What follows belongs to an exercise in optimizing a design on an open flow for small area; a production flow would make more cautious choices. RTL that was checked went through simulation tests only; none was proved equivalent to the original. Some runs may be left out. An edit can pass the tests and still lose a function that they never use. Function not checked in run 2: the RTL went through the layout flow alone. No activity file was given, so power comes from the tool's default toggle rates.

==> flow/run.sh <==
#!/bin/bash
# synth_recipe.tcl (not shown) runs the flow's synth.tcl, then flattens the netlist and writes it again
# the make line also repeats each setting of config.mk as NAME=value (left out here)
make -C /OpenROAD-flow-scripts/flow DESIGN_CONFIG=/design/flow/config.mk WORK_HOME=/design/flow/orfs CLKGATE_MAP_FILE= SYNTH_SCRIPT=/design/flow/synth_recipe.tcl finish
==> flow/config.mk <==
export PLATFORM = sky130hd
export DESIGN_NAME = FloatingPointAdder
export DESIGN_NICKNAME = FloatingPointAdder
export VERILOG_FILES = /design/flow/design.v
export SDC_FILE = /design/flow/constraint.sdc
export NUM_CORES = 4
export LEC_CHECK = 0
export CAP_MARGIN = 20
export CORE_MARGIN = 2
export CORE_UTILIZATION = 40
export SLEW_MARGIN = 20
==> flow/constraint.sdc <==
create_clock -name core_clock -period 5.5 [get_ports {clk_pll}]
set_input_delay 1.1000 -clock core_clock [delete_from_list [all_inputs] [get_ports {clk_pll}]]
set_output_delay 1.1000 -clock core_clock [all_outputs]
set_load 0.01 [all_outputs]
==> flow/design.v <==
`timescale 1ns / 1ps
module FPExpAdder(
	input wire [7 : 0] in,
	input wire [7 : 0] change,
	output reg [7 : 0] out
    );
	reg [8 : 0] res;
	always @(*)
	begin
		res = in + change;
		out = res[7:0];
		if(in[7] == 1'b0 && change[7] == 1'b0)
		begin
			if(res[7]) 
			begin
				out = 127;
			end
		end
		else if(in[7] == 1'b1 && change[7] == 1'b1)
		begin
			if(!res[7]) 
			begin
				out = -128;
			end
		end
	end
endmodule
`timescale 1ns / 1ps
module ShiftLeft(
	input wire [17 : 0] fraction,
	input wire [7 : 0] shift,
	output reg [17 : 0] out
    );
	always @(*)
	begin
		case (shift)
			0: out = fraction;
			1: out = {fraction[16: 0], 1'b0};
			2: out = {fraction[15: 0], 2'b00};
			3: out = {fraction[14: 0], 3'b000};
			4: out = {fraction[13: 0], 4'b0000};
			5: out = {fraction[12: 0], 5'b00000};
			6: out = {fraction[11: 0], 6'b000000};
			7: out = {fraction[10: 0], 7'b0000000};
			8: out = {fraction[9: 0], 8'b00000000};
			9: out = {fraction[8: 0], 9'b000000000};
			10: out = {fraction[7: 0], 10'b0000000000};
			11: out = {fraction[6: 0], 11'b00000000000};
			12: out = {fraction[5: 0], 12'b000000000000};
			13: out = {fraction[4: 0], 13'b0000000000000};
			14: out = {fraction[3: 0], 14'b00000000000000};
			15: out = {fraction[2: 0], 15'b000000000000000};
			16: out = {fraction[1: 0], 16'b0000000000000000};
			17: out = {fraction[0: 0], 17'b00000000000000000};
			default: out = 18'b000000000000000000;
		endcase
	end
endmodule
`timescale 1ns / 1ps
module ShiftRight(
	input wire [17 : 0] fraction,
	input wire [7 : 0] shift,
	output reg [17 : 0] out
    );
	always @(*)
	begin
		case (shift)
			0: out = fraction;
			1: out = {1'b0, fraction[17: 1]};
			2: out = {2'b00, fraction[17: 2]};
			3: out = {3'b000, fraction[17: 3]};
			4: out = {4'b0000, fraction[17: 4]};
			5: out = {5'b00000, fraction[17: 5]};
			6: out = {6'b000000, fraction[17: 6]};
			7: out = {7'b0000000, fraction[17: 7]};
			8: out = {8'b00000000, fraction[17: 8]};
			9: out = {9'b000000000, fraction[17: 9]};
			10: out = {10'b0000000000, fraction[17: 10]};
			11: out = {11'b00000000000, fraction[17: 11]};
			12: out = {12'b000000000000, fraction[17: 12]};
			13: out = {13'b0000000000000, fraction[17: 13]};
			14: out = {14'b00000000000000, fraction[17: 14]};
			15: out = {15'b000000000000000, fraction[17: 15]};
			16: out = {16'b0000000000000000, fraction[17: 16]};
			17: out = {17'b00000000000000000, fraction[17: 17]};
			default: out = 18'b000000000000000000;
		endcase
	end
endmodule
`timescale 1ns / 1ps
module FPNormal(
	input wire [26 : 0] in_1,
	input wire [26 : 0] in_2,
	output wire [26 : 0] out_1,
	output wire [26 : 0] out_2
    );
	wire in_1_sign;
	wire signed [7 : 0] in_1_exp;
	wire [17 : 0] in_1_fraction;
	wire in_2_sign;
	wire signed [7 : 0] in_2_exp;
	wire [17 : 0] in_2_fraction;
	reg out_1_sign;
	reg out_2_sign;
	reg [7 : 0] out_exp;
	reg [17 : 0] out_1_fraction;
	reg [17 : 0] out_2_fraction;
	assign in_1_sign = in_1[26];
	assign in_1_exp = in_1[25 : 18];
	assign in_1_fraction = in_1[17 : 0];
	assign in_2_sign = in_2[26];
	assign in_2_exp = in_2[25 : 18];
	assign in_2_fraction = in_2[17 : 0];
	assign out_1[26] = out_1_sign;
	assign out_2[26] = out_2_sign;
	assign out_1[25 : 18] = out_exp;
	assign out_2[25 : 18] = out_exp;
	assign out_1[17 : 0] = out_1_fraction;
	assign out_2[17 : 0] = out_2_fraction;
	reg [17 : 0] shifter_fraction;
	reg [7 : 0] shifter_shift;
	wire [17 : 0] shifter_out;
	ShiftRight shifter(.fraction(shifter_fraction), .shift(shifter_shift), .out(shifter_out));
	always @(*)
	begin
		out_1_sign = in_1_sign;
		out_2_sign = in_2_sign;
		if(in_1_exp < in_2_exp)
		begin
			out_exp = in_2_exp;
			out_2_fraction = in_2_fraction;
			shifter_fraction = in_1_fraction;
			shifter_shift = in_2_exp - in_1_exp;
			out_1_fraction = shifter_out;
		end
		else
		begin
			out_exp = in_1_exp;
			out_1_fraction = in_1_fraction;
			shifter_fraction = in_2_fraction;
			shifter_shift = in_1_exp - in_2_exp;
			out_2_fraction = shifter_out;
		end
	end
endmodule
`timescale 1ns / 1ps
module FPSubAdder(
	input wire [26 : 0] in_1,
	input wire [26 : 0] in_2,
	output wire [26 : 0] out,
	output reg carry
    );
	localparam negative = 1'b1;
	localparam possetive = 1'b0;
	wire in_1_sign;
	wire [17 : 0] in_1_fraction;
	wire in_2_sign;
	wire [17 : 0] in_2_fraction;
	wire [7 : 0] in_exp;
	reg out_sign;
	reg [7 : 0] out_exp;
	reg [17 : 0] out_fraction;
	assign in_1_sign = in_1[26];
	assign in_1_fraction = in_1[17 : 0];
	assign in_2_sign = in_2[26];
	assign in_2_fraction = in_2[17 : 0];
	assign in_exp = in_1[25 : 18];
	assign out[26] = out_sign;
	assign out[25 : 18] = out_exp;
	assign out[17 : 0] = out_fraction;
	reg [18 : 0] op_1;
	reg [18 : 0] op_2;
	reg signed [18 : 0] res;
	always @(*)
	begin
		out_exp = in_exp;
		if(in_1_sign == possetive)
		begin
			op_1 = {1'b0, in_1_fraction};
		end
		else
		begin
			op_1 = -{1'b0, in_1_fraction};
		end
		if(in_2_sign == possetive)
		begin
			op_2 = {1'b0, in_2_fraction};
		end
		else
		begin
			op_2 = -{1'b0, in_2_fraction};
		end
		res = op_1 + op_2;
		if(in_1_sign ^ in_2_sign)
		begin
			out_sign = res[18];
			if(out_sign == negative)
			begin
				res = -res;
			end
			out_fraction = res[17:0];
			carry = 0;
		end
		else if(in_1_sign == possetive)
		begin
			out_sign = possetive;
			out_fraction = res[17:0];
			carry = res[18];
		end
		else
		begin
			out_sign = negative;
			res = -res;
			out_fraction = res[17:0];
			carry = res[18];
		end
	end
endmodule
`timescale 1ns / 1ps
module FPShiftNormal(
	input wire [26:0] in,
	input wire carry,
	output wire [26:0] out
    );
	reg out_sign;
	reg [7 : 0] out_exp;
	reg [17 : 0] out_fraction;	
	assign out[26] = out_sign;
	assign out[25 : 18] = out_exp;
	assign out[17 : 0] = out_fraction;
	wire in_sign;
	wire [7 : 0] in_exp;
	wire [17 : 0] in_fraction;
	assign in_sign = in[26];
	assign in_exp = in[25 : 18];
	assign in_fraction = in[17 : 0];
	reg [7 : 0] f_p_exp_adder_in;
	reg [7 : 0] f_p_exp_adder_change;
	wire [7 : 0] f_p_exp_adder_out;
	FPExpAdder f_p_exp_adder (
		.in(f_p_exp_adder_in),
		.change(f_p_exp_adder_change),
		.out(f_p_exp_adder_out)
	);
	reg [17 : 0] shift_left_fraction;
	reg [7 : 0] shift_left_shift;
	wire [17 : 0] shift_left_out;
	ShiftLeft shift_left (
		.fraction(shift_left_fraction),
		.shift(shift_left_shift), 
		.out(shift_left_out)
	);
	reg [5 : 0] highest_set_bit;
	integer i;
	always @(*)
	begin
		out_sign = in_sign;
		f_p_exp_adder_in = in_exp;
		out_exp = f_p_exp_adder_out;
		shift_left_fraction = in_fraction;
		shift_left_shift = 0;
		highest_set_bit = 0;
		if(carry)
		begin
			f_p_exp_adder_change = 1;
			out_fraction = {1'b1, in_fraction[17 : 1]};
		end
		else
		begin
			highest_set_bit = 18;
			for (i=0; i<=17; i=i+1)
			begin
				if (in[i]) highest_set_bit = (17 - i);
			end
			shift_left_shift = highest_set_bit;
			f_p_exp_adder_change = -highest_set_bit;
			out_fraction = shift_left_out | (18'b1000_0000_0000_0000_00);
		end
	end
endmodule
`timescale 1ns / 1ps
module FloatingPointAdder( 
	input wire [26 : 0] in_1,
	input wire [26 : 0] in_2,
	input wire clk_pll,
	output wire [26 : 0] out
    );
	localparam negative = 1'b1;
	localparam possetive = 1'b0;
	wire [26:0] f_p_normal_out_1;
	wire [26:0] f_p_normal_out_2;
	FPNormal f_p_normal (
		.in_1(in_1), 
		.in_2(in_2), 
		.out_1(f_p_normal_out_1), 
		.out_2(f_p_normal_out_2)
	);
	reg [26:0] pipe_1_out_1;
	reg [26:0] pipe_1_out_2;
	always @(posedge clk_pll)
	begin
		pipe_1_out_1 <= f_p_normal_out_1;
		pipe_1_out_2 <= f_p_normal_out_2;
	end
	wire [26:0] f_p_sub_adder_out;
	wire f_p_sub_adder_carry;
	FPSubAdder f_p_sub_adder (
		.in_1(pipe_1_out_1),
		.in_2(pipe_1_out_2),
		.out(f_p_sub_adder_out),
		.carry(f_p_sub_adder_carry)
	);
	reg [26:0] pipe_2_out;
	reg pipe_2_carry;
	always @(posedge clk_pll)
	begin
		pipe_2_out <= f_p_sub_adder_out;
		pipe_2_carry <= f_p_sub_adder_carry;
	end
	FPShiftNormal f_p_shift_normal (
		.in(pipe_2_out),
		.carry(pipe_2_carry),
		.out(out)
	);
endmodule
==> metrics.md, run 1 <==
| Metric | Value |
|---|---|
| Total power | `5.70 mW` |
| R2R setup slack | `0.75 ns` |
| Status | `finished clean` |
| Max incr delay on CP | `0.59 ns` |
| Final Slew Violations | `0` |
| Reg2reg path depth | `15` |
| Avg Inst Size Synth | `7.24 um^2` |
| FF-to-FF End | `pipe_2_out[1]$_DFF_P_` |
| CTS buffer count | `9` |
| Via density | `6.08` |
| Reg area | `0.00148 mm^2` |
| Vias | `9593` |
| Clock transition at path regs | `0.06 ns` |
| Predominant post-synthesis flop cell | `dfxtp_1` |
| Ratio of cells with drive above 1 in the final layout | `12.3%` |
| Routed met3 length | `1.92 mm` |
| Post-route ant nets | `0` |
| DR iter-0 viols | `761` |
| Antenna violations before repair | `0` |
| Syn nets | `1305` |
| P_seq | `0.818 mW` |
| Die area | `0.0229 mm^2` |
| Max layer used | `met4` |
| GRT Total Usage | `25.6%` |
| Biggest consumer | `combinational logic` |
| Largest net degree at the start of global routing | `38` |
| DRC | `0` |
| Nature of the critical path startpoint | `register` |
| Sw frac | `47.1%` |
| Congestion Overflow GR | `0` |
| Synth Cell Area | `0.00868 mm^2` |
| Worst path cell trace | `or4b_4 > o21ai_2 > a21oi_1 > a211o_1 > inv_1 > ha_1 > nor2b_1 > ha_1 > a21o_1 > a21oi_2 > o21bai_1 > a21oi_2 > nor2b_1 > o21ai_1 > nand2b_1 > fa_2 > nand2_2 > nand2_1 > dlygate4sd2_1` |
| Hold Crit Start | `pipe_1_out_2[18]$_DFF_P_` |
| Final setup fails | `0` |
| Fillers | `2162` |
| Final period utilization | `96.0%` |
| Vias in the first global route | `8889` |
| DP HPWL | `23.0 mm` |
| Buffer and inverter count on the worst path | `2` |
| Ports | `82` |
| CP required | `4.40 ns` |
| Setup TNS | `0 ns` |
| Minimum clock period | `5.28 ns` |
| Final hold slack | `0.323 ns` |
| Largest family of logic cells by synthesized area | `compound AO/OA/AOI/OAI gates` |
| # hold bufs at CTS | `0` |
| RSZ-0062 raised after global routing | `no` |
| TritonCTS clock tree | `built` |
| Die width | `151 um` |
| Worst R2R Start | `pipe_1_out_2[0]$_DFF_P_` |
| PD cells | `541 mW/mm^2` |
| Drt wl/cell | `18.8 um` |
| RePlAce Congestion | `1.00` |
| Crit path max fanout | `5` |
| Synth Instances | `1199` |
| Hold Path Class | `reg -> reg` |
| Most frequent cells in the layout | `nand2_1, nor2_1, buf_4, a21oi_1, dfxtp_1` |
| Most used routing layer | `met2` |
| Synth Area in Adders | `7.79%` |
| Crit path DAT | `4.18 ns` |
| Sequential share of power | `14.3%` |
| WHS Endpoint | `pipe_2_out[18]$_DFF_P_` |
| CP max-delay cell | `fa_2` |
| Yosys Warn Count | `7` |
| Max Clock Freq | `0.189 GHz` |
| P&R area growth vs syn | `21.4%` |
| Min-Delay Path Depth | `0` |
| Final hold vios | `0` |
| First-pass DRT Iterations | `5` |
| NetSw | `2.69 mW` |
| Cells after DPL | `1555` |
| Mux cell area share after synthesis | `7.61%` |
| P_int | `3.02 mW` |
| Clock Tree Buf Depth | `2` |
| Post-synthesis register bit count | `74` |
| Max Cap Viol | `0` |
| Global-route met2 utilization | `43.1%` |
| Number of nets in the layout | `1404` |
| CP top delay family | `compound AO/OA/AOI/OAI gates` |
| Clock root cell | `clkbuf_16` |
| Grt met3 use | `2.71%` |
| Clock latency on the worst-skew pair | `0.33 ns` |
| Critical path endpoint category | `output port` |
| Comb pwr | `4.27 mW` |
-- run 1: cell families (layout without fill, tap and decap cells) --
family	after synthesis	after routing
AO/OA/AOI/OAI	373	373
flip-flops	74	74
other	1	1
adder cells (fa/ha/maj)	51	51
buffers and inverters	130	234
multiplexers	59	59
AND/OR/NAND/NOR	440	440
XOR/XNOR	71	71
-- run 1: layout make-up --
class / count / share of cell area (%)
Clock buffer: 10 / 2.17
Clock inverter: 6 / 0.843
Inverter: 47 / 1.67
Multi-Input combinational cell: 995 / 63.9
Sequential cell: 74 / 14.1
Tap cell: 275 / 3.27
Timing Repair Buffer: 171 / 14.1
-- run 1: what timing repair did --
action	in CTS	in global routing
resized for setup	32	5
pin swaps	5	2
endpoints found under the hold margin	0	0
setup endpoints to repair	8	8
setup buffers	7	0
-- run 1: worst max-delay path by stage --
stage	slack, ns	endpoint	cells past startpoint
after floorplan	0.02	out[20]	20
after global placement	-0.06	out[23]	19
after detailed placement	-0.14	out[21]	19
after CTS	0.1	out[24]	19
after global routing	0.01	out[22]	21
final	0.22	out[24]	19
-- run 1: synth_stat cells (all sizes together) (5+ instances only) --
master / count / area, um^2
a211o: 5 / 43.8
a211oi: 23 / 178
a21boi: 5 / 37.5
a21o: 9 / 67.6
a21oi: 84 / 420
a221o: 12 / 120
a221oi: 19 / 166
a22o: 6 / 52.6
a22oi: 23 / 173
a2bb2oi: 5 / 43.8
a31oi: 17 / 106
a32oi: 5 / 43.8
and2: 8 / 50.1
and3: 18 / 113
and4: 5 / 43.8
buf: 12 / 75.1
clkbuf: 71 / 267
dfxtp: 74 / 1480
fa: 5 / 100
ha: 46 / 576
inv: 46 / 173
mux2: 16 / 180
mux2i: 40 / 413
nand2: 129 / 484
nand2b: 20 / 125
nand3: 25 / 125
nand4: 6 / 37.5
nor2: 101 / 379
nor2b: 10 / 62.6
nor3: 40 / 200
nor3b: 5 / 37.5
nor4: 22 / 138
o211ai: 8 / 60.1
o21ai: 78 / 390
o31ai: 14 / 110
o32ai: 7 / 61.3
or2: 9 / 56.3
or3: 19 / 119
or4: 11 / 82.6
xnor2: 57 / 507
xor2: 14 / 123
-- run 1: state kept, by name, indices dropped and copies added, names as in the netlist --
signal / flops
pipe_1_out_1: 19
pipe_1_out_2: 27
pipe_2_out: 27
pipe_2_carry: 1
run_1/power_grid.png
Pins as bars on the die edge.
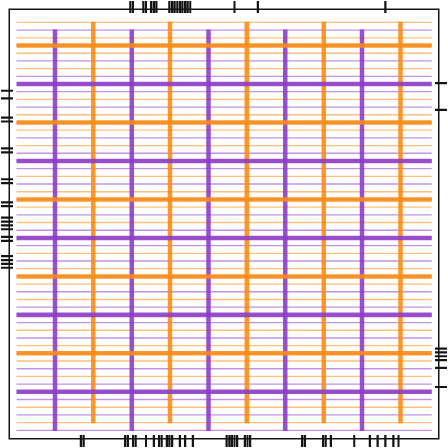
net	color
VDD	orange
VSS	purple
met5 straps	10
met1 rails	54

run_1/placement_by_type.png
The bar under the picture is 50 um long.
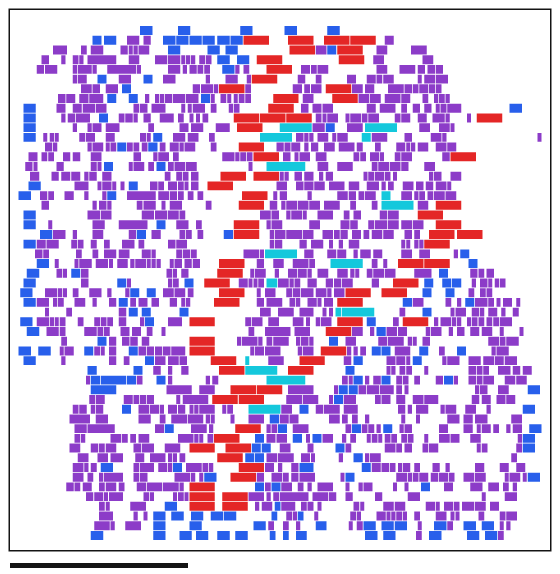
class	color	cells	share of their area
clock drivers and dummy loads	cyan	16	3.1%
sequential cells	red	74	15%
combinational and other logic	purple	1042	68%
remaining buffers and delay cells	blue	171	15%
fin util: 49.8%
cell row count: 53
sequential cell area share: 14.1%
Core Area: 0.0212 mm^2
fin area: 0.0105 mm^2

run_1/clk_routes.png
The bar under the picture is 50 um long.
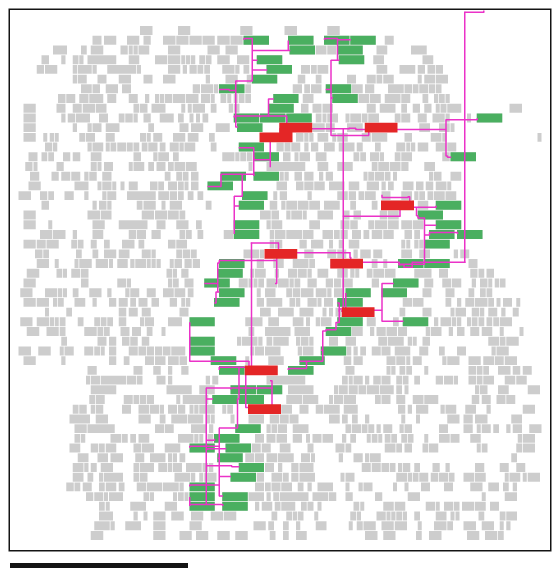
[flip-flops] green | count: 74
[clock wires] magenta | length: 925 um
[clock drivers] red | count: 9
routed clock nets	10
clk pwr: 0.618 mW
clock share of power: 10.8%

run_1/placement.png
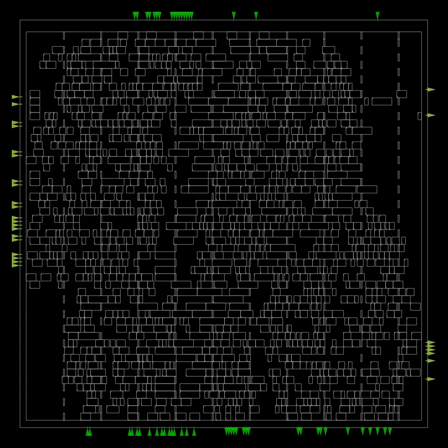

## Run 2: what changed since run 1
==> flow/design.v (replaced) <==
`timescale 1ns / 1ps
module FloatingPointAdder(
	input wire [26 : 0] in_1,
	input wire [26 : 0] in_2,
	input wire clk_pll,
	output wire [26 : 0] out
    );
	wire s1 = in_1[26];
	wire s2 = in_2[26];
	wire [7:0] e1 = in_1[25:18];
	wire [7:0] e2 = in_2[25:18];
	wire [17:0] f1 = in_1[17:0];
	wire [17:0] f2 = in_2[17:0];
	wire [8:0] ediff = {e1[7], e1} - {e2[7], e2};
	wire elt = ediff[8];
	wire eeq = (e1 == e2);
	wire flt = (f1 < f2);
	wire swap = elt | (eeq & flt);
	wire [7:0] d = elt ? (e2 - e1) : ediff[7:0];
	wire sb = swap ? s2 : s1;
	wire [7:0] eb = swap ? e2 : e1;
	wire [17:0] fb = swap ? f2 : f1;
	wire [17:0] fs = swap ? f1 : f2;
	wire [17:0] sh = fs >> d;
	wire sub = s1 ^ s2;
	wire [18:0] sum = {1'b0, fb} + ({19{sub}} ^ {1'b0, sh}) + {18'd0, sub};
	reg p1_sign;
	reg [7:0] p1_exp;
	reg [18:0] p1_sum;
	always @(posedge clk_pll)
	begin
		p1_sign <= sb;
		p1_exp <= eb;
		p1_sum <= sum;
	end
	wire z16 = ~|p1_sum[18:3];
	wire [18:0] n16 = z16 ? {p1_sum[2:0], 16'd0} : p1_sum;
	wire z8 = ~|n16[18:11];
	wire [18:0] n8 = z8 ? {n16[10:0], 8'd0} : n16;
	wire z4 = ~|n8[18:15];
	wire [18:0] n4 = z4 ? {n8[14:0], 4'd0} : n8;
	wire z2 = ~|n4[18:17];
	wire [18:0] n2 = z2 ? {n4[16:0], 2'd0} : n4;
	wire z1 = ~n2[18];
	wire [18:0] n1 = z1 ? {n2[17:0], 1'b0} : n2;
	wire zero = ~|p1_sum;
	wire [4:0] lz = zero ? 5'd19 : {z16, z8, z4, z2, z1};
	wire [9:0] ex = {{2{p1_exp[7]}}, p1_exp} + 10'd1 - {5'd0, lz};
	wire [7:0] exs = (ex[9] & ~&ex[8:7]) ? 8'h80 :
	                 (~ex[9] & |ex[8:7]) ? 8'h7f : ex[7:0];
	reg p2_sign;
	reg [7:0] p2_exp;
	reg [16:0] p2_frac;
	always @(posedge clk_pll)
	begin
		p2_sign <= p1_sign & ~zero;
		p2_exp <= exs;
		p2_frac <= n1[17:1];
	end
	assign out = {p2_sign, p2_exp, 1'b1, p2_frac};
endmodule
run_2/placement.png
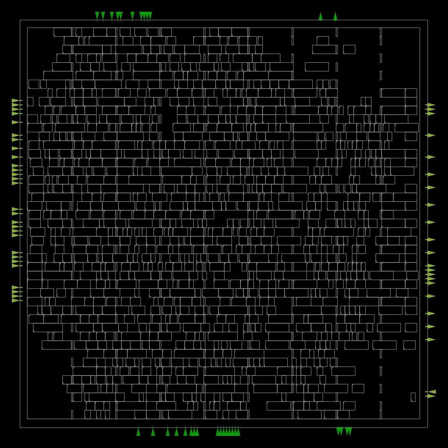
Finished Layout Cells: 1274
sequential cell area share: 11.1%
fin util: 65.1%
Seq cells: 54

run_2/wires.png
Only two layers are drawn.
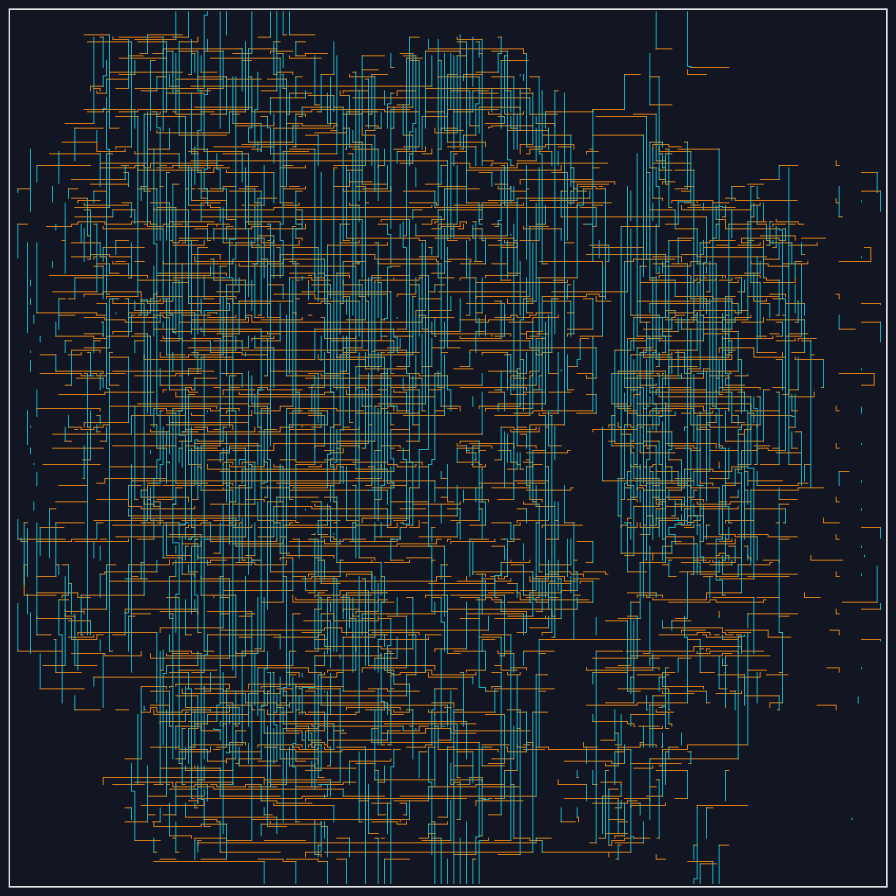
layer	color	wire length
metal 2	cyan	9250 um
metal 1	orange	8430 um

==> run 2 against run 1 <==
  * Critical endpoint is now p1_sum[18]$_DFF_P_
  * Synthesized cell count shrank 34%
  * Sequential share of layout area down 3.0 points
  * Clock skew up 0.0054 ns
  * Area after synthesis fell by 30%
  * First-iteration DRC count is 59% lower
  * The layout now fails its checks (negative setup slack)
  * Maximum frequency is 14% lower
  * Flip-flop and latch count shrank 20
  * Combinational power shrank 41%
  * Design area decreased by 7.2%
==> metrics.md, run 2 <==
| Metric | Value |
|---|---|
| Avg Inst Size Synth | `7.69 um^2` |
| Fillers | `1264` |
| PortBufs | `80` |
| DP HPWL | `14.0 mm` |
| Final setup fails | `9` |
| RePlAce Congestion | `0.938` |
| Most frequent cells in the layout | `buf_4, nand2_1, dfxtp_1` |
| Synth Cell Area | `0.00611 mm^2` |
| TritonCTS clock tree | `built` |
| Crit path max fanout | `8` |
| Largest Register | `p1_sum` |
| Rel. slew slack | `58.6%` |
| Max Cap Viol | `0` |
| Setup WS pre-CTS | `-1.51 ns` |
| Ratio of cells with drive above 1 in the final layout | `40.9%` |
| Status | `complete, but fails checks` |
| DR iter-0 viols | `309` |
| Vert. Die Dim | `128 um` |
| PD cells | `359 mW/mm^2` |
| Cells after DPL | `1213` |
| Nature of the critical path startpoint | `primary input` |
| Number of nets in the layout | `1206` |
| Final period utilization | `112%` |
| Clock transition at path regs | `0.07 ns` |
| Syn nets | `914` |
| Synth unique cells | `73` |
| P&R area growth vs syn | `60.2%` |
| Cell row count | `45` |
| Clock skew | `0.0117 ns` |
| Clock Tree Buf Depth | `2` |
| Synth Instances | `794` |
| Post-synthesis sequential area ratio | `17.7%` |
| Buffer and inverter count on the worst path | `4` |
| Asr flop ratio synth | `0%` |
| Final hold vios | `0` |
| Reg area | `0.00108 mm^2` |
| Synth top area cells | `dfxtp_1, ha_1, mux2i_1, nand2_1, a21oi_1` |
| CP most frequent cell | `o21ai_2` |
| Worst R2R Start | `p1_sum[7]$_DFF_P_` |
| # hold bufs at CTS | `0` |
| First-pass GRT wire length | `30.3 mm` |
| Total power | `3.51 mW` |
| Crit path DAT | `6.33 ns` |
| Violated checks | `negative setup slack` |
| RSZ-0062 raised after global routing | `yes` |
| Die area | `0.0163 mm^2` |
| CP max-delay cell | `mux4_2` |
| Critical path endpoint category | `register` |
| Max incr delay on CP | `0.46 ns` |
| GRT Total Usage | `22.5%` |
| Core Area | `0.0150 mm^2` |
| Final wirelength | `18.6 mm` |
| CP required | `5.67 ns` |
| Worst Tran Pin Value | `0.621 ns` |
| Top cell type's share of synthesized area | `17.7%` |
| Post-synth EDFFs | `0` |
| Drt wl/cell | `14.6 um` |
| CP top delay family | `compound AO/OA/AOI/OAI gates` |
| Area leader, netlist | `dfxtp_1` |
| Yosys Warn Count | `1` |
| Area of the multi-input gates | `0.00530 mm^2` |
| CTS buffer count | `5` |
| Clock latency on the worst-skew pair | `0.30 ns` |
| Most frequent cell after synthesis | `nand2_1` |
| Starting Density | `40.6%` |
| Peak supply drop | `0.187 mV` |
| Synth cell count leaders | `nand2_1, a21oi_1, inv_1` |
| Final hold slack | `0.469 ns` |
| Ports | `82` |
| Minimum clock period | `6.16 ns` |
| Final WS setup | `-0.662 ns` |
| Vias | `6673` |
| Max Clock Freq | `0.162 GHz` |
| Clock root cell | `clkbuf_16` |
| Hold Crit Start | `p1_sign$_DFF_P_` |
| Congestion Overflow GR | `0` |
| Predominant post-synthesis flop cell | `dfxtp_1` |
| Leakage Power | `4.52 nW` |
| Via density | `5.24` |
| Die width | `128 um` |
| H-tree levels | `2` |
| DRC | `0` |
| First-pass DRT Iterations | `4` |
| Top flop regs | `p1_sum (19), p2_frac (17)` |
| Post-synthesis register bit count | `54` |
| Hold Path Class | `reg -> reg` |
| Vias in the first global route | `6496` |
| Diodes inserted | `0` |
| Worst setup startpoint | `in_1[18]` |
| Antenna violations before repair | `0` |
| Max FFs per register | `19` |
| CTS Sinks | `54` |
| Largest net degree at the start of global routing | `27` |
| Post-route ant nets | `0` |
| Final Slew Violations | `0` |
| Most common cell after layout, fill and taps aside | `buf_4` |
| WS Path Type | `in -> reg` |
-- run 2: cell count changes in the layout (fill, tap and decap cells not counted), sizes merged, moves of 18 or more --
cell           previous run  this run
nor2                    101        57
xnor2                    57        33
o21ai                    78        59
buf                      96       248
nor3                     40        12
dfxtp                    74        54
mux2i                    40        58
inv                      47        67
a22oi                    23         4
nor4                     22         3
clkdlybuf4s50            73        34
nand2                   129        97
-- run 2: path summary, 6_finish.rpt --
kind	to	slack, ns	cells past startpoint
max	p1_sum[18]$_DFF_P_	-0.66	29
min	p2_sign$_DFF_P_	0.47	1
max reg2reg	p2_exp[1]$_SDFF_PP0_	0.52	22
min reg2reg	p2_sign$_DFF_P_	0.47	1
-- run 2: area by class of cell --
class | count | share of cell area [%]
multi-input cells | 638 | 54.2
repair buffers | 322 | 28.3
flip-flops and latches | 54 | 11.1
inverters | 65 | 2.62
well taps | 188 | 2.41
clock buffers | 5 | 1.28
clock inverters | 2 | 0.179
-- run 2: cells by family after synthesis --
| group | after synthesis | synth area share, % |
|---|---|---|
| adders and majority gates | 65 | 13.8 |
| buffers and inverters | 102 | 6.93 |
| and+or+nand+nor | 239 | 18.2 |
| xor gates and xnor gates | 40 | 5.74 |
| AOI/OAI and AO/OA | 205 | 20.9 |
| other | 1 | 0.0614 |
| muxes | 88 | 16.6 |
| DFF | 54 | 17.7 |
-- run 2: layer usage --
metal  global-route usage, %  vias to the layer above  part of all wire [%]
met4                    7.56                        0                   2.7
li1                        -                     3401                     -
met1                    28.1                     3081                    45
met3                    1.51                       41                   2.4
met2                    40.8                      150                    50
met5                       0                        -                     0
-- run 2: power by group --
group          total [mW]  internal [mW]  switching (mW)  leakage (nW)
sequential          0.701          0.584           0.117         0.455
combinational        2.50           1.30            1.20          3.99
clock               0.305          0.169           0.136        0.0707
total                3.51           2.05            1.46          4.52
-- run 2: through the flow --
step / setup TNS [ns] / instance area, um^2
floorplan: -2.81 / 6170
global placement: -12.18 / 8460
detailed placement: -14.27 / 8460
CTS: -4.29 / 9370
global route: -5.25 / 9780
finish: -3.25 / 9780
-- run 2: what timing repair did --
item,CTS,global route
gates resized for setup,141,138
endpoints found under the hold margin,0,0
pin swaps,57,51
gates cloned,2,0
buffers inserted,49,19
setup endpoints to repair,15,23
run_2/placement_by_type.png
The bar under the picture is 50 um long.
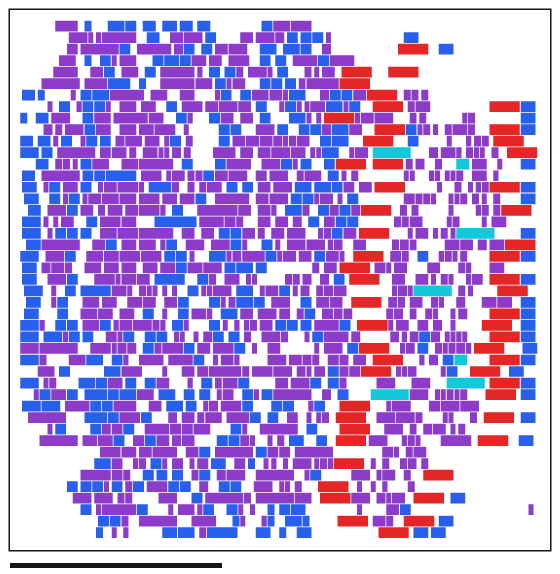

## Run 3: what changed since run 2
==> flow/design.v (replaced) <==
`timescale 1ns / 1ps
module FloatingPointAdder(
	input wire [26 : 0] in_1,
	input wire [26 : 0] in_2,
	input wire clk_pll,
	output wire [26 : 0] out
    );
	wire s1 = in_1[26];
	wire s2 = in_2[26];
	wire [7:0] e1 = in_1[25:18];
	wire [7:0] e2 = in_2[25:18];
	wire [17:0] f1 = in_1[17:0];
	wire [17:0] f2 = in_2[17:0];
	wire [8:0] ediff = {e1[7], e1} - {e2[7], e2};
	wire elt = ediff[8];
	wire swap = elt | ((e1 == e2) & (f1 < f2));
	wire [7:0] d = elt ? (e2 - e1) : ediff[7:0];
	reg p1_sign;
	reg p1_sub;
	reg [7:0] p1_exp;
	reg [17:0] p1_big;
	reg [17:0] p1_small;
	always @(posedge clk_pll)
	begin
		p1_sign <= swap ? s2 : s1;
		p1_sub <= s1 ^ s2;
		p1_exp <= swap ? e2 : e1;
		p1_big <= swap ? f2 : f1;
		p1_small <= (swap ? f1 : f2) >> d;
	end
	wire [18:0] sum = {1'b0, p1_big} + ({19{p1_sub}} ^ {1'b0, p1_small}) + {18'd0, p1_sub};
	reg [4:0] lz;
	integer i;
	always @(*)
	begin
		lz = 5'd19;
		for (i = 0; i <= 18; i = i + 1)
			if (sum[i]) lz = 18 - i;
	end
	wire zero = ~|sum;
	reg p2_sign;
	reg [7:0] p2_exp;
	reg [17:0] p2_sum;
	reg [4:0] p2_lz;
	always @(posedge clk_pll)
	begin
		p2_sign <= p1_sign & ~zero;
		p2_exp <= p1_exp;
		p2_sum <= sum[17:0];
		p2_lz <= lz;
	end
	wire [18:0] nrm = {1'b0, p2_sum} << p2_lz;
	wire [16:0] frac = nrm[17:1];
	wire [9:0] ex = {{2{p2_exp[7]}}, p2_exp} + 10'd1 - {5'd0, p2_lz};
	wire [7:0] exs = (ex[9] & ~&ex[8:7]) ? 8'h80 :
	                 (~ex[9] & |ex[8:7]) ? 8'h7f : ex[7:0];
	assign out = {p2_sign, exs, 1'b1, frac};
endmodule
run_3/placement_by_type.png
The bar under the picture is 50 um long.
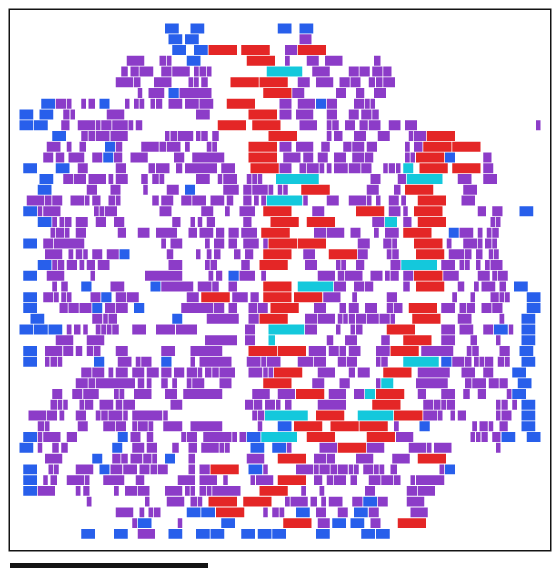
class	color	cells	share of their area
clock drivers and dummy loads	cyan	16	4.0%
combinational and other logic	purple	725	65%
remaining buffers and delay cells	blue	106	12%
sequential cells	red	78	19%

run_3/wires.png
Only two layers are drawn.
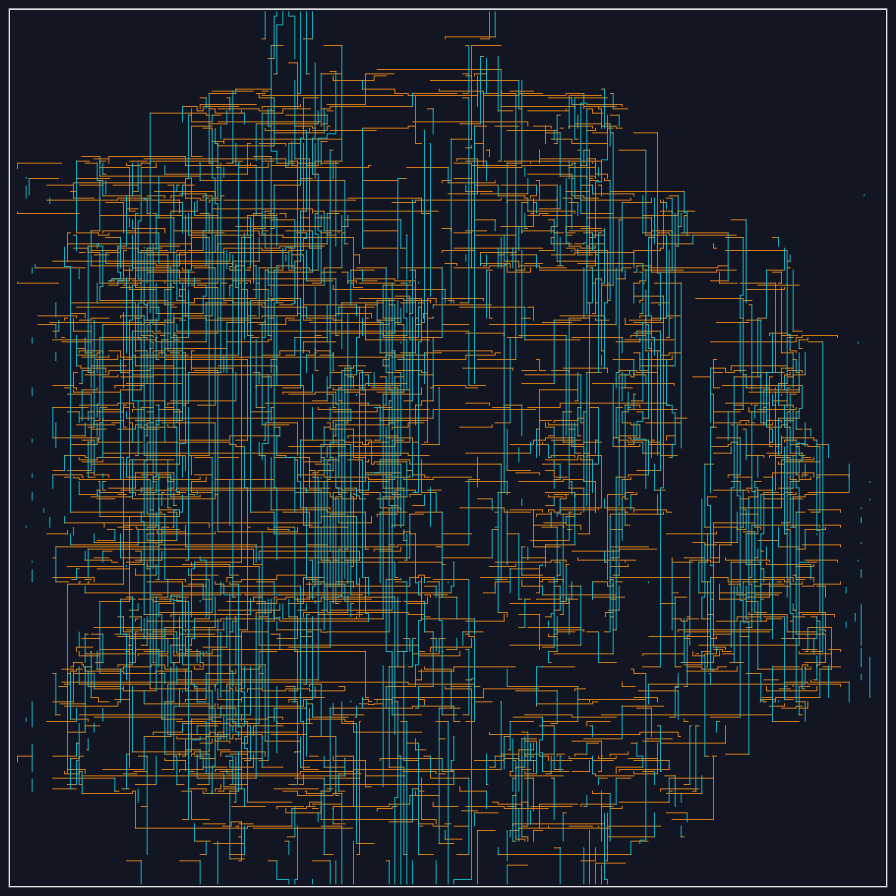
layer	color	wire length
metal 1	orange	8650 um
metal 2	cyan	9020 um
drt wl/cell: 16.3 um
GRT Total Usage: 20.5%
Vias: 6336

==> run 3 against run 2 <==
  * Now clean on timing, DRC and antenna
  * Critical path depth decreased by 14
  * Non-clock buffer count shrank 216
  * Final cell count down 9.7%
  * Clock-buffer cell count increased by 4
  * Clock power up 110%
  * Global-route usage decreased by 1.9 points
  * First-iteration DRC count up 13%
  * Power grew 5.8%
  * Hold slack lost 0.14 ns
  * Critical endpoint is now p1_small[0]$_SDFF_PP0_
  * Highest routed layer unchanged
==> metrics.md, run 3 <==
| Metric | Value |
|---|---|
| First-pass GRT wire length | `30.5 mm` |
| Final Slew Violations | `0` |
| PD cells | `440 mW/mm^2` |
| Area leader, netlist | `dfxtp_1` |
| Die area | `0.0187 mm^2` |
| Nature of the critical path startpoint | `primary input` |
| Final hold vios | `0` |
| Predominant post-synthesis flop cell | `dfxtp_1` |
| RePlAce Congestion | `0.938` |
| Post-synth EDFFs | `0` |
| TritonCTS clock tree | `built` |
| DRC | `0` |
| First-pass DRT Iterations | `5` |
| Crit path DAT | `5.15 ns` |
| Synth Cell Area | `0.00703 mm^2` |
| Synth cell count leaders | `dfxtp_1, nor2_1, inv_1` |
| Max Cap Viol | `0` |
| Hold Path Class | `reg -> reg` |
| Most frequent cells in the layout | `clkdlybuf4s50_1, dfxtp_1, inv_1, nor2_1, nand2_1` |
| Final setup fails | `0` |
| Avg Inst Size Synth | `8.35 um^2` |
| PortBufs | `80` |
| Most frequent cell after synthesis | `dfxtp_1` |
| Crit path max fanout | `15` |
| Ratio of cells with drive above 1 in the final layout | `9.95%` |
| Post-route ant nets | `0` |
| CP required | `5.78 ns` |
| Vert. Die Dim | `137 um` |
| Syn nets | `962` |
| Most common cell after layout, fill and taps aside | `clkdlybuf4s50_1` |
| Antenna violations before repair | `0` |
| Status | `finished clean` |
| Top flop regs | `p1_big (18), p1_small (18), p2_sum (18)` |
| Cell row count | `48` |
| Synth Instances | `842` |
| Finished Layout Cells | `1150` |
| Critical path endpoint category | `register` |
| Max Clock Freq | `0.205 GHz` |
| Clock transition at path regs | `0.06 ns` |
| Final wirelength | `18.7 mm` |
| Postcts setup bufs | `0` |
| Core Area | `0.0172 mm^2` |
| Post-synthesis sequential area ratio | `22.2%` |
| Largest net degree at the start of global routing | `53` |
| Post-synthesis register bit count | `78` |
| Worst Tran Pin Value | `0.753 ns` |
| Vias in the first global route | `6047` |
| Diodes inserted | `0` |
| Yosys Warn Count | `1` |
| H-tree levels | `3` |
| Final hold slack | `0.325 ns` |
| Die width | `137 um` |
| CTS Sinks | `78` |
| Final period utilization | `88.5%` |
| CTS buffer count | `9` |
| PostCTS Resize Cnt | `0` |
| # hold bufs at CTS | `0` |
| RSZ-0062 raised after global routing | `no` |
| Leakage Power | `3.67 nW` |
| Asr flop ratio synth | `0%` |
| Minimum clock period | `4.87 ns` |
| Fillers | `1709` |
| Via density | `5.51` |
| WS Path Type | `in -> reg` |
| Congestion Overflow GR | `0` |
| Clock skew | `0.00536 ns` |
| Clock root cell | `clkbuf_16` |
| DR iter-0 viols | `350` |
| Clock latency on the worst-skew pair | `0.34 ns` |
| Setup TNS | `0 ns` |
| Ports | `82` |
| Synth unique cells | `84` |
| Peak supply drop | `0.298 mV` |
| Clock Tree Buf Depth | `2` |
| DP HPWL | `15.2 mm` |
| Rel. slew slack | `49.8%` |
| Synth top area cells | `dfxtp_1, ha_1, mux2i_1, mux4_2, nor2_1` |
| Top cell type's share of synthesized area | `22.2%` |
| Number of nets in the layout | `1040` |
| Cells after DPL | `1134` |
| Starting Density | `40.8%` |
| P&R area growth vs syn | `20.1%` |
==> run 3: power breakdown <==
group          internal, mW  switching, mW
logic                  1.11           1.20
registers             0.706         0.0698
clock network         0.398          0.230
total                  2.21           1.50
==> run 3: final timing paths <==
path	from	to	slack [ns]	cells after the start
max	in_1[18]	p1_small[0]$_SDFF_PP0_	0.63	15
min reg2reg	p1_exp[1]$_DFF_P_	p2_exp[1]$_DFF_P_	0.33	0
min	p1_exp[1]$_DFF_P_	p2_exp[1]$_DFF_P_	0.33	0
max reg2reg	p1_sub$_DFF_P_	p2_sign$_DFF_P_	1.77	12
==> run 3: cells by family after synthesis <==
group,count (synthesis),share of synthesized area (%)
AO/OA/AOI/OAI,250,24.9
flip-flops,78,22.2
multiplexers,71,13.1
adder cells (fa/ha/maj),65,12.0
XOR/XNOR,46,6.00
AND/OR/NAND/NOR,221,15.3
other,1,0.0533
buffers and inverters,110,6.51
==> run 3: metrics by stage <==
step | instance area [um^2] | setup WS [ns] | util (%) | power (mW)
after floorplan | 7030 | 1.37 | - | 2.32
after global placement | 8130 | 0.301 | 47.1 | 3.09
after detailed placement | 8130 | 0.322 | 47.1 | 3.10
after CTS | 8450 | 0.635 | 49.0 | 3.73
after global routing | 8450 | 0.370 | 49.0 | 4.01
final | 8450 | 0.631 | 49.0 | 3.71
==> run 3: layout make-up <==
class / instances / area [um^2] / share of cell area [%]
repair buffers: 106 / 996 / 11.8
flip-flops and latches: 78 / 1560 / 18.5
inverters: 71 / 267 / 3.15
clock inverters: 7 / 97.6 / 1.16
clock buffers: 9 / 225 / 2.67
multi-input cells: 654 / 5020 / 59.4
well taps: 225 / 282 / 3.33
==> run 3: critical path, cell delays in order <==
cell	delay (ns)
clkdlybuf4s50_1	0.46
inv_1	0.08
ha_1	0.18
inv_1	0.06
fa_1	0.44
a211oi_1	0.40
o31ai_4	0.11
buf_4	0.23
o211ai_1	0.26
a21boi_0	0.44
nand2_1	0.13
xnor2_1	0.57
a211oi_1	0.20
a311oi_1	0.30
o311a_1	0.20
==> run 3: metal layers <==
layer / wire, um / part of all wire (%) / GRT usage [%]
met1: 8650 / 46 / 26.6
met2: 9020 / 48 / 35.2
met3: 608 / 3.2 / 1.74
met4: 442 / 2.4 / 8.10
met5: 0 / 0 / 0
run_3/power_grid.png
Pins as bars on the die edge.
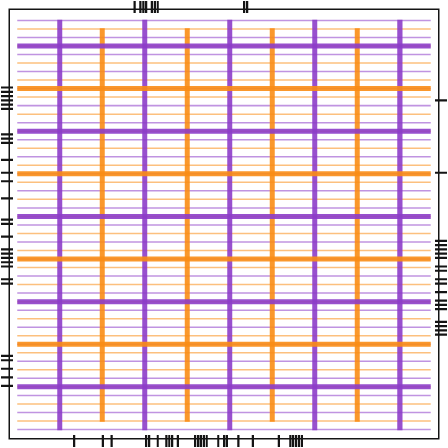

## Run 4: what changed since run 3
==> flow/flow/run.sh (new file) <==
#!/bin/bash
# Standard ORFS layout with two changes: port buffers use the smallest
# buffer cell, and adders are mapped with Yosys's default (Brent-Kung)
# carry network instead of Kogge-Stone.
export BUFFER_PORTS_ARGS="-buffer_cell sky130_fd_sc_hd__buf_1"
export SYNTH_OPERATIONS_ARGS="-nofsm"
bash standard.sh > standard.log 2>&1
==> flow/standard.sh (new file) <==
#!/bin/bash
# synth_recipe.tcl (not shown) runs the flow's synth.tcl, then flattens the netlist and writes it again
# the make line also repeats each setting of config.mk as NAME=value (left out here)
make -C /OpenROAD-flow-scripts/flow DESIGN_CONFIG=/design/flow/config.mk WORK_HOME=/design/flow/orfs CLKGATE_MAP_FILE= SYNTH_SCRIPT=/design/flow/synth_recipe.tcl "${@:-finish}"
removed: flow/run.sh
run_4/power_grid.png
Pins as bars on the die edge.
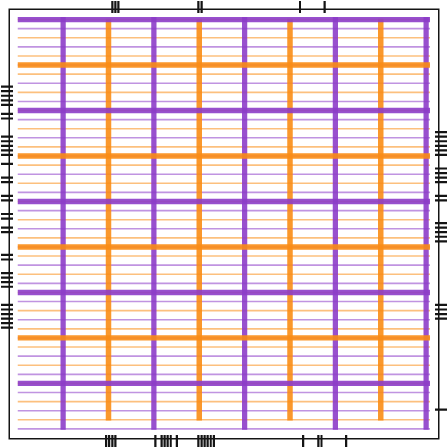
net	color
VDD	orange
VSS	purple
met5 straps	9
rows	45
Core Area: 0.0151 mm^2
peak supply drop: 0.154 mV
Vert. Die Dim: 128 um
die width: 128 um

run_4/chip.png
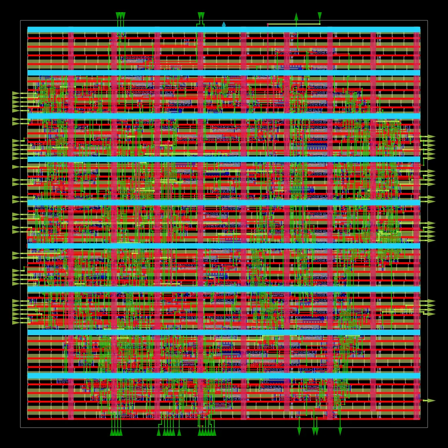
cell row count: 45
final wirelength: 14.8 mm
fin util: 46.2%

==> run 4 against run 3 <==
  * Critical path type is now reg -> out
  * Critical path depth down 2
  * Maximum frequency fell by 2.7%
  * First-iteration DRC count down 43%
  * Wire length shrank 21%
  * Power shrank 19%
  * Still clean on timing, DRC and antenna
  * Synthesized cell count is 18% lower
  * Global-route usage fell by 1.7 points
  * Flip-flop and latch count did not move
  * Largest power group unchanged
  * Worst setup slack got worse by 0.13 ns
==> metrics.md, run 4 <==
| Metric | Value |
|---|---|
| Status | `finished clean` |
| Drt wl/cell | `15.4 um` |
| Clock transition at path regs | `0.05 ns` |
| Synth Instances | `693` |
| Final setup fails | `0` |
| Critical path endpoint category | `output port` |
| Top flop regs | `p1_big (18), p1_small (18), p2_sum (18)` |
| Final hold vios | `0` |
| DRC | `0` |
| Final WS setup | `0.497 ns` |
| Cells after DPL | `942` |
| Clock Tree Buf Depth | `2` |
| Asr flop ratio synth | `0%` |
| CTS Sinks | `78` |
| Most frequent cell after synthesis | `nand2_1` |
| Clock skew | `0.00519 ns` |
| Antenna violations before repair | `0` |
| Post-synth EDFFs | `0` |
| Vias in the first global route | `5053` |
| Number of nets in the layout | `899` |
| Syn nets | `827` |
| Setup WS pre-CTS | `0.815 ns` |
| PortBufs | `80` |
| PostCTS Resize Cnt | `0` |
| Crit path max fanout | `17` |
| Min-Delay Path Depth | `0` |
| Post-synthesis register bit count | `78` |
| Synth Cell Area | `0.00615 mm^2` |
| Synth top area cells | `dfxtp_1, ha_1, mux4_2, fa_1, nand2_1` |
| Fin area | `0.00697 mm^2` |
| DP HPWL | `12.5 mm` |
| First-pass DRT Iterations | `5` |
| Vias | `5132` |
| Nature of the critical path startpoint | `register` |
| H-tree levels | `3` |
| Minimum clock period | `5.00 ns` |
| CTS buffer count | `9` |
| Synth unique cells | `58` |
| RePlAce Congestion | `0.884` |
| Hold Path Class | `reg -> reg` |
| Post-synthesis sequential area ratio | `25.4%` |
| Clock root cell | `clkbuf_16` |
| Postcts setup bufs | `0` |
| Avg Inst Size Synth | `8.87 um^2` |
| P&R area growth vs syn | `13.3%` |
| Ports | `82` |
| Buffer and inverter count on the worst path | `2` |
| Predominant post-synthesis flop cell | `dfxtp_1` |
| Most common cell after layout, fill and taps aside | `nand2_1` |
| Most frequent cells in the layout | `nand2_1, buf_1, dfxtp_1, inv_1, ha_1` |
| Hold Crit Start | `p1_exp[3]$_DFF_P_` |
| Ratio of cells with drive above 1 in the final layout | `7.92%` |
| Most used routing layer | `met2` |
| Top cell type's share of synthesized area | `25.4%` |
| Worst path cell trace | `inv_2 > ha_1 > ha_1 > a21o_1 > a21oi_1 > nor2b_1 > o21ai_0 > nand2b_1 > fa_1 > xnor2_1 > nor2_1 > o21a_1 > buf_1` |
| CP max-delay cell | `dfxtp_1` |
| Finished Layout Cells | `958` |
| Fillers | `1490` |
| # hold bufs at CTS | `0` |
| Leakage Power | `3.09 nW` |
| Area of the multi-input gates | `0.00421 mm^2` |
| Max Cap Viol | `0` |
| FF-to-FF End | `p2_sign$_DFF_P_` |
| Crit path DAT | `3.90 ns` |
| First-pass GRT wire length | `24.7 mm` |
| CP required | `4.40 ns` |
| Final hold slack | `0.325 ns` |
| Via density | `5.36` |
| Final Slew Violations | `0` |
| Post-route ant nets | `0` |
| Congestion Overflow GR | `0` |
| DR iter-0 viols | `200` |
## run 4: through the flow
step                power [mW]  utilization, %
detailed placement        2.42            44.1
global placement          2.39            44.1
floorplan                 1.97               -
global route              3.27            46.2
finish                    3.01            46.2
CTS                       3.03            46.2
## run 4: how the worst max path moves through the flow
stage,cells after the start,startpoint,endpoint,slack [ns]
3_5_place_dp,11,in_1[22],p1_small[5]$_SDFF_PP0_,0.82
6_report,13,p2_lz[2]$_SDFF_PP0_,out[21],0.50
4_1_cts,13,p2_lz[2]$_SDFF_PP0_,out[21],0.51
3_3_place_gp,18,in_1[18],p1_small[3]$_SDFF_PP0_,0.88
2_1_floorplan,14,p2_lz[2]$_SDFF_PP0_,out[22],1.15
5_1_grt,13,p2_lz[2]$_SDFF_PP0_,out[21],0.27
## run 4: layout make-up
type | instances | area share, %
sequential | 78 | 22.4
inverter | 67 | 3.61
multi-input combinational | 519 | 60.4
clock inverter | 3 | 0.575
tap | 188 | 3.38
clock buffer | 13 | 4.02
timing repair buffer | 90 | 5.57
## run 4: metal layers
layer / routed length (um) / part of all wire, %
met1: 6760 / 46
met2: 7200 / 49
met3: 526 / 3.6
met4: 306 / 2.1
met5: 0 / 0
## run 4: cells by family after synthesis
group / share of synthesized area (%)
AO/OA/AOI/OAI: 17.3
XOR/XNOR: 4.99
adder cells (fa/ha/maj): 18.5
buffers and inverters: 6.27
flip-flops: 25.4
multiplexers: 13.7
other: 0.0610
AND/OR/NAND/NOR: 13.7
## run 4: report_power, final
part           switching (mW)  internal [mW]
clock network           0.202          0.398
registers              0.0696          0.692
logic                   0.964          0.682
total                    1.24           1.77
## run 4: worst register-to-register path: cells and delay by family, from the launching register on
kind | cells | cell delay, ns
compound gates | 8 | 1.70
xor+xnor | 2 | 0.45
fa+ha+maj | 2 | 0.62
buf+inv | 1 | 0.29
flops | 1 | 0.31
simple gates | 4 | 0.76
run_4/clk_routes.png
The bar under the picture is 50 um long.
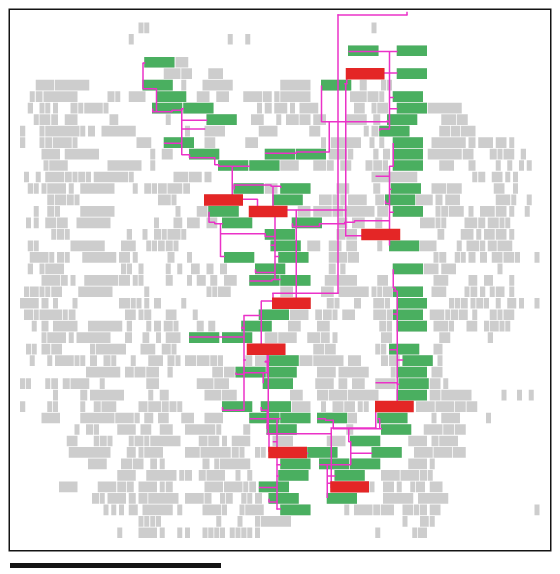

## Run 5: what changed since run 4
--- a/flow/config.mk
+++ b/flow/config.mk
@@ -7,5 +7,6 @@
 export LEC_CHECK = 0
 export CAP_MARGIN = 20
 export CORE_MARGIN = 2
-export CORE_UTILIZATION = 40
+export CORE_UTILIZATION = 60
+export CTS_BUF_LIST = sky130_fd_sc_hd__clkbuf_4 sky130_fd_sc_hd__clkbuf_8
 export SLEW_MARGIN = 20
run_5/clk_routes.png
The bar under the picture is 20 um long.
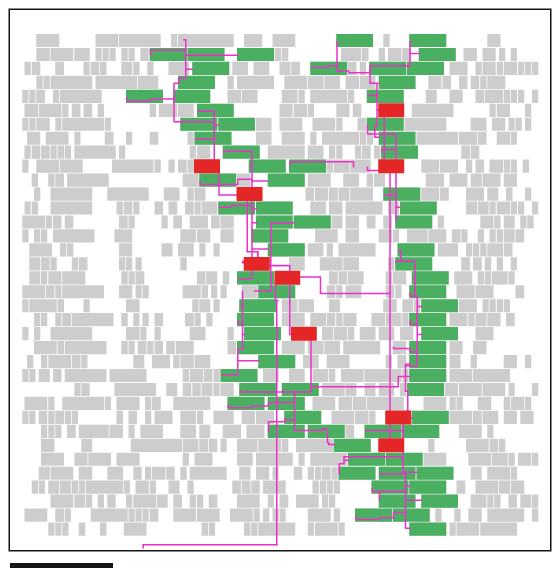
[flip-flops] green | count: 78
[clock drivers] red | count: 9
[clock wires] magenta | length: 751 um
routed clock nets	10
clock skew: 0.00857 ns
clk pwr: 0.427 mW
clock latency on the worst-skew pair: 0.34 ns

run_5/placement.png
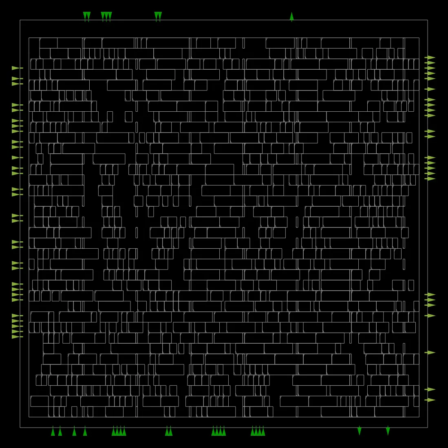
cell row count: 36
fin util: 68.7%
Finished Layout Cells: 902
tapcell count: 133

==> run 5 against run 4 <==
  * Clock power is 29% lower
  * First-iteration DRC count is 65% higher
  * Die area is 32% lower
  * Core utilization grew 23 points
  * Flip-flop and latch count stayed put
  * Critical endpoint is now out[22]
  * Highest routed layer unchanged
  * Design area shrank 2.7%
  * Power shrank 6.4%
  * Via count increased by 0.37%
  * Still clean on timing, DRC and antenna
  * Non-clock buffer count is 1 lower
  * Hold slack improved by 0.0055 ns
  * Clock skew rose by 0.0034 ns
  * Maximum frequency grew 0.32%
==> metrics.md, run 5 <==
| Metric | Value |
|---|---|
| Metal2 WL | `6.62 mm` |
| P&R area growth vs syn | `10.3%` |
| DRC | `0` |
| CP max-delay cell | `dfxtp_1` |
| Crit path max fanout | `17` |
| Synth unique cells | `58` |
| Ports | `82` |
| Post-synthesis compound-gate area fraction | `17.3%` |
| Predominant post-synthesis flop cell | `dfxtp_1` |
| Minimum clock period | `4.99 ns` |
| Post-synth EDFFs | `0` |
| Buffer and inverter count on the worst path | `2` |
| RePlAce Congestion | `0.925` |
| Largest family of logic cells by synthesized area | `adder cells` |
| Yosys Warn Count | `1` |
| PD cells | `415 mW/mm^2` |
| Worst R2R Start | `p1_sub$_DFF_P_` |
| Most frequent cell after synthesis | `nand2_1` |
| Top cell type's share of synthesized area | `25.4%` |
| R2R setup slack | `1.23 ns` |
| Max incr delay on CP | `0.58 ns` |
| Vias | `5151` |
| Synth Instances | `693` |
| Hold Path Class | `reg -> reg` |
| Post-route ant nets | `0` |
| Leakage Power | `3.02 nW` |
| PortBufs | `80` |
| PostCTS Resize Cnt | `0` |
| Hold Crit Start | `p1_exp[2]$_DFF_P_` |
| DR iter-0 viols | `329` |
| Max Cap Viol | `0` |
| Final setup fails | `0` |
| Postcts setup bufs | `0` |
| Synth top area cells | `dfxtp_1, ha_1, mux4_2, fa_1, nand2_1` |
| DP HPWL | `11.2 mm` |
| Most common cell after layout, fill and taps aside | `nand2_1` |
| GRT Total Usage | `25.0%` |
| First-pass GRT wire length | `22.7 mm` |
| Worst Tran Pin Value | `1.00 ns` |
| First-pass DRT Iterations | `5` |
| Top flop regs | `p1_big (18), p1_small (18), p2_sum (18)` |
| TritonCTS clock tree | `built` |
| CP top delay family | `adder cells` |
| Final Slew Violations | `0` |
| Syn nets | `827` |
| Worst setup startpoint | `p2_lz[2]$_SDFF_PP0_` |
| Synth cell count leaders | `nand2_1, dfxtp_1, inv_1` |
| Asr flop ratio synth | `0%` |
| Antenna violations before repair | `0` |
| Die width | `105 um` |
| Cells after DPL | `886` |
| Ratio of cells with drive above 1 in the final layout | `7.80%` |
| Xor-xnor portion of the synthesized cell area | `4.99%` |
| Mux cell area share after synthesis | `13.7%` |
| CTS Sinks | `78` |
| Setup TNS | `0 ns` |
| Via density | `5.71` |
| Vert. Die Dim | `105 um` |
| Starting Density | `62.3%` |
| Worst path cell trace | `inv_2 > ha_1 > ha_1 > a21o_1 > a21oi_1 > nor2b_1 > o21ai_0 > nand2b_1 > fa_1 > xnor2_1 > nor2_1 > or2_2 > buf_1` |
| Post-synthesis sequential area ratio | `25.4%` |
| H-tree levels | `3` |
| Nature of the critical path startpoint | `register` |
| Critical path endpoint category | `output port` |
| Final hold slack | `0.331 ns` |
| Routed met3 length | `491 um` |
| Avg Inst Size Synth | `8.87 um^2` |
| Final period utilization | `90.7%` |
| Clock Tree Buf Depth | `2` |
| Diodes inserted | `0` |
| WS Path Type | `reg -> out` |
| Clock transition at path regs | `0.08 ns` |
| CP required | `4.40 ns` |
| Congestion Overflow GR | `0` |
| RSZ-0062 raised after global routing | `no` |
| Max layer used | `met4` |
| Fillers | `826` |
| Core Area | `0.00986 mm^2` |
| Largest net degree at the start of global routing | `43` |
| # hold bufs at CTS | `0` |
| Die area | `0.0111 mm^2` |
| Peak supply drop | `0.243 mV` |
| Max Clock Freq | `0.201 GHz` |
| Crit path DAT | `3.89 ns` |
| Status | `finished clean` |
| Synth Area in Adders | `18.5%` |
| CP most frequent cell | `ha_1` |
| Post-Synth Simple-Gate Area | `13.7%` |
| Post-synthesis register bit count | `78` |
| CTS buffer count | `9` |
| Rel. slew slack | `32.9%` |
| Drt wl/cell | `14.9 um` |
| Final hold vios | `0` |
| Clock root cell | `clkbuf_8` |
| Vias in the first global route | `4962` |
## run 5: logic make-up after synthesis
kind of cell / Yosys count
compound gates: 162
xor+xnor: 35
fa+ha+maj: 79
buf+inv: 96
flops: 78
mux: 56
other cells: 1
simple gates: 186
## run 5: worst paths after layout
path,endpoint,cells after the start
worst max register to register,p2_lz[0]$_SDFF_PP0_,20
worst min register to register,p2_exp[2]$_DFF_P_,0
worst max-delay path,out[22],13
worst min-delay path,p2_exp[2]$_DFF_P_,0
## run 5: final cells by class
class                      instances  area, um^2  area share [%]
clock buffer                       9         124            1.83
sequential                        78        1560            23.0
tap                              133         166            2.45
inverter                          67         251            3.71
multi-input combinational        519        4210            62.1
clock inverter                     7        82.6            1.22
timing repair buffer              89         380            5.61
## run 5: metal layers
metal,vias up,global-route usage (%)
met5,-,0
met4,0,8.57
met3,19,1.92
met2,152,44.5
met1,2392,31.8
li1,2588,-
## run 5: per-stage QoR
step                cell area (um^2)  setup WS (ns)
floorplan                       6150           1.15
global placement                6570          0.769
detailed placement              6570          0.592
CTS                             6780          0.515
global route                    6780          0.292
finish                          6780          0.513
## run 5: report_power, final
part	internal, mW	switching, mW	leakage (nW)	total [mW]
Combinational	0.679	0.949	2.28	1.63
Clock	0.215	0.212	0.0980	0.427
Sequential	0.690	0.0691	0.650	0.759
run_5/wires.png
Only two layers are drawn.
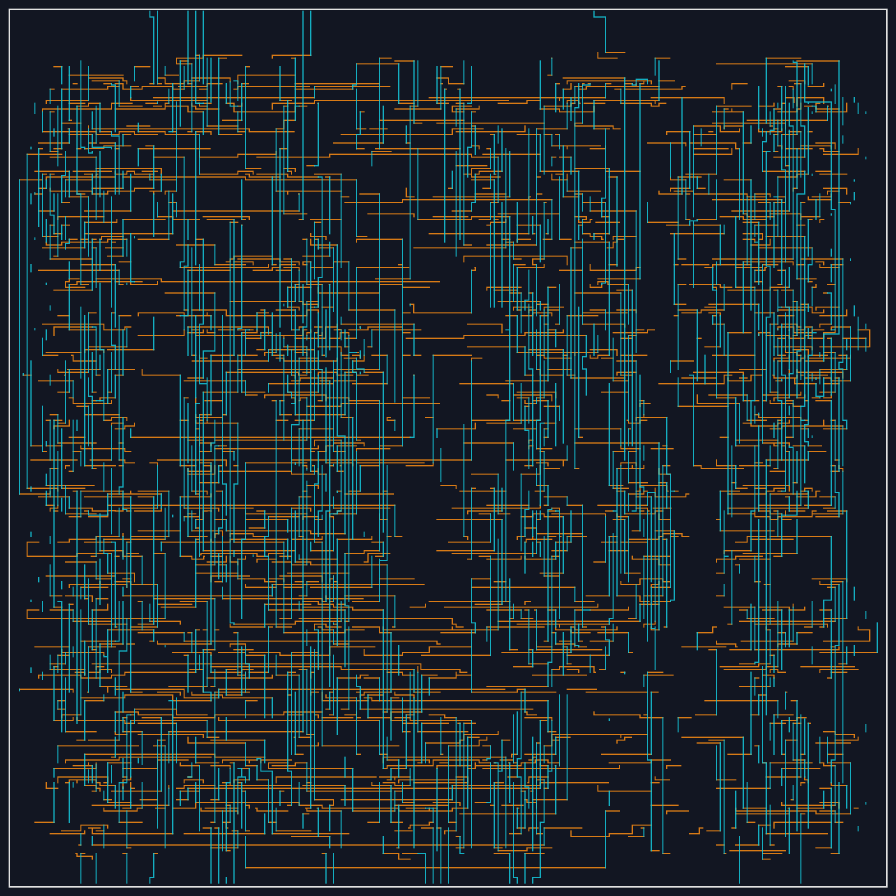

## Run 6: what changed since run 5
==> flow/flow/run.sh (replaced) <==
#!/bin/bash
# Standard ORFS layout with these changes:
#  - port buffers use the smallest buffer cell (buf_1);
#  - adders use Yosys's default Brent-Kung carry network, not Kogge-Stone;
#  - ABC maps with the area-oriented script flow/area.abc.
# Synthesis is the standard flow's own script (synth_recipe.tcl) with only the ABC call
# changed; registers are unchanged.
set -e
W=$PWD
sed 's|^  log_cmd abc {\*}\$abc_args$|  log_cmd abc -script $::env(MY_ABC_SCRIPT) {*}[lrange $abc_args 2 end]|' \
  $FLOW_HOME/scripts/synth.tcl > $W/synth_mod.tcl
grep -q MY_ABC_SCRIPT $W/synth_mod.tcl
sed "s|source \$::env(SCRIPTS_DIR)/synth.tcl|source $W/synth_mod.tcl|" synth_recipe.tcl > $W/flow_synth.tcl
grep -q synth_mod.tcl $W/flow_synth.tcl
sed "s|SYNTH_SCRIPT=[^ ]*|SYNTH_SCRIPT=$W/flow_synth.tcl|" standard.sh > $W/flow_standard.sh
grep -q flow_synth.tcl $W/flow_standard.sh
export MY_ABC_SCRIPT=$W/flow/area.abc
export BUFFER_PORTS_ARGS="-buffer_cell sky130_fd_sc_hd__buf_1"
export SYNTH_OPERATIONS_ARGS="-nofsm"
bash $W/flow_standard.sh > $W/standard.log 2>&1
==> flow/flow/area.abc (new file) <==
strash
&get -n
&fraig -x
&put
scorr
dc2
strash
&get -n
&dch -f
&nf
&put
topo
stime -c
run_6/wires.png
Only two layers are drawn.
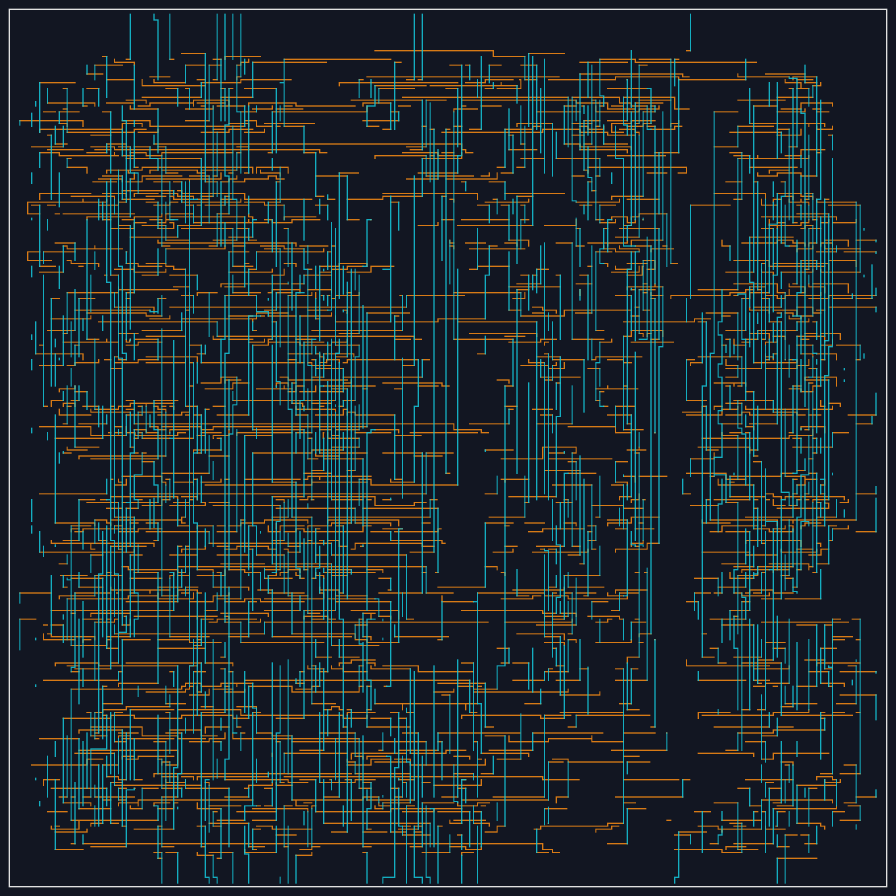
layer	color	wire length
metal 1	orange	5850 um
metal 2	cyan	6310 um

==> run 6 against run 5 <==
  * Still clean
  * Via count is 2.6% higher
  * Die area shrank 5.8%
  * Wire length fell by 2.7%
  * Synthesized cell count grew 1.0%
  * Worst setup slack lost 0.085 ns
  * Area after synthesis down 6.0%
  * Highest routed layer unchanged
==> metrics.md, run 6 <==
| Metric | Value |
|---|---|
| Crit path DAT | `5.33 ns` |
| Asr flop ratio synth | `0%` |
| Antenna violations before repair | `0` |
| Critical path endpoint category | `register` |
| Max Clock Freq | `0.197 GHz` |
| CTS buffer count | `9` |
| PostCTS Resize Cnt | `0` |
| PD cells | `466 mW/mm^2` |
| Grt met3 use | `3.42%` |
| Final wirelength | `13.1 mm` |
| PortBufs | `80` |
| Clock Tree Buf Depth | `2` |
| Worst Tran Pin Value | `0.817 ns` |
| Status | `finished clean` |
| CTS Sinks | `78` |
| Final Slew Violations | `0` |
| Crit path max fanout | `8` |
| Nature of the critical path startpoint | `primary input` |
| Syn nets | `834` |
| Post-synthesis register bit count | `78` |
| Number of nets in the layout | `938` |
| Setup TNS | `0 ns` |
| CP required | `5.76 ns` |
| Drt wl/cell | `14.0 um` |
| Final hold vios | `0` |
| Top flop regs | `p1_big (18), p1_small (18), p2_sum (18)` |
| CP top delay family | `compound AO/OA/AOI/OAI gates` |
| Final setup fails | `0` |
| Predominant post-synthesis flop cell | `dfxtp_1` |
| Ratio of cells with drive above 1 in the final layout | `3.84%` |
| Clock root cell | `clkbuf_8` |
| Met1 Use GR | `31.4%` |
| Die width | `102 um` |
| Yosys Warn Count | `1` |
| H-tree levels | `3` |
| Minimum clock period | `5.07 ns` |
| DP HPWL | `10.8 mm` |
| CP max-delay cell | `a221oi_1` |
| Area leader, netlist | `dfxtp_1` |
| Most used routing layer | `met2` |
| Final hold slack | `0.332 ns` |
| RePlAce Congestion | `0.922` |
| Most frequent cells in the layout | `buf_1, dfxtp_1, o21ai_0, nand2_1, nor2_1` |
| Worst path cell trace | `buf_1 > clkinv_1 > ha_1 > and2_0 > a221oi_1 > o21ai_0 > fa_1 > xor2_1 > nor2_1 > o221ai_1 > a21oi_1 > clkinv_1 > a211oi_1 > o21ai_0 > mux2_1 > mux2_1 > o22ai_1` |
| Buffer and inverter count on the worst path | `3` |
| Max incr delay on CP | `0.42 ns` |
| RSZ-0062 raised after global routing | `no` |
| Hold Path Class | `reg -> reg` |
| Synth Instances | `700` |
run_6/clk_routes.png
The bar under the picture is 20 um long.
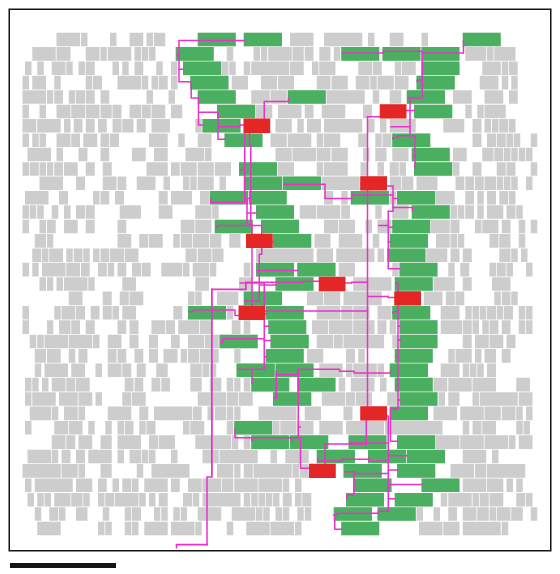
[clock wires] magenta | length: 737 um
[flip-flops] green | count: 78
[clock drivers] red | count: 9
routed clock nets	10
clk pwr: 0.457 mW
clock skew: 0.00932 ns
clock share of power: 14.9%

-- run 6: logic make-up after synthesis --
family,synth area share (%)
other cells,0.0649
simple gates,14.0
fa+ha+maj,19.7
flops,27.0
mux,5.33
compound gates,24.4
xor+xnor,5.30
buf+inv,4.16
-- run 6: where the power goes --
part / internal (mW) / switching [mW]
combinational: 0.709 / 1.11
clock: 0.266 / 0.192
sequential: 0.714 / 0.0699
-- run 6: final cells by class --
type	count	area (um^2)
Inverter	60	225
Fill cell	814	2720
Multi-Input combinational cell	560	3990
Timing Repair Buffer	95	413
Tap cell	129	161
Sequential cell	78	1560
Clock buffer	10	138
Clock inverter	5	83.8
-- run 6: final timing paths --
| check | from | to | slack [ns] | depth (start not counted) |
|---|---|---|---|---|
| setup / recovery | in_1[20] | p1_small[2]$_SDFF_PP0_ | 0.43 | 17 |
| hold reg to reg | p1_exp[7]$_DFF_P_ | p2_exp[7]$_DFF_P_ | 0.33 | 0 |
| setup reg to reg | p1_sub$_DFF_P_ | p2_sign$_DFF_P_ | 0.66 | 18 |
| hold / removal | p1_exp[7]$_DFF_P_ | p2_exp[7]$_DFF_P_ | 0.33 | 0 |
-- run 6: layer usage --
metal / vias up / share of wire [%]
met5: - / 0
met4: 0 / 3.0
met3: 36 / 4.1
met2: 155 / 48
met1: 2383 / 45
li1: 2713 / -
-- run 6: through the flow --
step | setup WS (ns) | instances | utilization [%]
floorplan | 0.0704 | 700 | -
global placement | 0.345 | 922 | 68.4
detailed placement | 0.141 | 922 | 68.4
CTS | 0.469 | 937 | 70.7
global route | 0.00369 | 937 | 70.7
finish | 0.428 | 937 | 70.7
run_6/chip.png
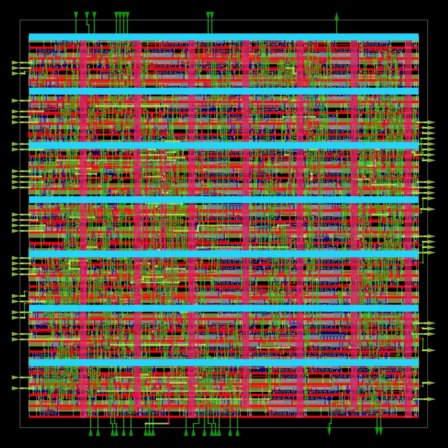

## Run 7: what changed since run 6
==> flow/flow/area.abc (replaced) <==
strash
balance -l
resub -K 6 -l
rewrite -l
resub -K 6 -N 2 -l
refactor -l
resub -K 8 -l
balance -l
resub -K 8 -N 2 -l
rewrite -l
resub -K 10 -l
rewrite -z -l
resub -K 10 -N 2 -l
balance -l
resub -K 12 -l
refactor -z -l
resub -K 12 -N 2 -l
rewrite -z -l
balance -l
dch -f
amap
topo
stime -c
run_7/chip.png
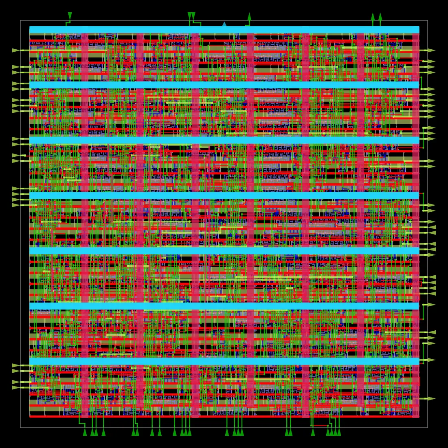
Vert. Die Dim: 100 um
Ports: 82
fin util: 69.0%
cell row count: 35
Finished Layout Cells: 917

==> run 7 against run 6 <==
  * Power decreased by 8.9%
  * Hold slack got worse by 0.0015 ns
  * Clock-buffer cell count rose by 3
==> metrics.md, run 7 <==
| Metric | Value |
|---|---|
| Status | `finished clean` |
| Setup WS pre-CTS | `0.299 ns` |
| Via density | `5.89` |
| Cells after DPL | `901` |
| Critical path endpoint category | `output port` |
| Fin area | `0.00628 mm^2` |
| Starting Density | `61.0%` |
| Leakage Power | `2.42 nW` |
| Post-synth EDFFs | `0` |
| Most frequent cell after synthesis | `nor2_1` |
| WS Path Type | `reg -> out` |
| CP max-delay cell | `dfxtp_1` |
| NetSw | `1.26 mW` |
| RePlAce Congestion | `0.973` |
| Die width | `100 um` |
| Die area | `0.0100 mm^2` |
| CTS buffer count | `9` |
| WHS Endpoint | `p2_exp[2]$_DFF_P_` |
| Worst path cell trace | `clkinv_1 > ha_1 > ha_1 > a21o_1 > a21oi_1 > clkinv_1 > a21oi_1 > o21bai_1 > fa_1 > o21ai_0 > and2_0 > o22ai_1 > buf_1` |
| Asr flop ratio synth | `0%` |
| Vias in the first global route | `4916` |
| Reg area | `0.00156 mm^2` |
| Max incr delay on CP | `0.69 ns` |
| Setup TNS | `0 ns` |
| Hold Crit Start | `p1_exp[2]$_DFF_P_` |
| Worst setup path endpoint | `out[22]` |
| Synth Cell Area | `0.00555 mm^2` |
| First-pass DRT Iterations | `4` |
| Syn nets | `832` |
| Crit path DAT | `4.04 ns` |
| Clock Tree Buf Depth | `2` |
| PortBufs | `80` |
| Sequential share of power | `28.7%` |
| CP top delay family | `compound AO/OA/AOI/OAI gates` |
| Core Area | `0.00911 mm^2` |
| Synth top area cells | `dfxtp_1, ha_1, nor2_1, a21oi_1, fa_1` |
| Predominant post-synthesis flop cell | `dfxtp_1` |
| Worst setup startpoint | `p2_lz[2]$_SDFF_PP0_` |
| Most common cell after layout, fill and taps aside | `nor2_1` |
| Nature of the critical path startpoint | `register` |
| Final setup fails | `0` |
| Worst Tran Pin Value | `0.636 ns` |
| Postcts setup bufs | `0` |
| Post-synthesis register bit count | `78` |
| Post-synthesis sequential area ratio | `28.1%` |
| Number of nets in the layout | `935` |
| GRT Total Usage | `28.1%` |
| Clock root cell | `clkbuf_8` |
| Drt wl/cell | `15.0 um` |
| Most frequent cells in the layout | `nor2_1, clkinv_1, a21oi_1, buf_1, dfxtp_1` |
| Yosys Warn Count | `1` |
| R2R setup slack | `0.65 ns` |
| Buffer and inverter count on the worst path | `3` |
| Reg2reg path depth | `27` |
| Logic pwr share | `56.9%` |
| Final period utilization | `93.5%` |
| First-pass GRT wire length | `22.6 mm` |
| Worst R2R Start | `p1_sub$_DFF_P_` |
| Clock latency on the worst-skew pair | `0.35 ns` |
| Hold Path Class | `reg -> reg` |
| CP Depth | `13` |
| Clock transition at path regs | `0.08 ns` |
| CP required | `4.40 ns` |
| H-tree levels | `3` |
| Dpl cell area | `0.00610 mm^2` |
| Clock share of power | `14.3%` |
| Max Cap Viol | `0` |
| Congestion Overflow GR | `0` |
| Area of the multi-input gates | `0.00367 mm^2` |
| Final hold vios | `0` |
| Diodes inserted | `0` |
| Peak supply drop | `0.173 mV` |
| Area leader, netlist | `dfxtp_1` |
run_7/placement.png
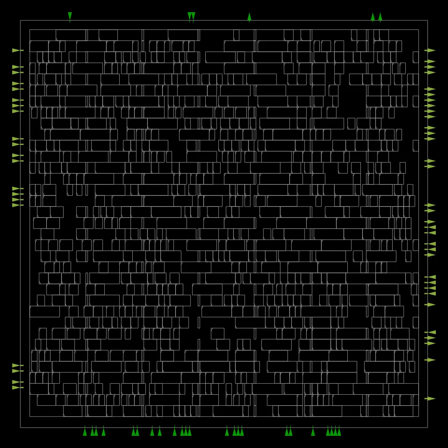
Seq cells: 78
Fillers: 808

## run 7: cell types whose count changed after synthesis, moves of 26 or more
cell	previous run	this run
o21ai_0	77	31
xor2_1	26	0
nor2_1	64	108
o22a_1	0	26
nand2_1	70	31
o22ai_1	6	54
## run 7: power groups by stage
stage / Combinational, mW / Clock (mW) / Sequential (mW)
floorplan: 1.15 / 0 / 0.783
global placement: 1.54 / 0 / 0.809
detailed placement: 1.57 / 0 / 0.814
CTS: 1.58 / 0.408 / 0.801
global route: 1.78 / 0.431 / 0.816
finish: 1.59 / 0.400 / 0.802
## run 7: worst reg2reg max path: cells and delay by family, from the launching register on
kind / cells / cell delay [ns]
AOI/OAI and AO/OA: 11 / 1.87
buffers and inverters: 2 / 0.32
adders and majority gates: 2 / 0.68
DFF: 1 / 0.35
and+or+nand+nor: 12 / 1.55
## run 7: cells by family (layout without fill, tap and decap cells)
family,count (synthesis),in the layout,synth area share [%]
AND/OR/NAND/NOR,197,197,15.7
flip-flops,78,78,28.1
other,1,1,0.0675
adder cells (fa/ha/maj),79,79,20.5
AO/OA/AOI/OAI,259,259,29.8
buffers and inverters,84,192,5.81
## run 7: timing repair
| action | 4_1_cts | 5_1_grt |
|---|---|---|
| setup endpoints to repair | 0 | 1 |
| hold buffers | 0 | 0 |
| resized for setup | 0 | 1 |
| hold endpoints to repair | 0 | 0 |
## run 7: final cells by class
type	instances	share of cell area [%]
Clock inverter	3	0.299
Clock buffer	13	2.65
Timing Repair Buffer	94	6.65
Multi-Input combinational cell	536	58.4
Tap cell	111	2.21
Inverter	82	4.92
Sequential cell	78	24.9
## run 7: routing by layer
metal	global-route usage [%]	up-vias	wire length [um]	share of wire [%]
met5	0	-	0	0
met3	3.97	19	604	4.4
met4	9.38	0	306	2.2
li1	-	2762	-	-
met2	51.2	121	7010	51
met1	33.7	2501	5820	42
## run 7: metrics by stage
| step | util, % | total power, mW | hold WS [ns] |
|---|---|---|---|
| 4_1_cts | 69.0 | 2.79 | 0.331 |
| 3_5_place_dp | 67.0 | 2.39 | 0.312 |
| 2_1_floorplan | - | 1.93 | 0.310 |
| 6_report | 69.0 | 2.79 | 0.331 |
| 3_3_place_gp | 67.0 | 2.35 | 0.311 |
| 5_1_grt | 69.0 | 3.03 | 0.337 |
run_7/placement_by_type.png
The bar under the picture is 20 um long.
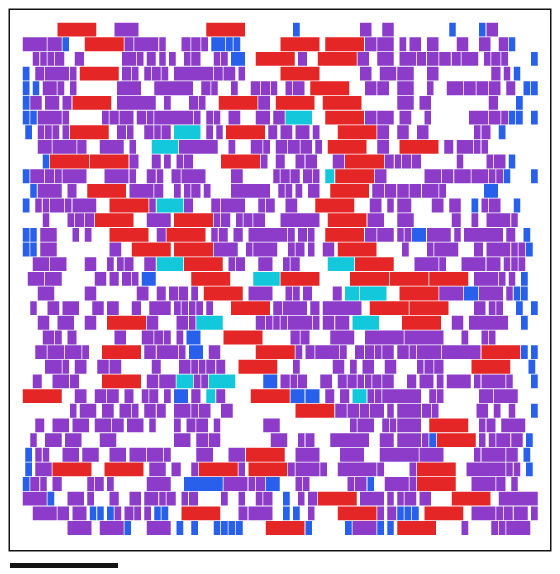

## Run 8: what changed since run 7
--- a/flow/flow/run.sh
+++ b/flow/flow/run.sh
@@ -2,7 +2,8 @@
 # Standard ORFS layout with these changes:
 #  - port buffers use the smallest buffer cell (buf_1);
 #  - adders use Yosys's default Brent-Kung carry network, not Kogge-Stone;
-#  - ABC maps with the area-oriented script flow/area.abc.
+#  - no full/half-adder cell extraction; ABC maps all logic with the
+#    area-oriented script flow/area.abc.
 # Synthesis is the standard flow's own script (synth_recipe.tcl) with only the ABC call
 # changed; registers are unchanged.
 set -e
@@ -17,4 +18,5 @@
 export MY_ABC_SCRIPT=$W/flow/area.abc
 export BUFFER_PORTS_ARGS="-buffer_cell sky130_fd_sc_hd__buf_1"
 export SYNTH_OPERATIONS_ARGS="-nofsm"
+export ADDER_MAP_FILE=
 bash $W/flow_standard.sh > $W/standard.log 2>&1
run_8/placement_by_type.png
The bar under the picture is 20 um long.
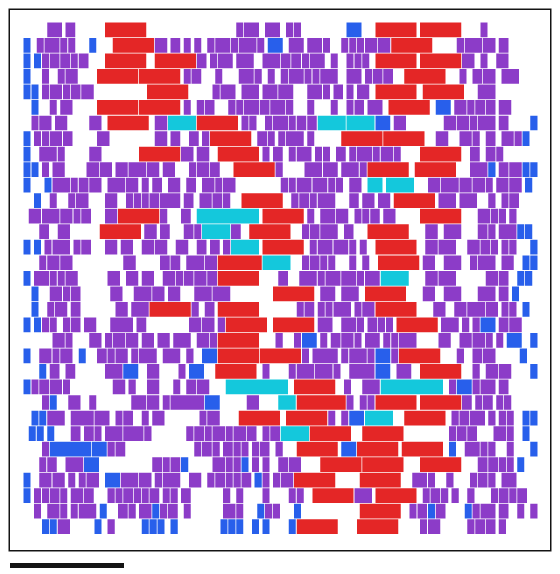
class	color	cells	share of their area
clock drivers and dummy loads	cyan	15	4.3%
combinational and other logic	purple	647	60%
sequential cells	red	78	27%
remaining buffers and delay cells	blue	100	8.1%

run_8/clk_routes.png
The bar under the picture is 20 um long.
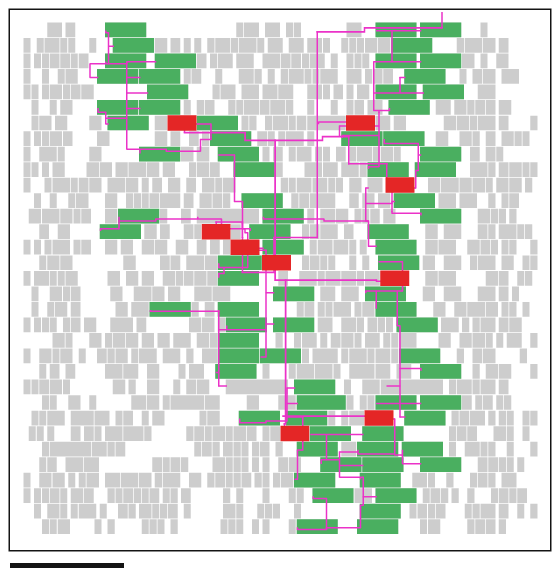
[clock drivers] red | count: 9
[clock wires] magenta | length: 770 um
[flip-flops] green | count: 78
routed clock nets	10

==> run 8 against run 7 <==
  * Synthesized cell count grew 4.2%
  * Critical path type is now reg -> reg
  * Combinational power down 17%
  * Hold slack lost 0.0080 ns
  * Non-clock buffer count is 6 higher
  * Register-to-register slack got worse by 0.26 ns
  * Critical endpoint is now p2_sign$_DFF_P_
  * Largest power group unchanged
  * Wire length is 7.1% lower
==> metrics.md, run 8 <==
| Metric | Value |
|---|---|
| Mux cell area share after synthesis | `0%` |
| Most frequent cell after synthesis | `nor2_1` |
| Routed met3 length | `643 um` |
| Most frequent cells in the layout | `nor2_1, clkinv_1, o22ai_1, buf_1, dfxtp_1` |
| Crit path DAT | `5.34 ns` |
| Synth Cell Area | `0.00492 mm^2` |
| PortBufs | `80` |
| WS Path Type | `reg -> reg` |
| GRT Total Usage | `28.7%` |
| Clock transition at path regs | `0.08 ns` |
| Post-route ant nets | `0` |
| CP required | `5.73 ns` |
| Metal2 WL | `6.11 mm` |
| Crit path max fanout | `5` |
| Die width | `94.6 um` |
| # hold bufs at CTS | `0` |
| Clock root cell | `clkbuf_8` |
| Yosys Warn Count | `1` |
| Metal-1 WL | `5.72 mm` |
| CTS buffer count | `9` |
| Starting Density | `60.9%` |
| Antenna violations before repair | `0` |
| Status | `finished clean` |
| Synth cell count leaders | `nor2_1, clkinv_1, o22ai_1` |
| Rel. slew slack | `59.2%` |
| Leakage Power | `2.12 nW` |
| H-tree levels | `3` |
| DR iter-0 viols | `285` |
| Final hold vios | `0` |
| Final period utilization | `93.0%` |
| Critical path endpoint category | `register` |
| Post-synthesis sequential area ratio | `31.7%` |
| Vert. Die Dim | `94.6 um` |
| Diodes inserted | `0` |
| Avg Inst Size Synth | `6.77 um^2` |
| Synth top area cells | `dfxtp_1, o22ai_1, nor2_1, clkinv_1, a21oi_1` |
| Max Cap Viol | `0` |
| CP most frequent cell | `nand2_1` |
| CP max-delay cell | `dfxtp_4` |
| Clock skew | `0.00862 ns` |
| Clock latency on the worst-skew pair | `0.35 ns` |
| Largest net degree at the start of global routing | `43` |
| Ports | `82` |
| Post-Synth Simple-Gate Area | `22.0%` |
| Syn nets | `782` |
| Congestion Overflow GR | `0` |
| First-pass GRT wire length | `20.7 mm` |
| Clock Tree Buf Depth | `2` |
| Post-synth EDFFs | `0` |
| Setup TNS | `0 ns` |
| Hold Path Class | `reg -> reg` |
| Max Clock Freq | `0.196 GHz` |
| Via density | `5.86` |
| CTS Sinks | `78` |
| Top cell type's share of synthesized area | `31.7%` |
| Vias in the first global route | `4820` |
| P&R area growth vs syn | `19.0%` |
| Final wirelength | `12.8 mm` |
| Synth Area in Adders | `0%` |
| Minimum clock period | `5.11 ns` |
| CP top delay family | `simple AND/OR/NAND/NOR gates` |
| Synth unique cells | `34` |
| TritonCTS clock tree | `built` |
| Vias | `5533` |
| DP HPWL | `9.89 mm` |
| Buffer and inverter count on the worst path | `0` |
| Max layer used | `met4` |
| PD cells | `443 mW/mm^2` |
run 8: changes by cell type in the layout (fill, tap and decap cells not counted), sizes merged, moves of 18 or more:
cell | before | now
o21a | 7 | 25
ha | 59 | 0
o21ai | 31 | 59
o22ai | 54 | 84
a22oi | 1 | 20
nor2 | 108 | 129
nand2 | 31 | 55
a21oi | 80 | 62
fa | 20 | 0
run 8: path summary, 6_finish.rpt:
check / slack, ns / depth (start not counted) / startpoint / endpoint
worst max-delay path: 0.39 / 46 / p1_sub$_DFF_P_ / p2_sign$_DFF_P_
worst min-delay path: 0.32 / 0 / p1_exp[7]$_DFF_P_ / p2_exp[7]$_DFF_P_
worst max register to register: 0.39 / 46 / p1_sub$_DFF_P_ / p2_sign$_DFF_P_
worst min register to register: 0.32 / 0 / p1_exp[7]$_DFF_P_ / p2_exp[7]$_DFF_P_
run 8: final cells by class:
type                    count  area, um^2  share of cell area, %
flip-flops and latches     78        1570                   26.7
multi-input cells         556        3110                   53.1
clock inverters             5         106                   1.81
clock buffers              10         138                   2.35
well taps                 105         131                   2.24
repair buffers            100         463                   7.90
inverters                  91         347                   5.91
run 8: routing by layer:
metal / track usage [%] / up-vias
met5: 0 / -
met3: 4.79 / 28
met2: 51.5 / 171
li1: - / 2870
met1: 34.9 / 2464
met4: 9.54 / 0
run 8: where the power goes:
| group | total [mW] | switching (mW) | internal (mW) |
|---|---|---|---|
| logic | 1.32 | 0.792 | 0.530 |
| clock network | 0.510 | 0.197 | 0.313 |
| registers | 0.762 | 0.0797 | 0.682 |
run 8: per-stage QoR:
| step | instances | util [%] | power [mW] | setup slack (ns) | area (um^2) |
|---|---|---|---|---|---|
| floorplan | 727 | - | 1.68 | 0.0227 | 4940 |
| global placement | 925 | 67.8 | 1.99 | 0.283 | 5490 |
| detailed placement | 925 | 67.8 | 2.01 | 0.0195 | 5490 |
| CTS | 942 | 71.2 | 2.54 | 0.0121 | 5760 |
| global route | 945 | 72.4 | 2.80 | -0.225 | 5860 |
| finish | 945 | 72.4 | 2.59 | 0.387 | 5860 |
run 8: timing repair:
| action | CTS | global route |
|---|---|---|
| pin swaps | 2 | 6 |
| resized for setup | 7 | 38 |
| buffers inserted | 2 | 3 |
| endpoints found under the setup margin | 1 | 14 |
| endpoints found under the hold margin | 0 | 0 |
run_8/chip.png
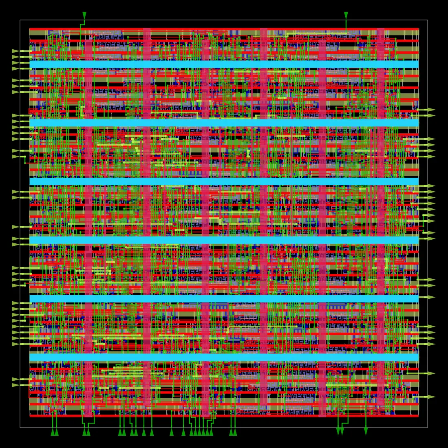

## Run 9: what changed since run 8
--- a/flow/config.mk
+++ b/flow/config.mk
@@ -8,5 +8,5 @@
 export CAP_MARGIN = 20
 export CORE_MARGIN = 2
 export CORE_UTILIZATION = 60
-export CTS_BUF_LIST = sky130_fd_sc_hd__clkbuf_4 sky130_fd_sc_hd__clkbuf_8
+export CTS_BUF_LIST = sky130_fd_sc_hd__clkbuf_4
 export SLEW_MARGIN = 20
run_9/chip.png
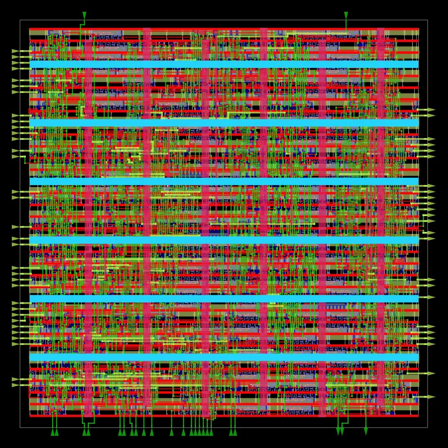
die area: 0.00895 mm^2
Vert. Die Dim: 94.6 um
fin util: 71.4%
fin area: 0.00578 mm^2

==> run 9 against run 8 <==
  * Flip-flop and latch count unchanged
  * Wire length is 1.9% lower
  * First-iteration DRC count is 10% lower
  * Maximum frequency up 0.54%
  * Hold slack better by 0.0061 ns
  * Core utilization fell by 0.99 points
  * Via count grew 0.47%
  * Worst setup slack better by 0.028 ns
  * Clock power down about 20%
  * Critical path type unchanged
  * Largest power group unchanged
==> metrics.md, run 9 <==
| Metric | Value |
|---|---|
| First-pass DRT Iterations | `5` |
| Reg area | `0.00156 mm^2` |
| TritonCTS clock tree | `built` |
| Predominant post-synthesis flop cell | `dfxtp_1` |
| Final WS setup | `0.415 ns` |
| Sequential share of power | `30.6%` |
| Ratio of cells with drive above 1 in the final layout | `7.28%` |
| Synth top area cells | `dfxtp_1, o22ai_1, nor2_1, clkinv_1, a21oi_1` |
| Min-Delay Path Depth | `0` |
| Syn nets | `782` |
| Post-synth EDFFs | `0` |
| PortBufs | `80` |
| Synth Cell Area | `0.00492 mm^2` |
| Max Cap Viol | `0` |
| Max Clock Freq | `0.197 GHz` |
| Final hold vios | `0` |
| Worst Tran Pin Value | `0.607 ns` |
| Area of the multi-input gates | `0.00311 mm^2` |
| Synth Instances | `727` |
| Yosys Warn Count | `1` |
| Fillers | `720` |
| Post-route ant nets | `0` |
| Clock skew | `0.0143 ns` |
| CP required | `5.81 ns` |
| Global-route met2 utilization | `51.0%` |
| Via density | `5.90` |
| Clock share of power | `16.5%` |
| RePlAce Congestion | `0.942` |
| Final period utilization | `92.5%` |
| CP most frequent cell | `nand2_1` |
| P&R area growth vs syn | `17.4%` |
| Diodes inserted | `0` |
| GRT Total Usage | `28.3%` |
| Reg2reg path depth | `43` |
| Vias in the first global route | `4772` |
| Drt wl/cell | `13.3 um` |
| NetSw | `1.05 mW` |
| Leakage Power | `2.08 nW` |
| Most common cell after layout, fill and taps aside | `nor2_1` |
| Crit path max fanout | `5` |
| Nature of the critical path startpoint | `register` |
| Synth unique cells | `34` |
| Clock transition at path regs | `0.11 ns` |
| Avg Inst Size Synth | `6.77 um^2` |
| DR iter-0 viols | `256` |
| Area leader, netlist | `dfxtp_1` |
| Most frequent cells in the layout | `nor2_1, clkinv_1, o22ai_1, buf_1, dfxtp_1` |
| Crit path DAT | `5.40 ns` |
| Final wirelength | `12.5 mm` |
| Most frequent cell after synthesis | `nor2_1` |
| Final setup fails | `0` |
| Dpl cell area | `0.00549 mm^2` |
| Clock latency on the worst-skew pair | `0.42 ns` |
| DP HPWL | `9.89 mm` |
| Antenna violations before repair | `0` |
| Clock Tree Buf Depth | `2` |
| Congestion Overflow GR | `0` |
| WS Path Type | `reg -> reg` |
| Hold Path Class | `reg -> reg` |
| Cell row count | `33` |
| Asr flop ratio synth | `0%` |
| Most used routing layer | `met2` |
| PD cells | `430 mW/mm^2` |
| Critical path endpoint category | `register` |
| Starting Density | `60.9%` |
| Rel. slew slack | `59.2%` |
| DRC | `0` |
| Max incr delay on CP | `0.36 ns` |
| Status | `finished clean` |
| Final Slew Violations | `0` |
| Top cell type's share of synthesized area | `31.7%` |
| Largest net degree at the start of global routing | `43` |
| Post-synthesis sequential area ratio | `31.7%` |
| Post-synthesis register bit count | `78` |
| CTS Sinks | `78` |
| Clock root cell | `clkbuf_4` |
| Grt met3 use | `4.23%` |
| Minimum clock period | `5.08 ns` |
| Sw frac | `42.2%` |
| Logic pwr share | `52.9%` |
| Vias | `5559` |
| Met1 Use GR | `34.4%` |
| P_int | `1.44 mW` |
| Top flop regs | `p1_big (18), p1_small (18), p2_sum (18)` |
| Ports | `82` |
| CTS buffer count | `9` |
| Setup WS pre-CTS | `0.0195 ns` |
| First-pass GRT wire length | `20.4 mm` |
| Cells after DPL | `925` |
| Number of nets in the layout | `889` |
| CP max-delay cell | `dfxtp_2` |
| # hold bufs at CTS | `0` |
| Finished Layout Cells | `943` |
| Synth cell count leaders | `nor2_1, clkinv_1, o22ai_1` |
| H-tree levels | `3` |
run_9/power_grid.png
Pins as bars on the die edge.
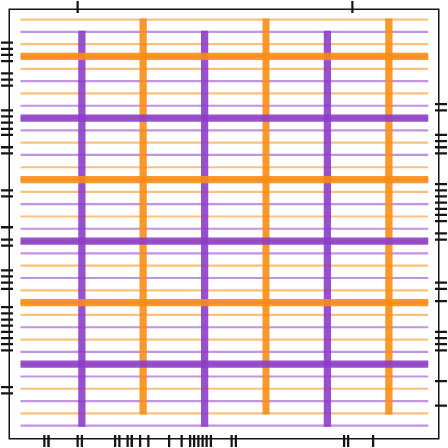
net	color
VDD	orange
VSS	purple
met1 rails	34
signal pins	82
met4 straps	6
Core Area: 0.00809 mm^2
peak supply drop: 0.143 mV
die width: 94.6 um

==> run 9: cell counts after synthesis <==
No cell type changed its count.
==> run 9: what timing repair did <==
item                                    in CTS  in global routing
pin swaps                                    0                  6
buffers inserted                             0                  3
endpoints found under the setup margin       1                  8
resized for setup                            2                 38
cloned                                       0                  0
==> run 9: worst paths after layout <==
path | startpoint | slack [ns] | to
hold reg to reg | p1_exp[7]$_DFF_P_ | 0.33 | p2_exp[7]$_DFF_P_
setup reg to reg | p1_sub$_DFF_P_ | 0.42 | p2_sign$_DFF_P_
hold / removal | p1_exp[7]$_DFF_P_ | 0.33 | p2_exp[7]$_DFF_P_
setup / recovery | p1_sub$_DFF_P_ | 0.42 | p2_sign$_DFF_P_
==> run 9: layout make-up <==
class / instances / share of cell area, %
multi-input cells: 556 / 53.9
clock inverters: 6 / 1.90
repair buffers: 98 / 7.75
flip-flops and latches: 78 / 27.1
clock buffers: 9 / 1.17
inverters: 91 / 6.00
well taps: 105 / 2.27
==> run 9: logic make-up after synthesis <==
logic type | count (synthesis) | synth area share (%)
AO/OA/AOI/OAI | 304 | 38.8
buffers and inverters | 93 | 7.24
AND/OR/NAND/NOR | 250 | 22.0
XOR/XNOR | 1 | 0.178
flip-flops | 78 | 31.7
other | 1 | 0.0761
==> run 9: worst max-delay path: cells and delay by family, from the launching register on <==
family | cells | cell delay, ns
AO/OA/AOI/OAI | 20 | 1.89
buffers and inverters | 1 | 0.15
flip-flops | 1 | 0.36
AND/OR/NAND/NOR | 22 | 2.58
==> run 9: per-layer routing <==
layer / vias to the layer above / part of all wire [%]
li1: 2872 / -
met1: 2475 / 44
met2: 191 / 49
met3: 21 / 5.4
met4: 0 / 1.8
met5: - / 0
==> run 9: power groups by stage <==
stage	Combinational, mW	Clock (mW)	Sequential, mW
CTS	1.25	0.416	0.758
global route	1.48	0.440	0.776
finish	1.31	0.410	0.761
detailed placement	1.24	0	0.771
floorplan	0.920	0	0.759
global placement	1.22	0	0.768
==> run 9: through the flow <==
step	hold WS [ns]	utilization [%]	power (mW)	TNS, ns
finish	0.329	71.4	2.49	0
global route	0.342	71.4	2.69	-0.315
CTS	0.330	70.0	2.43	0
detailed placement	0.313	67.8	2.01	0
global placement	0.313	67.8	1.99	0
floorplan	0.310	-	1.68	0
run_9/wires.png
Only two layers are drawn.
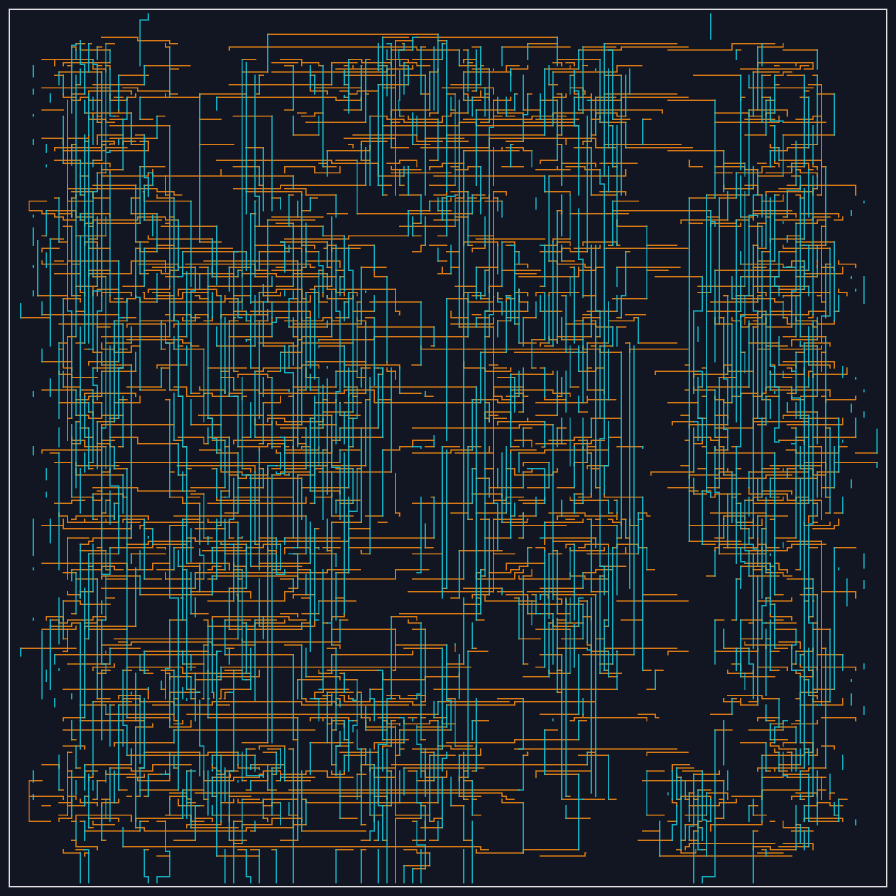

## Run 10: what changed since run 9
--- a/flow/config.mk
+++ b/flow/config.mk
@@ -8,5 +8,7 @@
 export CAP_MARGIN = 20
 export CORE_MARGIN = 2
 export CORE_UTILIZATION = 60
-export CTS_BUF_LIST = sky130_fd_sc_hd__clkbuf_4
+export CTS_BUF_LIST = sky130_fd_sc_hd__clkbuf_8
+export CTS_CLUSTER_DIAMETER = 60
+export CTS_CLUSTER_SIZE = 30
 export SLEW_MARGIN = 20
run_10/wires.png
Only two layers are drawn.
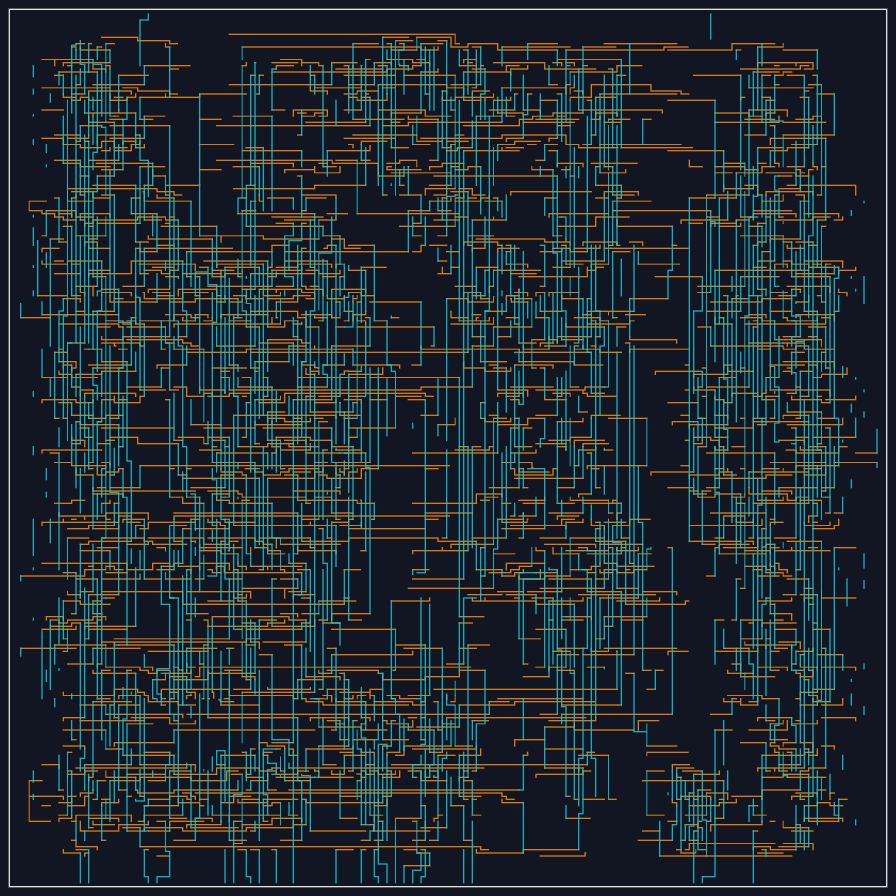
layer	color	wire length
metal 1	orange	5720 um
metal 2	cyan	6110 um

run_10/placement.png
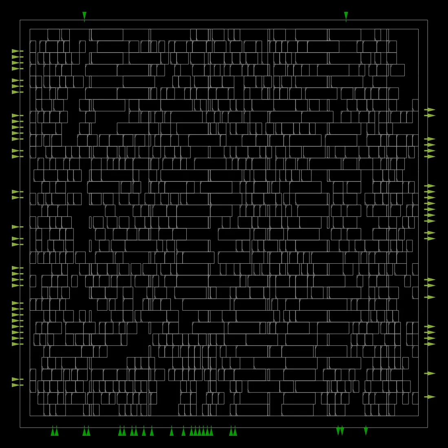
sequential cell area share: 26.7%
Finished Layout Cells: 945
Fillers: 701

==> run 10 against run 9 <==
  * Synthesized cell count did not move
  * Register-to-register slack got worse by 0.03 ns
  * Clock power rose by 24%
  * Wire length rose by 1.9%
  * Non-clock buffer count rose by 2
  * Worst setup slack got worse by 0.028 ns
  * Via count fell by 0.47%
  * Critical path depth rose by 3
  * Area after synthesis did not move
  * Design area rose by 1.4%
  * Largest power group unchanged
==> metrics.md, run 10 <==
| Metric | Value |
|---|---|
| Status | `finished clean` |
| Leakage Power | `2.12 nW` |
| Synth unique cells | `34` |
| Synth Instances | `727` |
| Critical path endpoint category | `register` |
| Antenna violations before repair | `0` |
| Vias | `5533` |
| Final wirelength | `12.8 mm` |
| Final hold slack | `0.323 ns` |
| Total power | `2.59 mW` |
| Top cell type's share of synthesized area | `31.7%` |
| Ports | `82` |
| TritonCTS clock tree | `built` |
| Die width | `94.6 um` |
| Starting Density | `60.9%` |
| # hold bufs at CTS | `0` |
| Rel. slew slack | `59.2%` |
| P&R area growth vs syn | `19.0%` |
| Syn nets | `782` |
| Clock transition at path regs | `0.08 ns` |
| WS Path Type | `reg -> reg` |
| Top flop regs | `p1_big (18), p1_small (18), p2_sum (18)` |
| CTS Sinks | `78` |
| Clock Tree Buf Depth | `2` |
| Post-synthesis register bit count | `78` |
| Final setup fails | `0` |
| CP most frequent cell | `nand2_1` |
| Yosys Warn Count | `1` |
| Max incr delay on CP | `0.36 ns` |
| Synth top area cells | `dfxtp_1, o22ai_1, nor2_1, clkinv_1, a21oi_1` |
| Nature of the critical path startpoint | `register` |
| Core Area | `0.00809 mm^2` |
| CP required | `5.73 ns` |
| Area of the multi-input gates | `0.00311 mm^2` |
| Drt wl/cell | `13.5 um` |
| Largest net degree at the start of global routing | `43` |
| Post-route ant nets | `0` |
| RePlAce Congestion | `0.942` |
| Synth cell count leaders | `nor2_1, clkinv_1, o22ai_1` |
| DRC | `0` |
| Clock latency on the worst-skew pair | `0.35 ns` |
| Ratio of cells with drive above 1 in the final layout | `7.74%` |
| Diodes inserted | `0` |
| DR iter-0 viols | `285` |
| Reg area | `0.00157 mm^2` |
| Final WS setup | `0.387 ns` |
| Clock root cell | `clkbuf_8` |
| Final hold vios | `0` |
| Vias in the first global route | `4820` |
| H-tree levels | `3` |
| Max Cap Viol | `0` |
| Minimum clock period | `5.11 ns` |
| Crit path max fanout | `5` |
| Number of nets in the layout | `891` |
| CP top delay family | `simple AND/OR/NAND/NOR gates` |
| Clock skew | `0.00862 ns` |
| GRT Total Usage | `28.7%` |
| Cells after DPL | `925` |
| Predominant post-synthesis flop cell | `dfxtp_1` |
| PortBufs | `80` |
| Post-synth EDFFs | `0` |
| Crit path DAT | `5.34 ns` |
| Final period utilization | `93.0%` |
| DP HPWL | `9.89 mm` |
| Max Clock Freq | `0.196 GHz` |
| CP max-delay cell | `dfxtp_4` |
| Setup WS pre-CTS | `0.0195 ns` |
| Die area | `0.00895 mm^2` |
| Congestion Overflow GR | `0` |
| Most frequent cells in the layout | `nor2_1, clkinv_1, o22ai_1, buf_1, dfxtp_1` |
| First-pass DRT Iterations | `5` |
| Via density | `5.86` |
| Buffer and inverter count on the worst path | `0` |
| Hold Path Class | `reg -> reg` |
| Most frequent cell after synthesis | `nor2_1` |
| Area leader, netlist | `dfxtp_1` |
| Synth Cell Area | `0.00492 mm^2` |
| Most common cell after layout, fill and taps aside | `nor2_1` |
| Worst Tran Pin Value | `0.607 ns` |
| Vert. Die Dim | `94.6 um` |
| Avg Inst Size Synth | `6.77 um^2` |
| Final Slew Violations | `0` |
| Post-synthesis sequential area ratio | `31.7%` |
| Asr flop ratio synth | `0%` |
| Cell row count | `33` |
## run 10: cell counts after synthesis
Identical to the previous run, type by type.
## run 10: what timing repair did
action	in CTS	in global routing
buffers inserted	2	3
pin swaps	2	6
setup endpoints to repair	1	14
resized for setup	7	38
## run 10: kinds of logic after synthesis
family | after synthesis | synth area share (%)
compound gates | 304 | 38.8
simple gates | 250 | 22.0
buf+inv | 93 | 7.24
flops | 78 | 31.7
xor+xnor | 1 | 0.178
other cells | 1 | 0.0761
## run 10: cell type report
| class | instances | area share (%) |
|---|---|---|
| clock buffer | 10 | 2.35 |
| clock inverter | 5 | 1.81 |
| inverter | 91 | 5.91 |
| multi-input combinational | 556 | 53.1 |
| sequential | 78 | 26.7 |
| tap | 105 | 2.24 |
| timing repair buffer | 100 | 7.90 |
## run 10: through the flow
step                      area (um^2)  TNS [ns]  util, %
after floorplan                  4940         0        -
after global placement           5490         0     67.8
after detailed placement         5490         0     67.8
after CTS                        5760         0     71.2
after global routing             5860    -0.345     72.4
final                            5860         0     72.4
## run 10: where the power goes
part	internal [mW]	switching, mW
Combinational	0.530	0.792
Sequential	0.682	0.0797
Clock	0.313	0.197
Total	1.53	1.07
## run 10: worst register-to-register path: cells and delay by family, from the launching register on
kind,cells,cell delay (ns)
AO/OA/AOI/OAI,22,2.09
AND/OR/NAND/NOR,24,2.52
flip-flops,1,0.36
## run 10: path summary, 6_finish.rpt
kind | from | endpoint | slack (ns) | cells after the start
setup / recovery | p1_sub$_DFF_P_ | p2_sign$_DFF_P_ | 0.39 | 46
hold / removal | p1_exp[7]$_DFF_P_ | p2_exp[7]$_DFF_P_ | 0.32 | 0
setup reg to reg | p1_sub$_DFF_P_ | p2_sign$_DFF_P_ | 0.39 | 46
hold reg to reg | p1_exp[7]$_DFF_P_ | p2_exp[7]$_DFF_P_ | 0.32 | 0
## run 10: layer usage
metal | part of all wire [%] | GRT usage [%] | vias to the layer above
li1 | - | - | 2870
met1 | 45 | 34.9 | 2464
met2 | 48 | 51.5 | 171
met3 | 5.0 | 4.79 | 28
met4 | 2.3 | 9.54 | 0
met5 | 0 | 0 | -
## Run 11: what changed since run 10
--- a/flow/config.mk
+++ b/flow/config.mk
@@ -7,8 +7,9 @@
 export LEC_CHECK = 0
 export CAP_MARGIN = 20
 export CORE_MARGIN = 2
-export CORE_UTILIZATION = 60
+export CORE_UTILIZATION = 70
 export CTS_BUF_LIST = sky130_fd_sc_hd__clkbuf_8
-export CTS_CLUSTER_DIAMETER = 60
-export CTS_CLUSTER_SIZE = 30
+export CTS_CLUSTER_DIAMETER = 100
+export CTS_CLUSTER_SIZE = 40
+export PLACE_DENSITY = 0.75
 export SLEW_MARGIN = 20
run_11/power_grid.png
Pins as bars on the die edge.
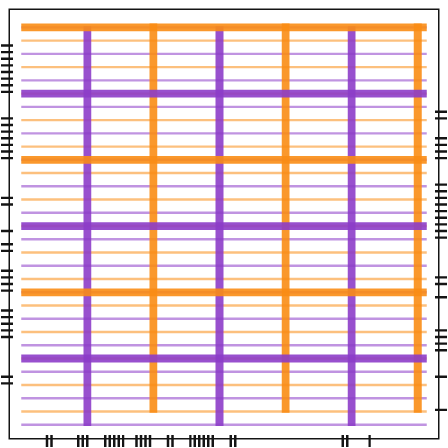
net	color
VDD	orange
VSS	purple
met4 straps	6
rows	30
met5 straps	6
met1 rails	31
Core Area: 0.00679 mm^2
Vert. Die Dim: 87.9 um
peak supply drop: 0.225 mV
die width: 87.9 um

==> run 11 against run 10 <==
  * Now fails the layout checks on negative setup slack
  * Clock skew rose by 0.0073 ns
  * Register-to-register slack got worse by 0.56 ns
  * Clock-buffer cell count fell by 1
  * Largest cell class unchanged
  * Power rose by 1.7%
  * Hold slack improved by 0.0088 ns
==> metrics.md, run 11 <==
| Metric | Value |
|---|---|
| Status | `complete, but fails checks` |
| Violated checks | `negative setup slack` |
| Min-Delay Path Depth | `0` |
| CP most frequent cell | `o21ai_2` |
| Final period utilization | `103%` |
| Clock root cell | `clkbuf_8` |
| Post-synthesis sequential area ratio | `31.7%` |
| Starting Density | `72.5%` |
| Crit path max fanout | `7` |
| Avg Inst Size Synth | `6.77 um^2` |
| TritonCTS clock tree | `built` |
| Reg area | `0.00157 mm^2` |
| Area leader, netlist | `dfxtp_1` |
| Syn nets | `782` |
| Max Cap Viol | `0` |
| Post-route ant nets | `0` |
| Routed met3 length | `1.50 mm` |
| Reg2reg path depth | `46` |
| Most frequent cells in the layout | `nor2_1, clkinv_1, o22ai_1, buf_1, dfxtp_1` |
| Synth Cell Area | `0.00492 mm^2` |
| Max layer used | `met4` |
| WS Path Type | `reg -> reg` |
| RePlAce Congestion | `0.977` |
| Max incr delay on CP | `0.39 ns` |
| Fillers | `394` |
| Post-synthesis register bit count | `78` |
| Post-synth EDFFs | `0` |
| Worst Tran Pin Value | `0.760 ns` |
| DP HPWL | `9.92 mm` |
| Clock transition at path regs | `0.09 ns` |
| Vias | `6158` |
| Leakage Power | `2.12 nW` |
| Metal-1 WL | `5.84 mm` |
| Critical path endpoint category | `register` |
| Clock latency on the worst-skew pair | `0.37 ns` |
| Area of the multi-input gates | `0.00317 mm^2` |
| Synth unique cells | `34` |
| Predominant post-synthesis flop cell | `dfxtp_1` |
| CTS Sinks | `78` |
| Ratio of cells with drive above 1 in the final layout | `9.40%` |
| Yosys Warn Count | `1` |
| Rel. slew slack | `49.0%` |
| Synth top area cells | `dfxtp_1, o22ai_1, nor2_1, clkinv_1, a21oi_1` |
| Vias in the first global route | `5145` |
| Max Clock Freq | `0.176 GHz` |
| Most frequent cell after synthesis | `nor2_1` |
| Asr flop ratio synth | `0%` |
| Final WS setup | `-0.173 ns` |
| Clock skew | `0.0160 ns` |
| Drt wl/cell | `16.8 um` |
| Number of nets in the layout | `890` |
| Final hold vios | `0` |
| Synth Instances | `727` |
| Metal2 WL | `7.24 mm` |
| Largest net degree at the start of global routing | `43` |
| Top flop regs | `p1_big (18), p1_small (18), p2_sum (18)` |
| P&R area growth vs syn | `19.2%` |
| Final hold slack | `0.331 ns` |
| Minimum clock period | `5.67 ns` |
| PD cells | `450 mW/mm^2` |
| Synth cell count leaders | `nor2_1, clkinv_1, o22ai_1` |
| H-tree levels | `3` |
| GRT Total Usage | `37.8%` |
| Hold Path Class | `reg -> reg` |
| DR iter-0 viols | `823` |
| Final setup fails | `2` |
| Nature of the critical path startpoint | `register` |
| CP required | `5.73 ns` |
| Antenna violations before repair | `0` |
| Top cell type's share of synthesized area | `31.7%` |
| Crit path DAT | `5.90 ns` |
| First-pass GRT wire length | `23.1 mm` |
| Clock Tree Buf Depth | `2` |
| PortBufs | `80` |
| DRC | `0` |
| Via density | `6.58` |
| Diodes inserted | `0` |
| Most common cell after layout, fill and taps aside | `nor2_1` |
| Final Slew Violations | `0` |
| Ports | `82` |
| First-pass DRT Iterations | `12` |
| # hold bufs at CTS | `0` |
| CTS buffer count | `9` |
| CP max-delay cell | `dfxtp_4` |
| Total power | `2.64 mW` |
| Congestion Overflow GR | `0` |
run_11/chip.png
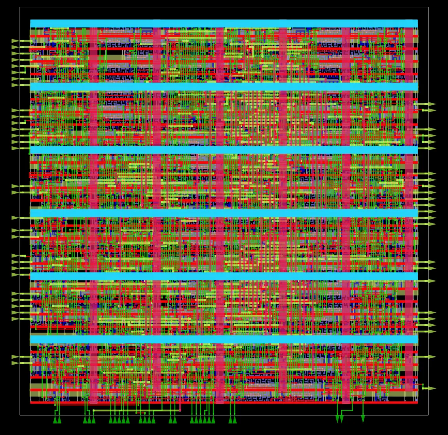
final wirelength: 15.7 mm
die area: 0.00772 mm^2
fin util: 86.4%
cell row count: 30

## run 11: power breakdown
group | total [mW] | switching (mW) | internal (mW)
Sequential | 0.777 | 0.0948 | 0.682
Combinational | 1.43 | 0.891 | 0.543
Clock | 0.427 | 0.217 | 0.211
Total | 2.64 | 1.20 | 1.44
## run 11: worst max-delay path: cells and delay by family (launching register included)
family          cells  cell delay, ns
flops               1            0.39
simple gates       24            2.83
compound gates     22            2.28
## run 11: final timing paths
check	startpoint	endpoint	slack, ns
worst max-delay path	p1_sub$_DFF_P_	p2_sign$_DFF_P_	-0.17
worst min-delay path	p1_exp[3]$_DFF_P_	p2_exp[3]$_DFF_P_	0.33
worst max register to register	p1_sub$_DFF_P_	p2_sign$_DFF_P_	-0.17
worst min register to register	p1_exp[3]$_DFF_P_	p2_exp[3]$_DFF_P_	0.33
## run 11: area by class of cell
cell class / count / share of cell area, %
multi-input cells: 556 / 54.1
flip-flops and latches: 78 / 26.7
repair buffers: 99 / 7.89
inverters: 91 / 5.93
clock buffers: 9 / 2.11
well taps: 96 / 2.05
clock inverters: 7 / 1.28
## run 11: cell families after synthesis
family / share of synthesized area (%)
and+or+nand+nor: 22.0
buffers and inverters: 7.24
other: 0.0761
xor gates and xnor gates: 0.178
AOI/OAI and AO/OA: 38.8
DFF: 31.7
## run 11: layer usage
metal  track usage [%]  vias to the layer above
met5                 0                        -
met4              20.3                        0
met3              7.07                      134
met2              67.1                      427
met1              42.9                     2729
li1                  -                     2868
## run 11: per-stage QoR
stage               area (um^2)  cells  setup WS, ns  setup TNS [ns]
floorplan                  4940    727        0.0227               0
global placement           5460    914         0.285               0
detailed placement         5460    914        -0.422          -0.822
CTS                        5740    933        0.0134               0
global route               5870    936        -0.363          -0.731
finish                     5870    936        -0.173          -0.184
## run 11: timing repair
| item | in CTS | in global routing |
|---|---|---|
| endpoints found under the setup margin | 5 | 19 |
| resized for setup | 22 | 43 |
| pin swaps | 3 | 5 |
| buffers inserted | 3 | 3 |

==> notes/layouts.md <==
Pictures saved along the way, in no particular order.

Floorplan with the power grid.
Pins as bars on the die edge.
image #1
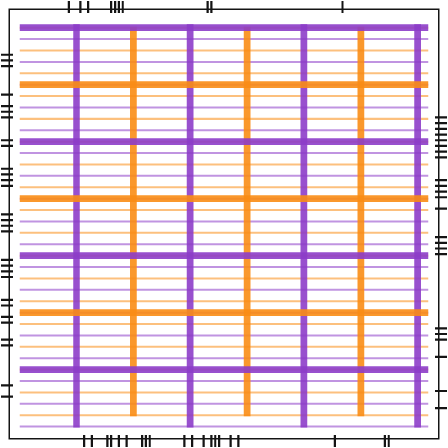
image #2
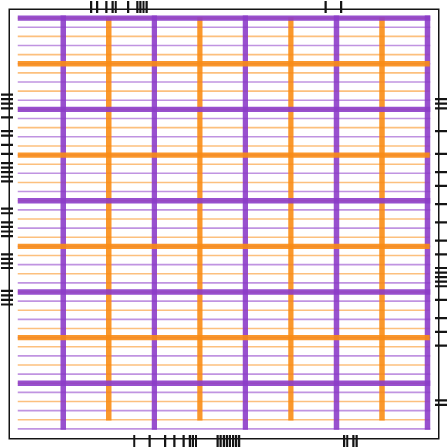
image #3
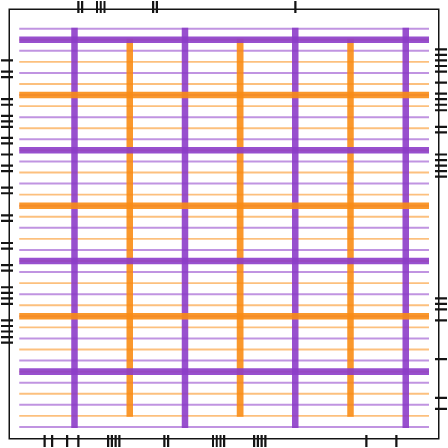
The one with the largest die is image #2.
run 5 -> image #3
run 6 -> image #1
run 2 -> image #2

Key to image #3:
net	color
VSS	purple
VDD	orange
rows	36
met4 straps	7
met5 straps	7


==> layout pictures side by side <==
Clock wires, drivers and flops.
(a)
The bar under the picture is 20 um long.
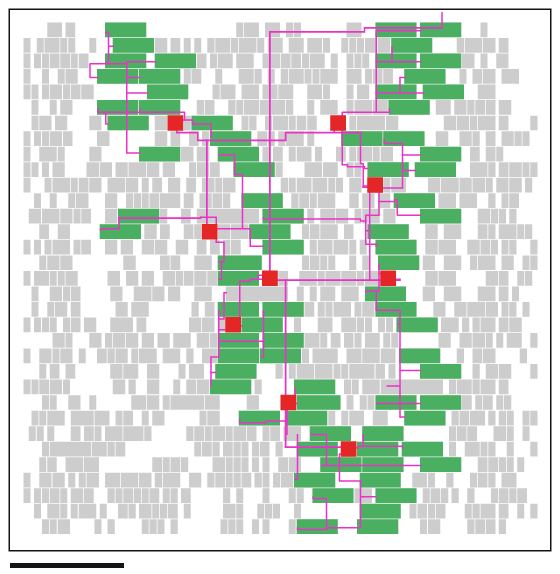
(b)
The bar under the picture is 20 um long.
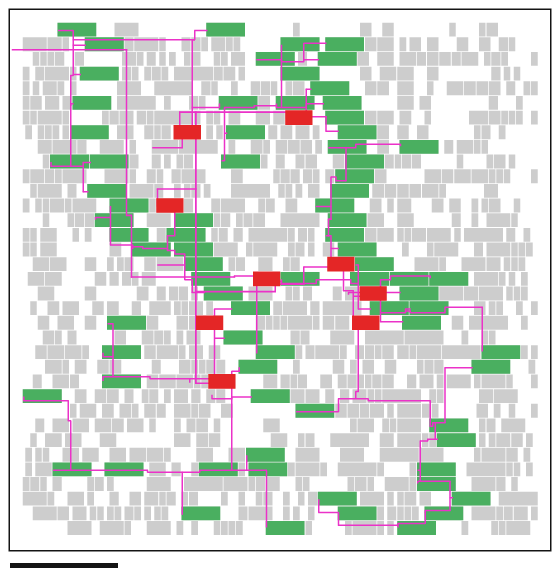
(c)
The bar under the picture is 50 um long.
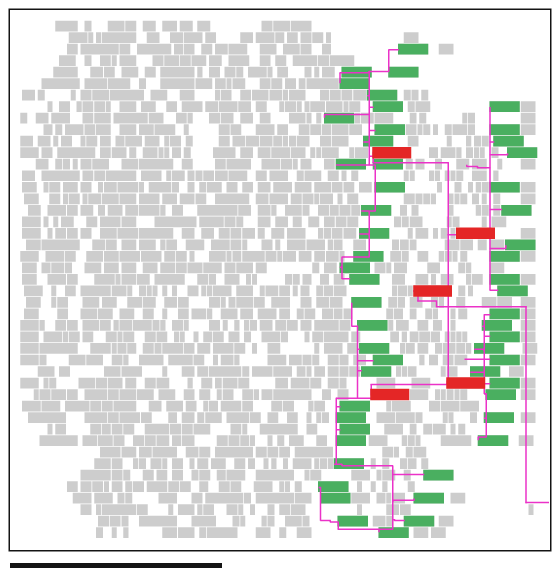
(d)
The bar under the picture is 50 um long.
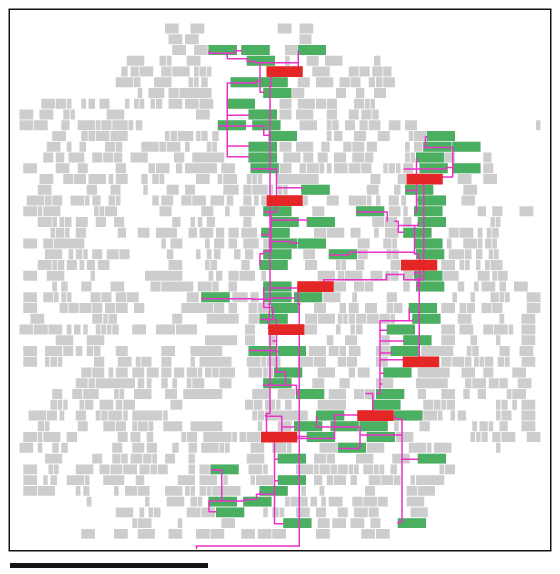
(d): run 3
(a): run 9
(b): run 7
(c): run 2
- fewest sequential cells: (c)

Key to (b):
[clock wires] magenta | length: 918 um
[flip-flops] green | count: 78
[clock drivers] red | count: 9
flops lie	all over the die

==> afterwards: timing with drivers on the ports <==
No port has a modelled driver above. Below, the same layouts with a new extraction and two added sets of constraints. Step 1, drivers: a clkbuf_16 drives clk_pll and a buf_2 each remaining input, both assumed. Step 2 moves the port delays by t, midway between the first and last clock arrival at a register: inputs arrive t later, outputs are due t later. That takes back most of the time a late clock gives input paths. a / b / c = ideal ports / drivers / drivers and shift; a / b = the first two.
run	shift t [ns]	slack for setup (ns)	worst hold slack (ns)	slew at the worst register clock pin (ns)
run 1	0.370	0.219 / 0.179 / 0.189	0.323 / 0.323 / 0.323	0.06 / 0.06
run 2	0.325	-0.662 / -0.688 / -1.013	0.469 / 0.469 / 0.469	0.07 / 0.07
run 3	0.371	0.631 / 0.604 / 0.276	0.325 / 0.325 / 0.325	0.06 / 0.06
run 4	0.362	0.497 / 0.459 / 0.795	0.325 / 0.325 / 0.325	0.05 / 0.05
run 5	0.367	0.513 / 0.484 / 0.525	0.331 / 0.331 / 0.331	0.08 / 0.08
run 6	0.365	0.428 / 0.422 / 0.056	0.332 / 0.332 / 0.332	0.08 / 0.08
run 7	0.369	0.359 / 0.326 / 0.355	0.331 / 0.331 / 0.331	0.09 / 0.09
run 8	0.371	0.387 / 0.387 / 0.103	0.323 / 0.323 / 0.323	0.08 / 0.08
run 9	0.440	0.415 / 0.415 / 0.088	0.329 / 0.329 / 0.329	0.12 / 0.12
run 10	0.371	0.387 / 0.387 / 0.103	0.323 / 0.323 / 0.323	0.08 / 0.08
run 11	0.392	-0.173 / -0.173 / -0.173	0.331 / 0.331 / 0.331	0.09 / 0.09
For run 6, which loses most, drivers alone change the setup slack by -0.006 ns; drivers and shift together by -0.372 ns.
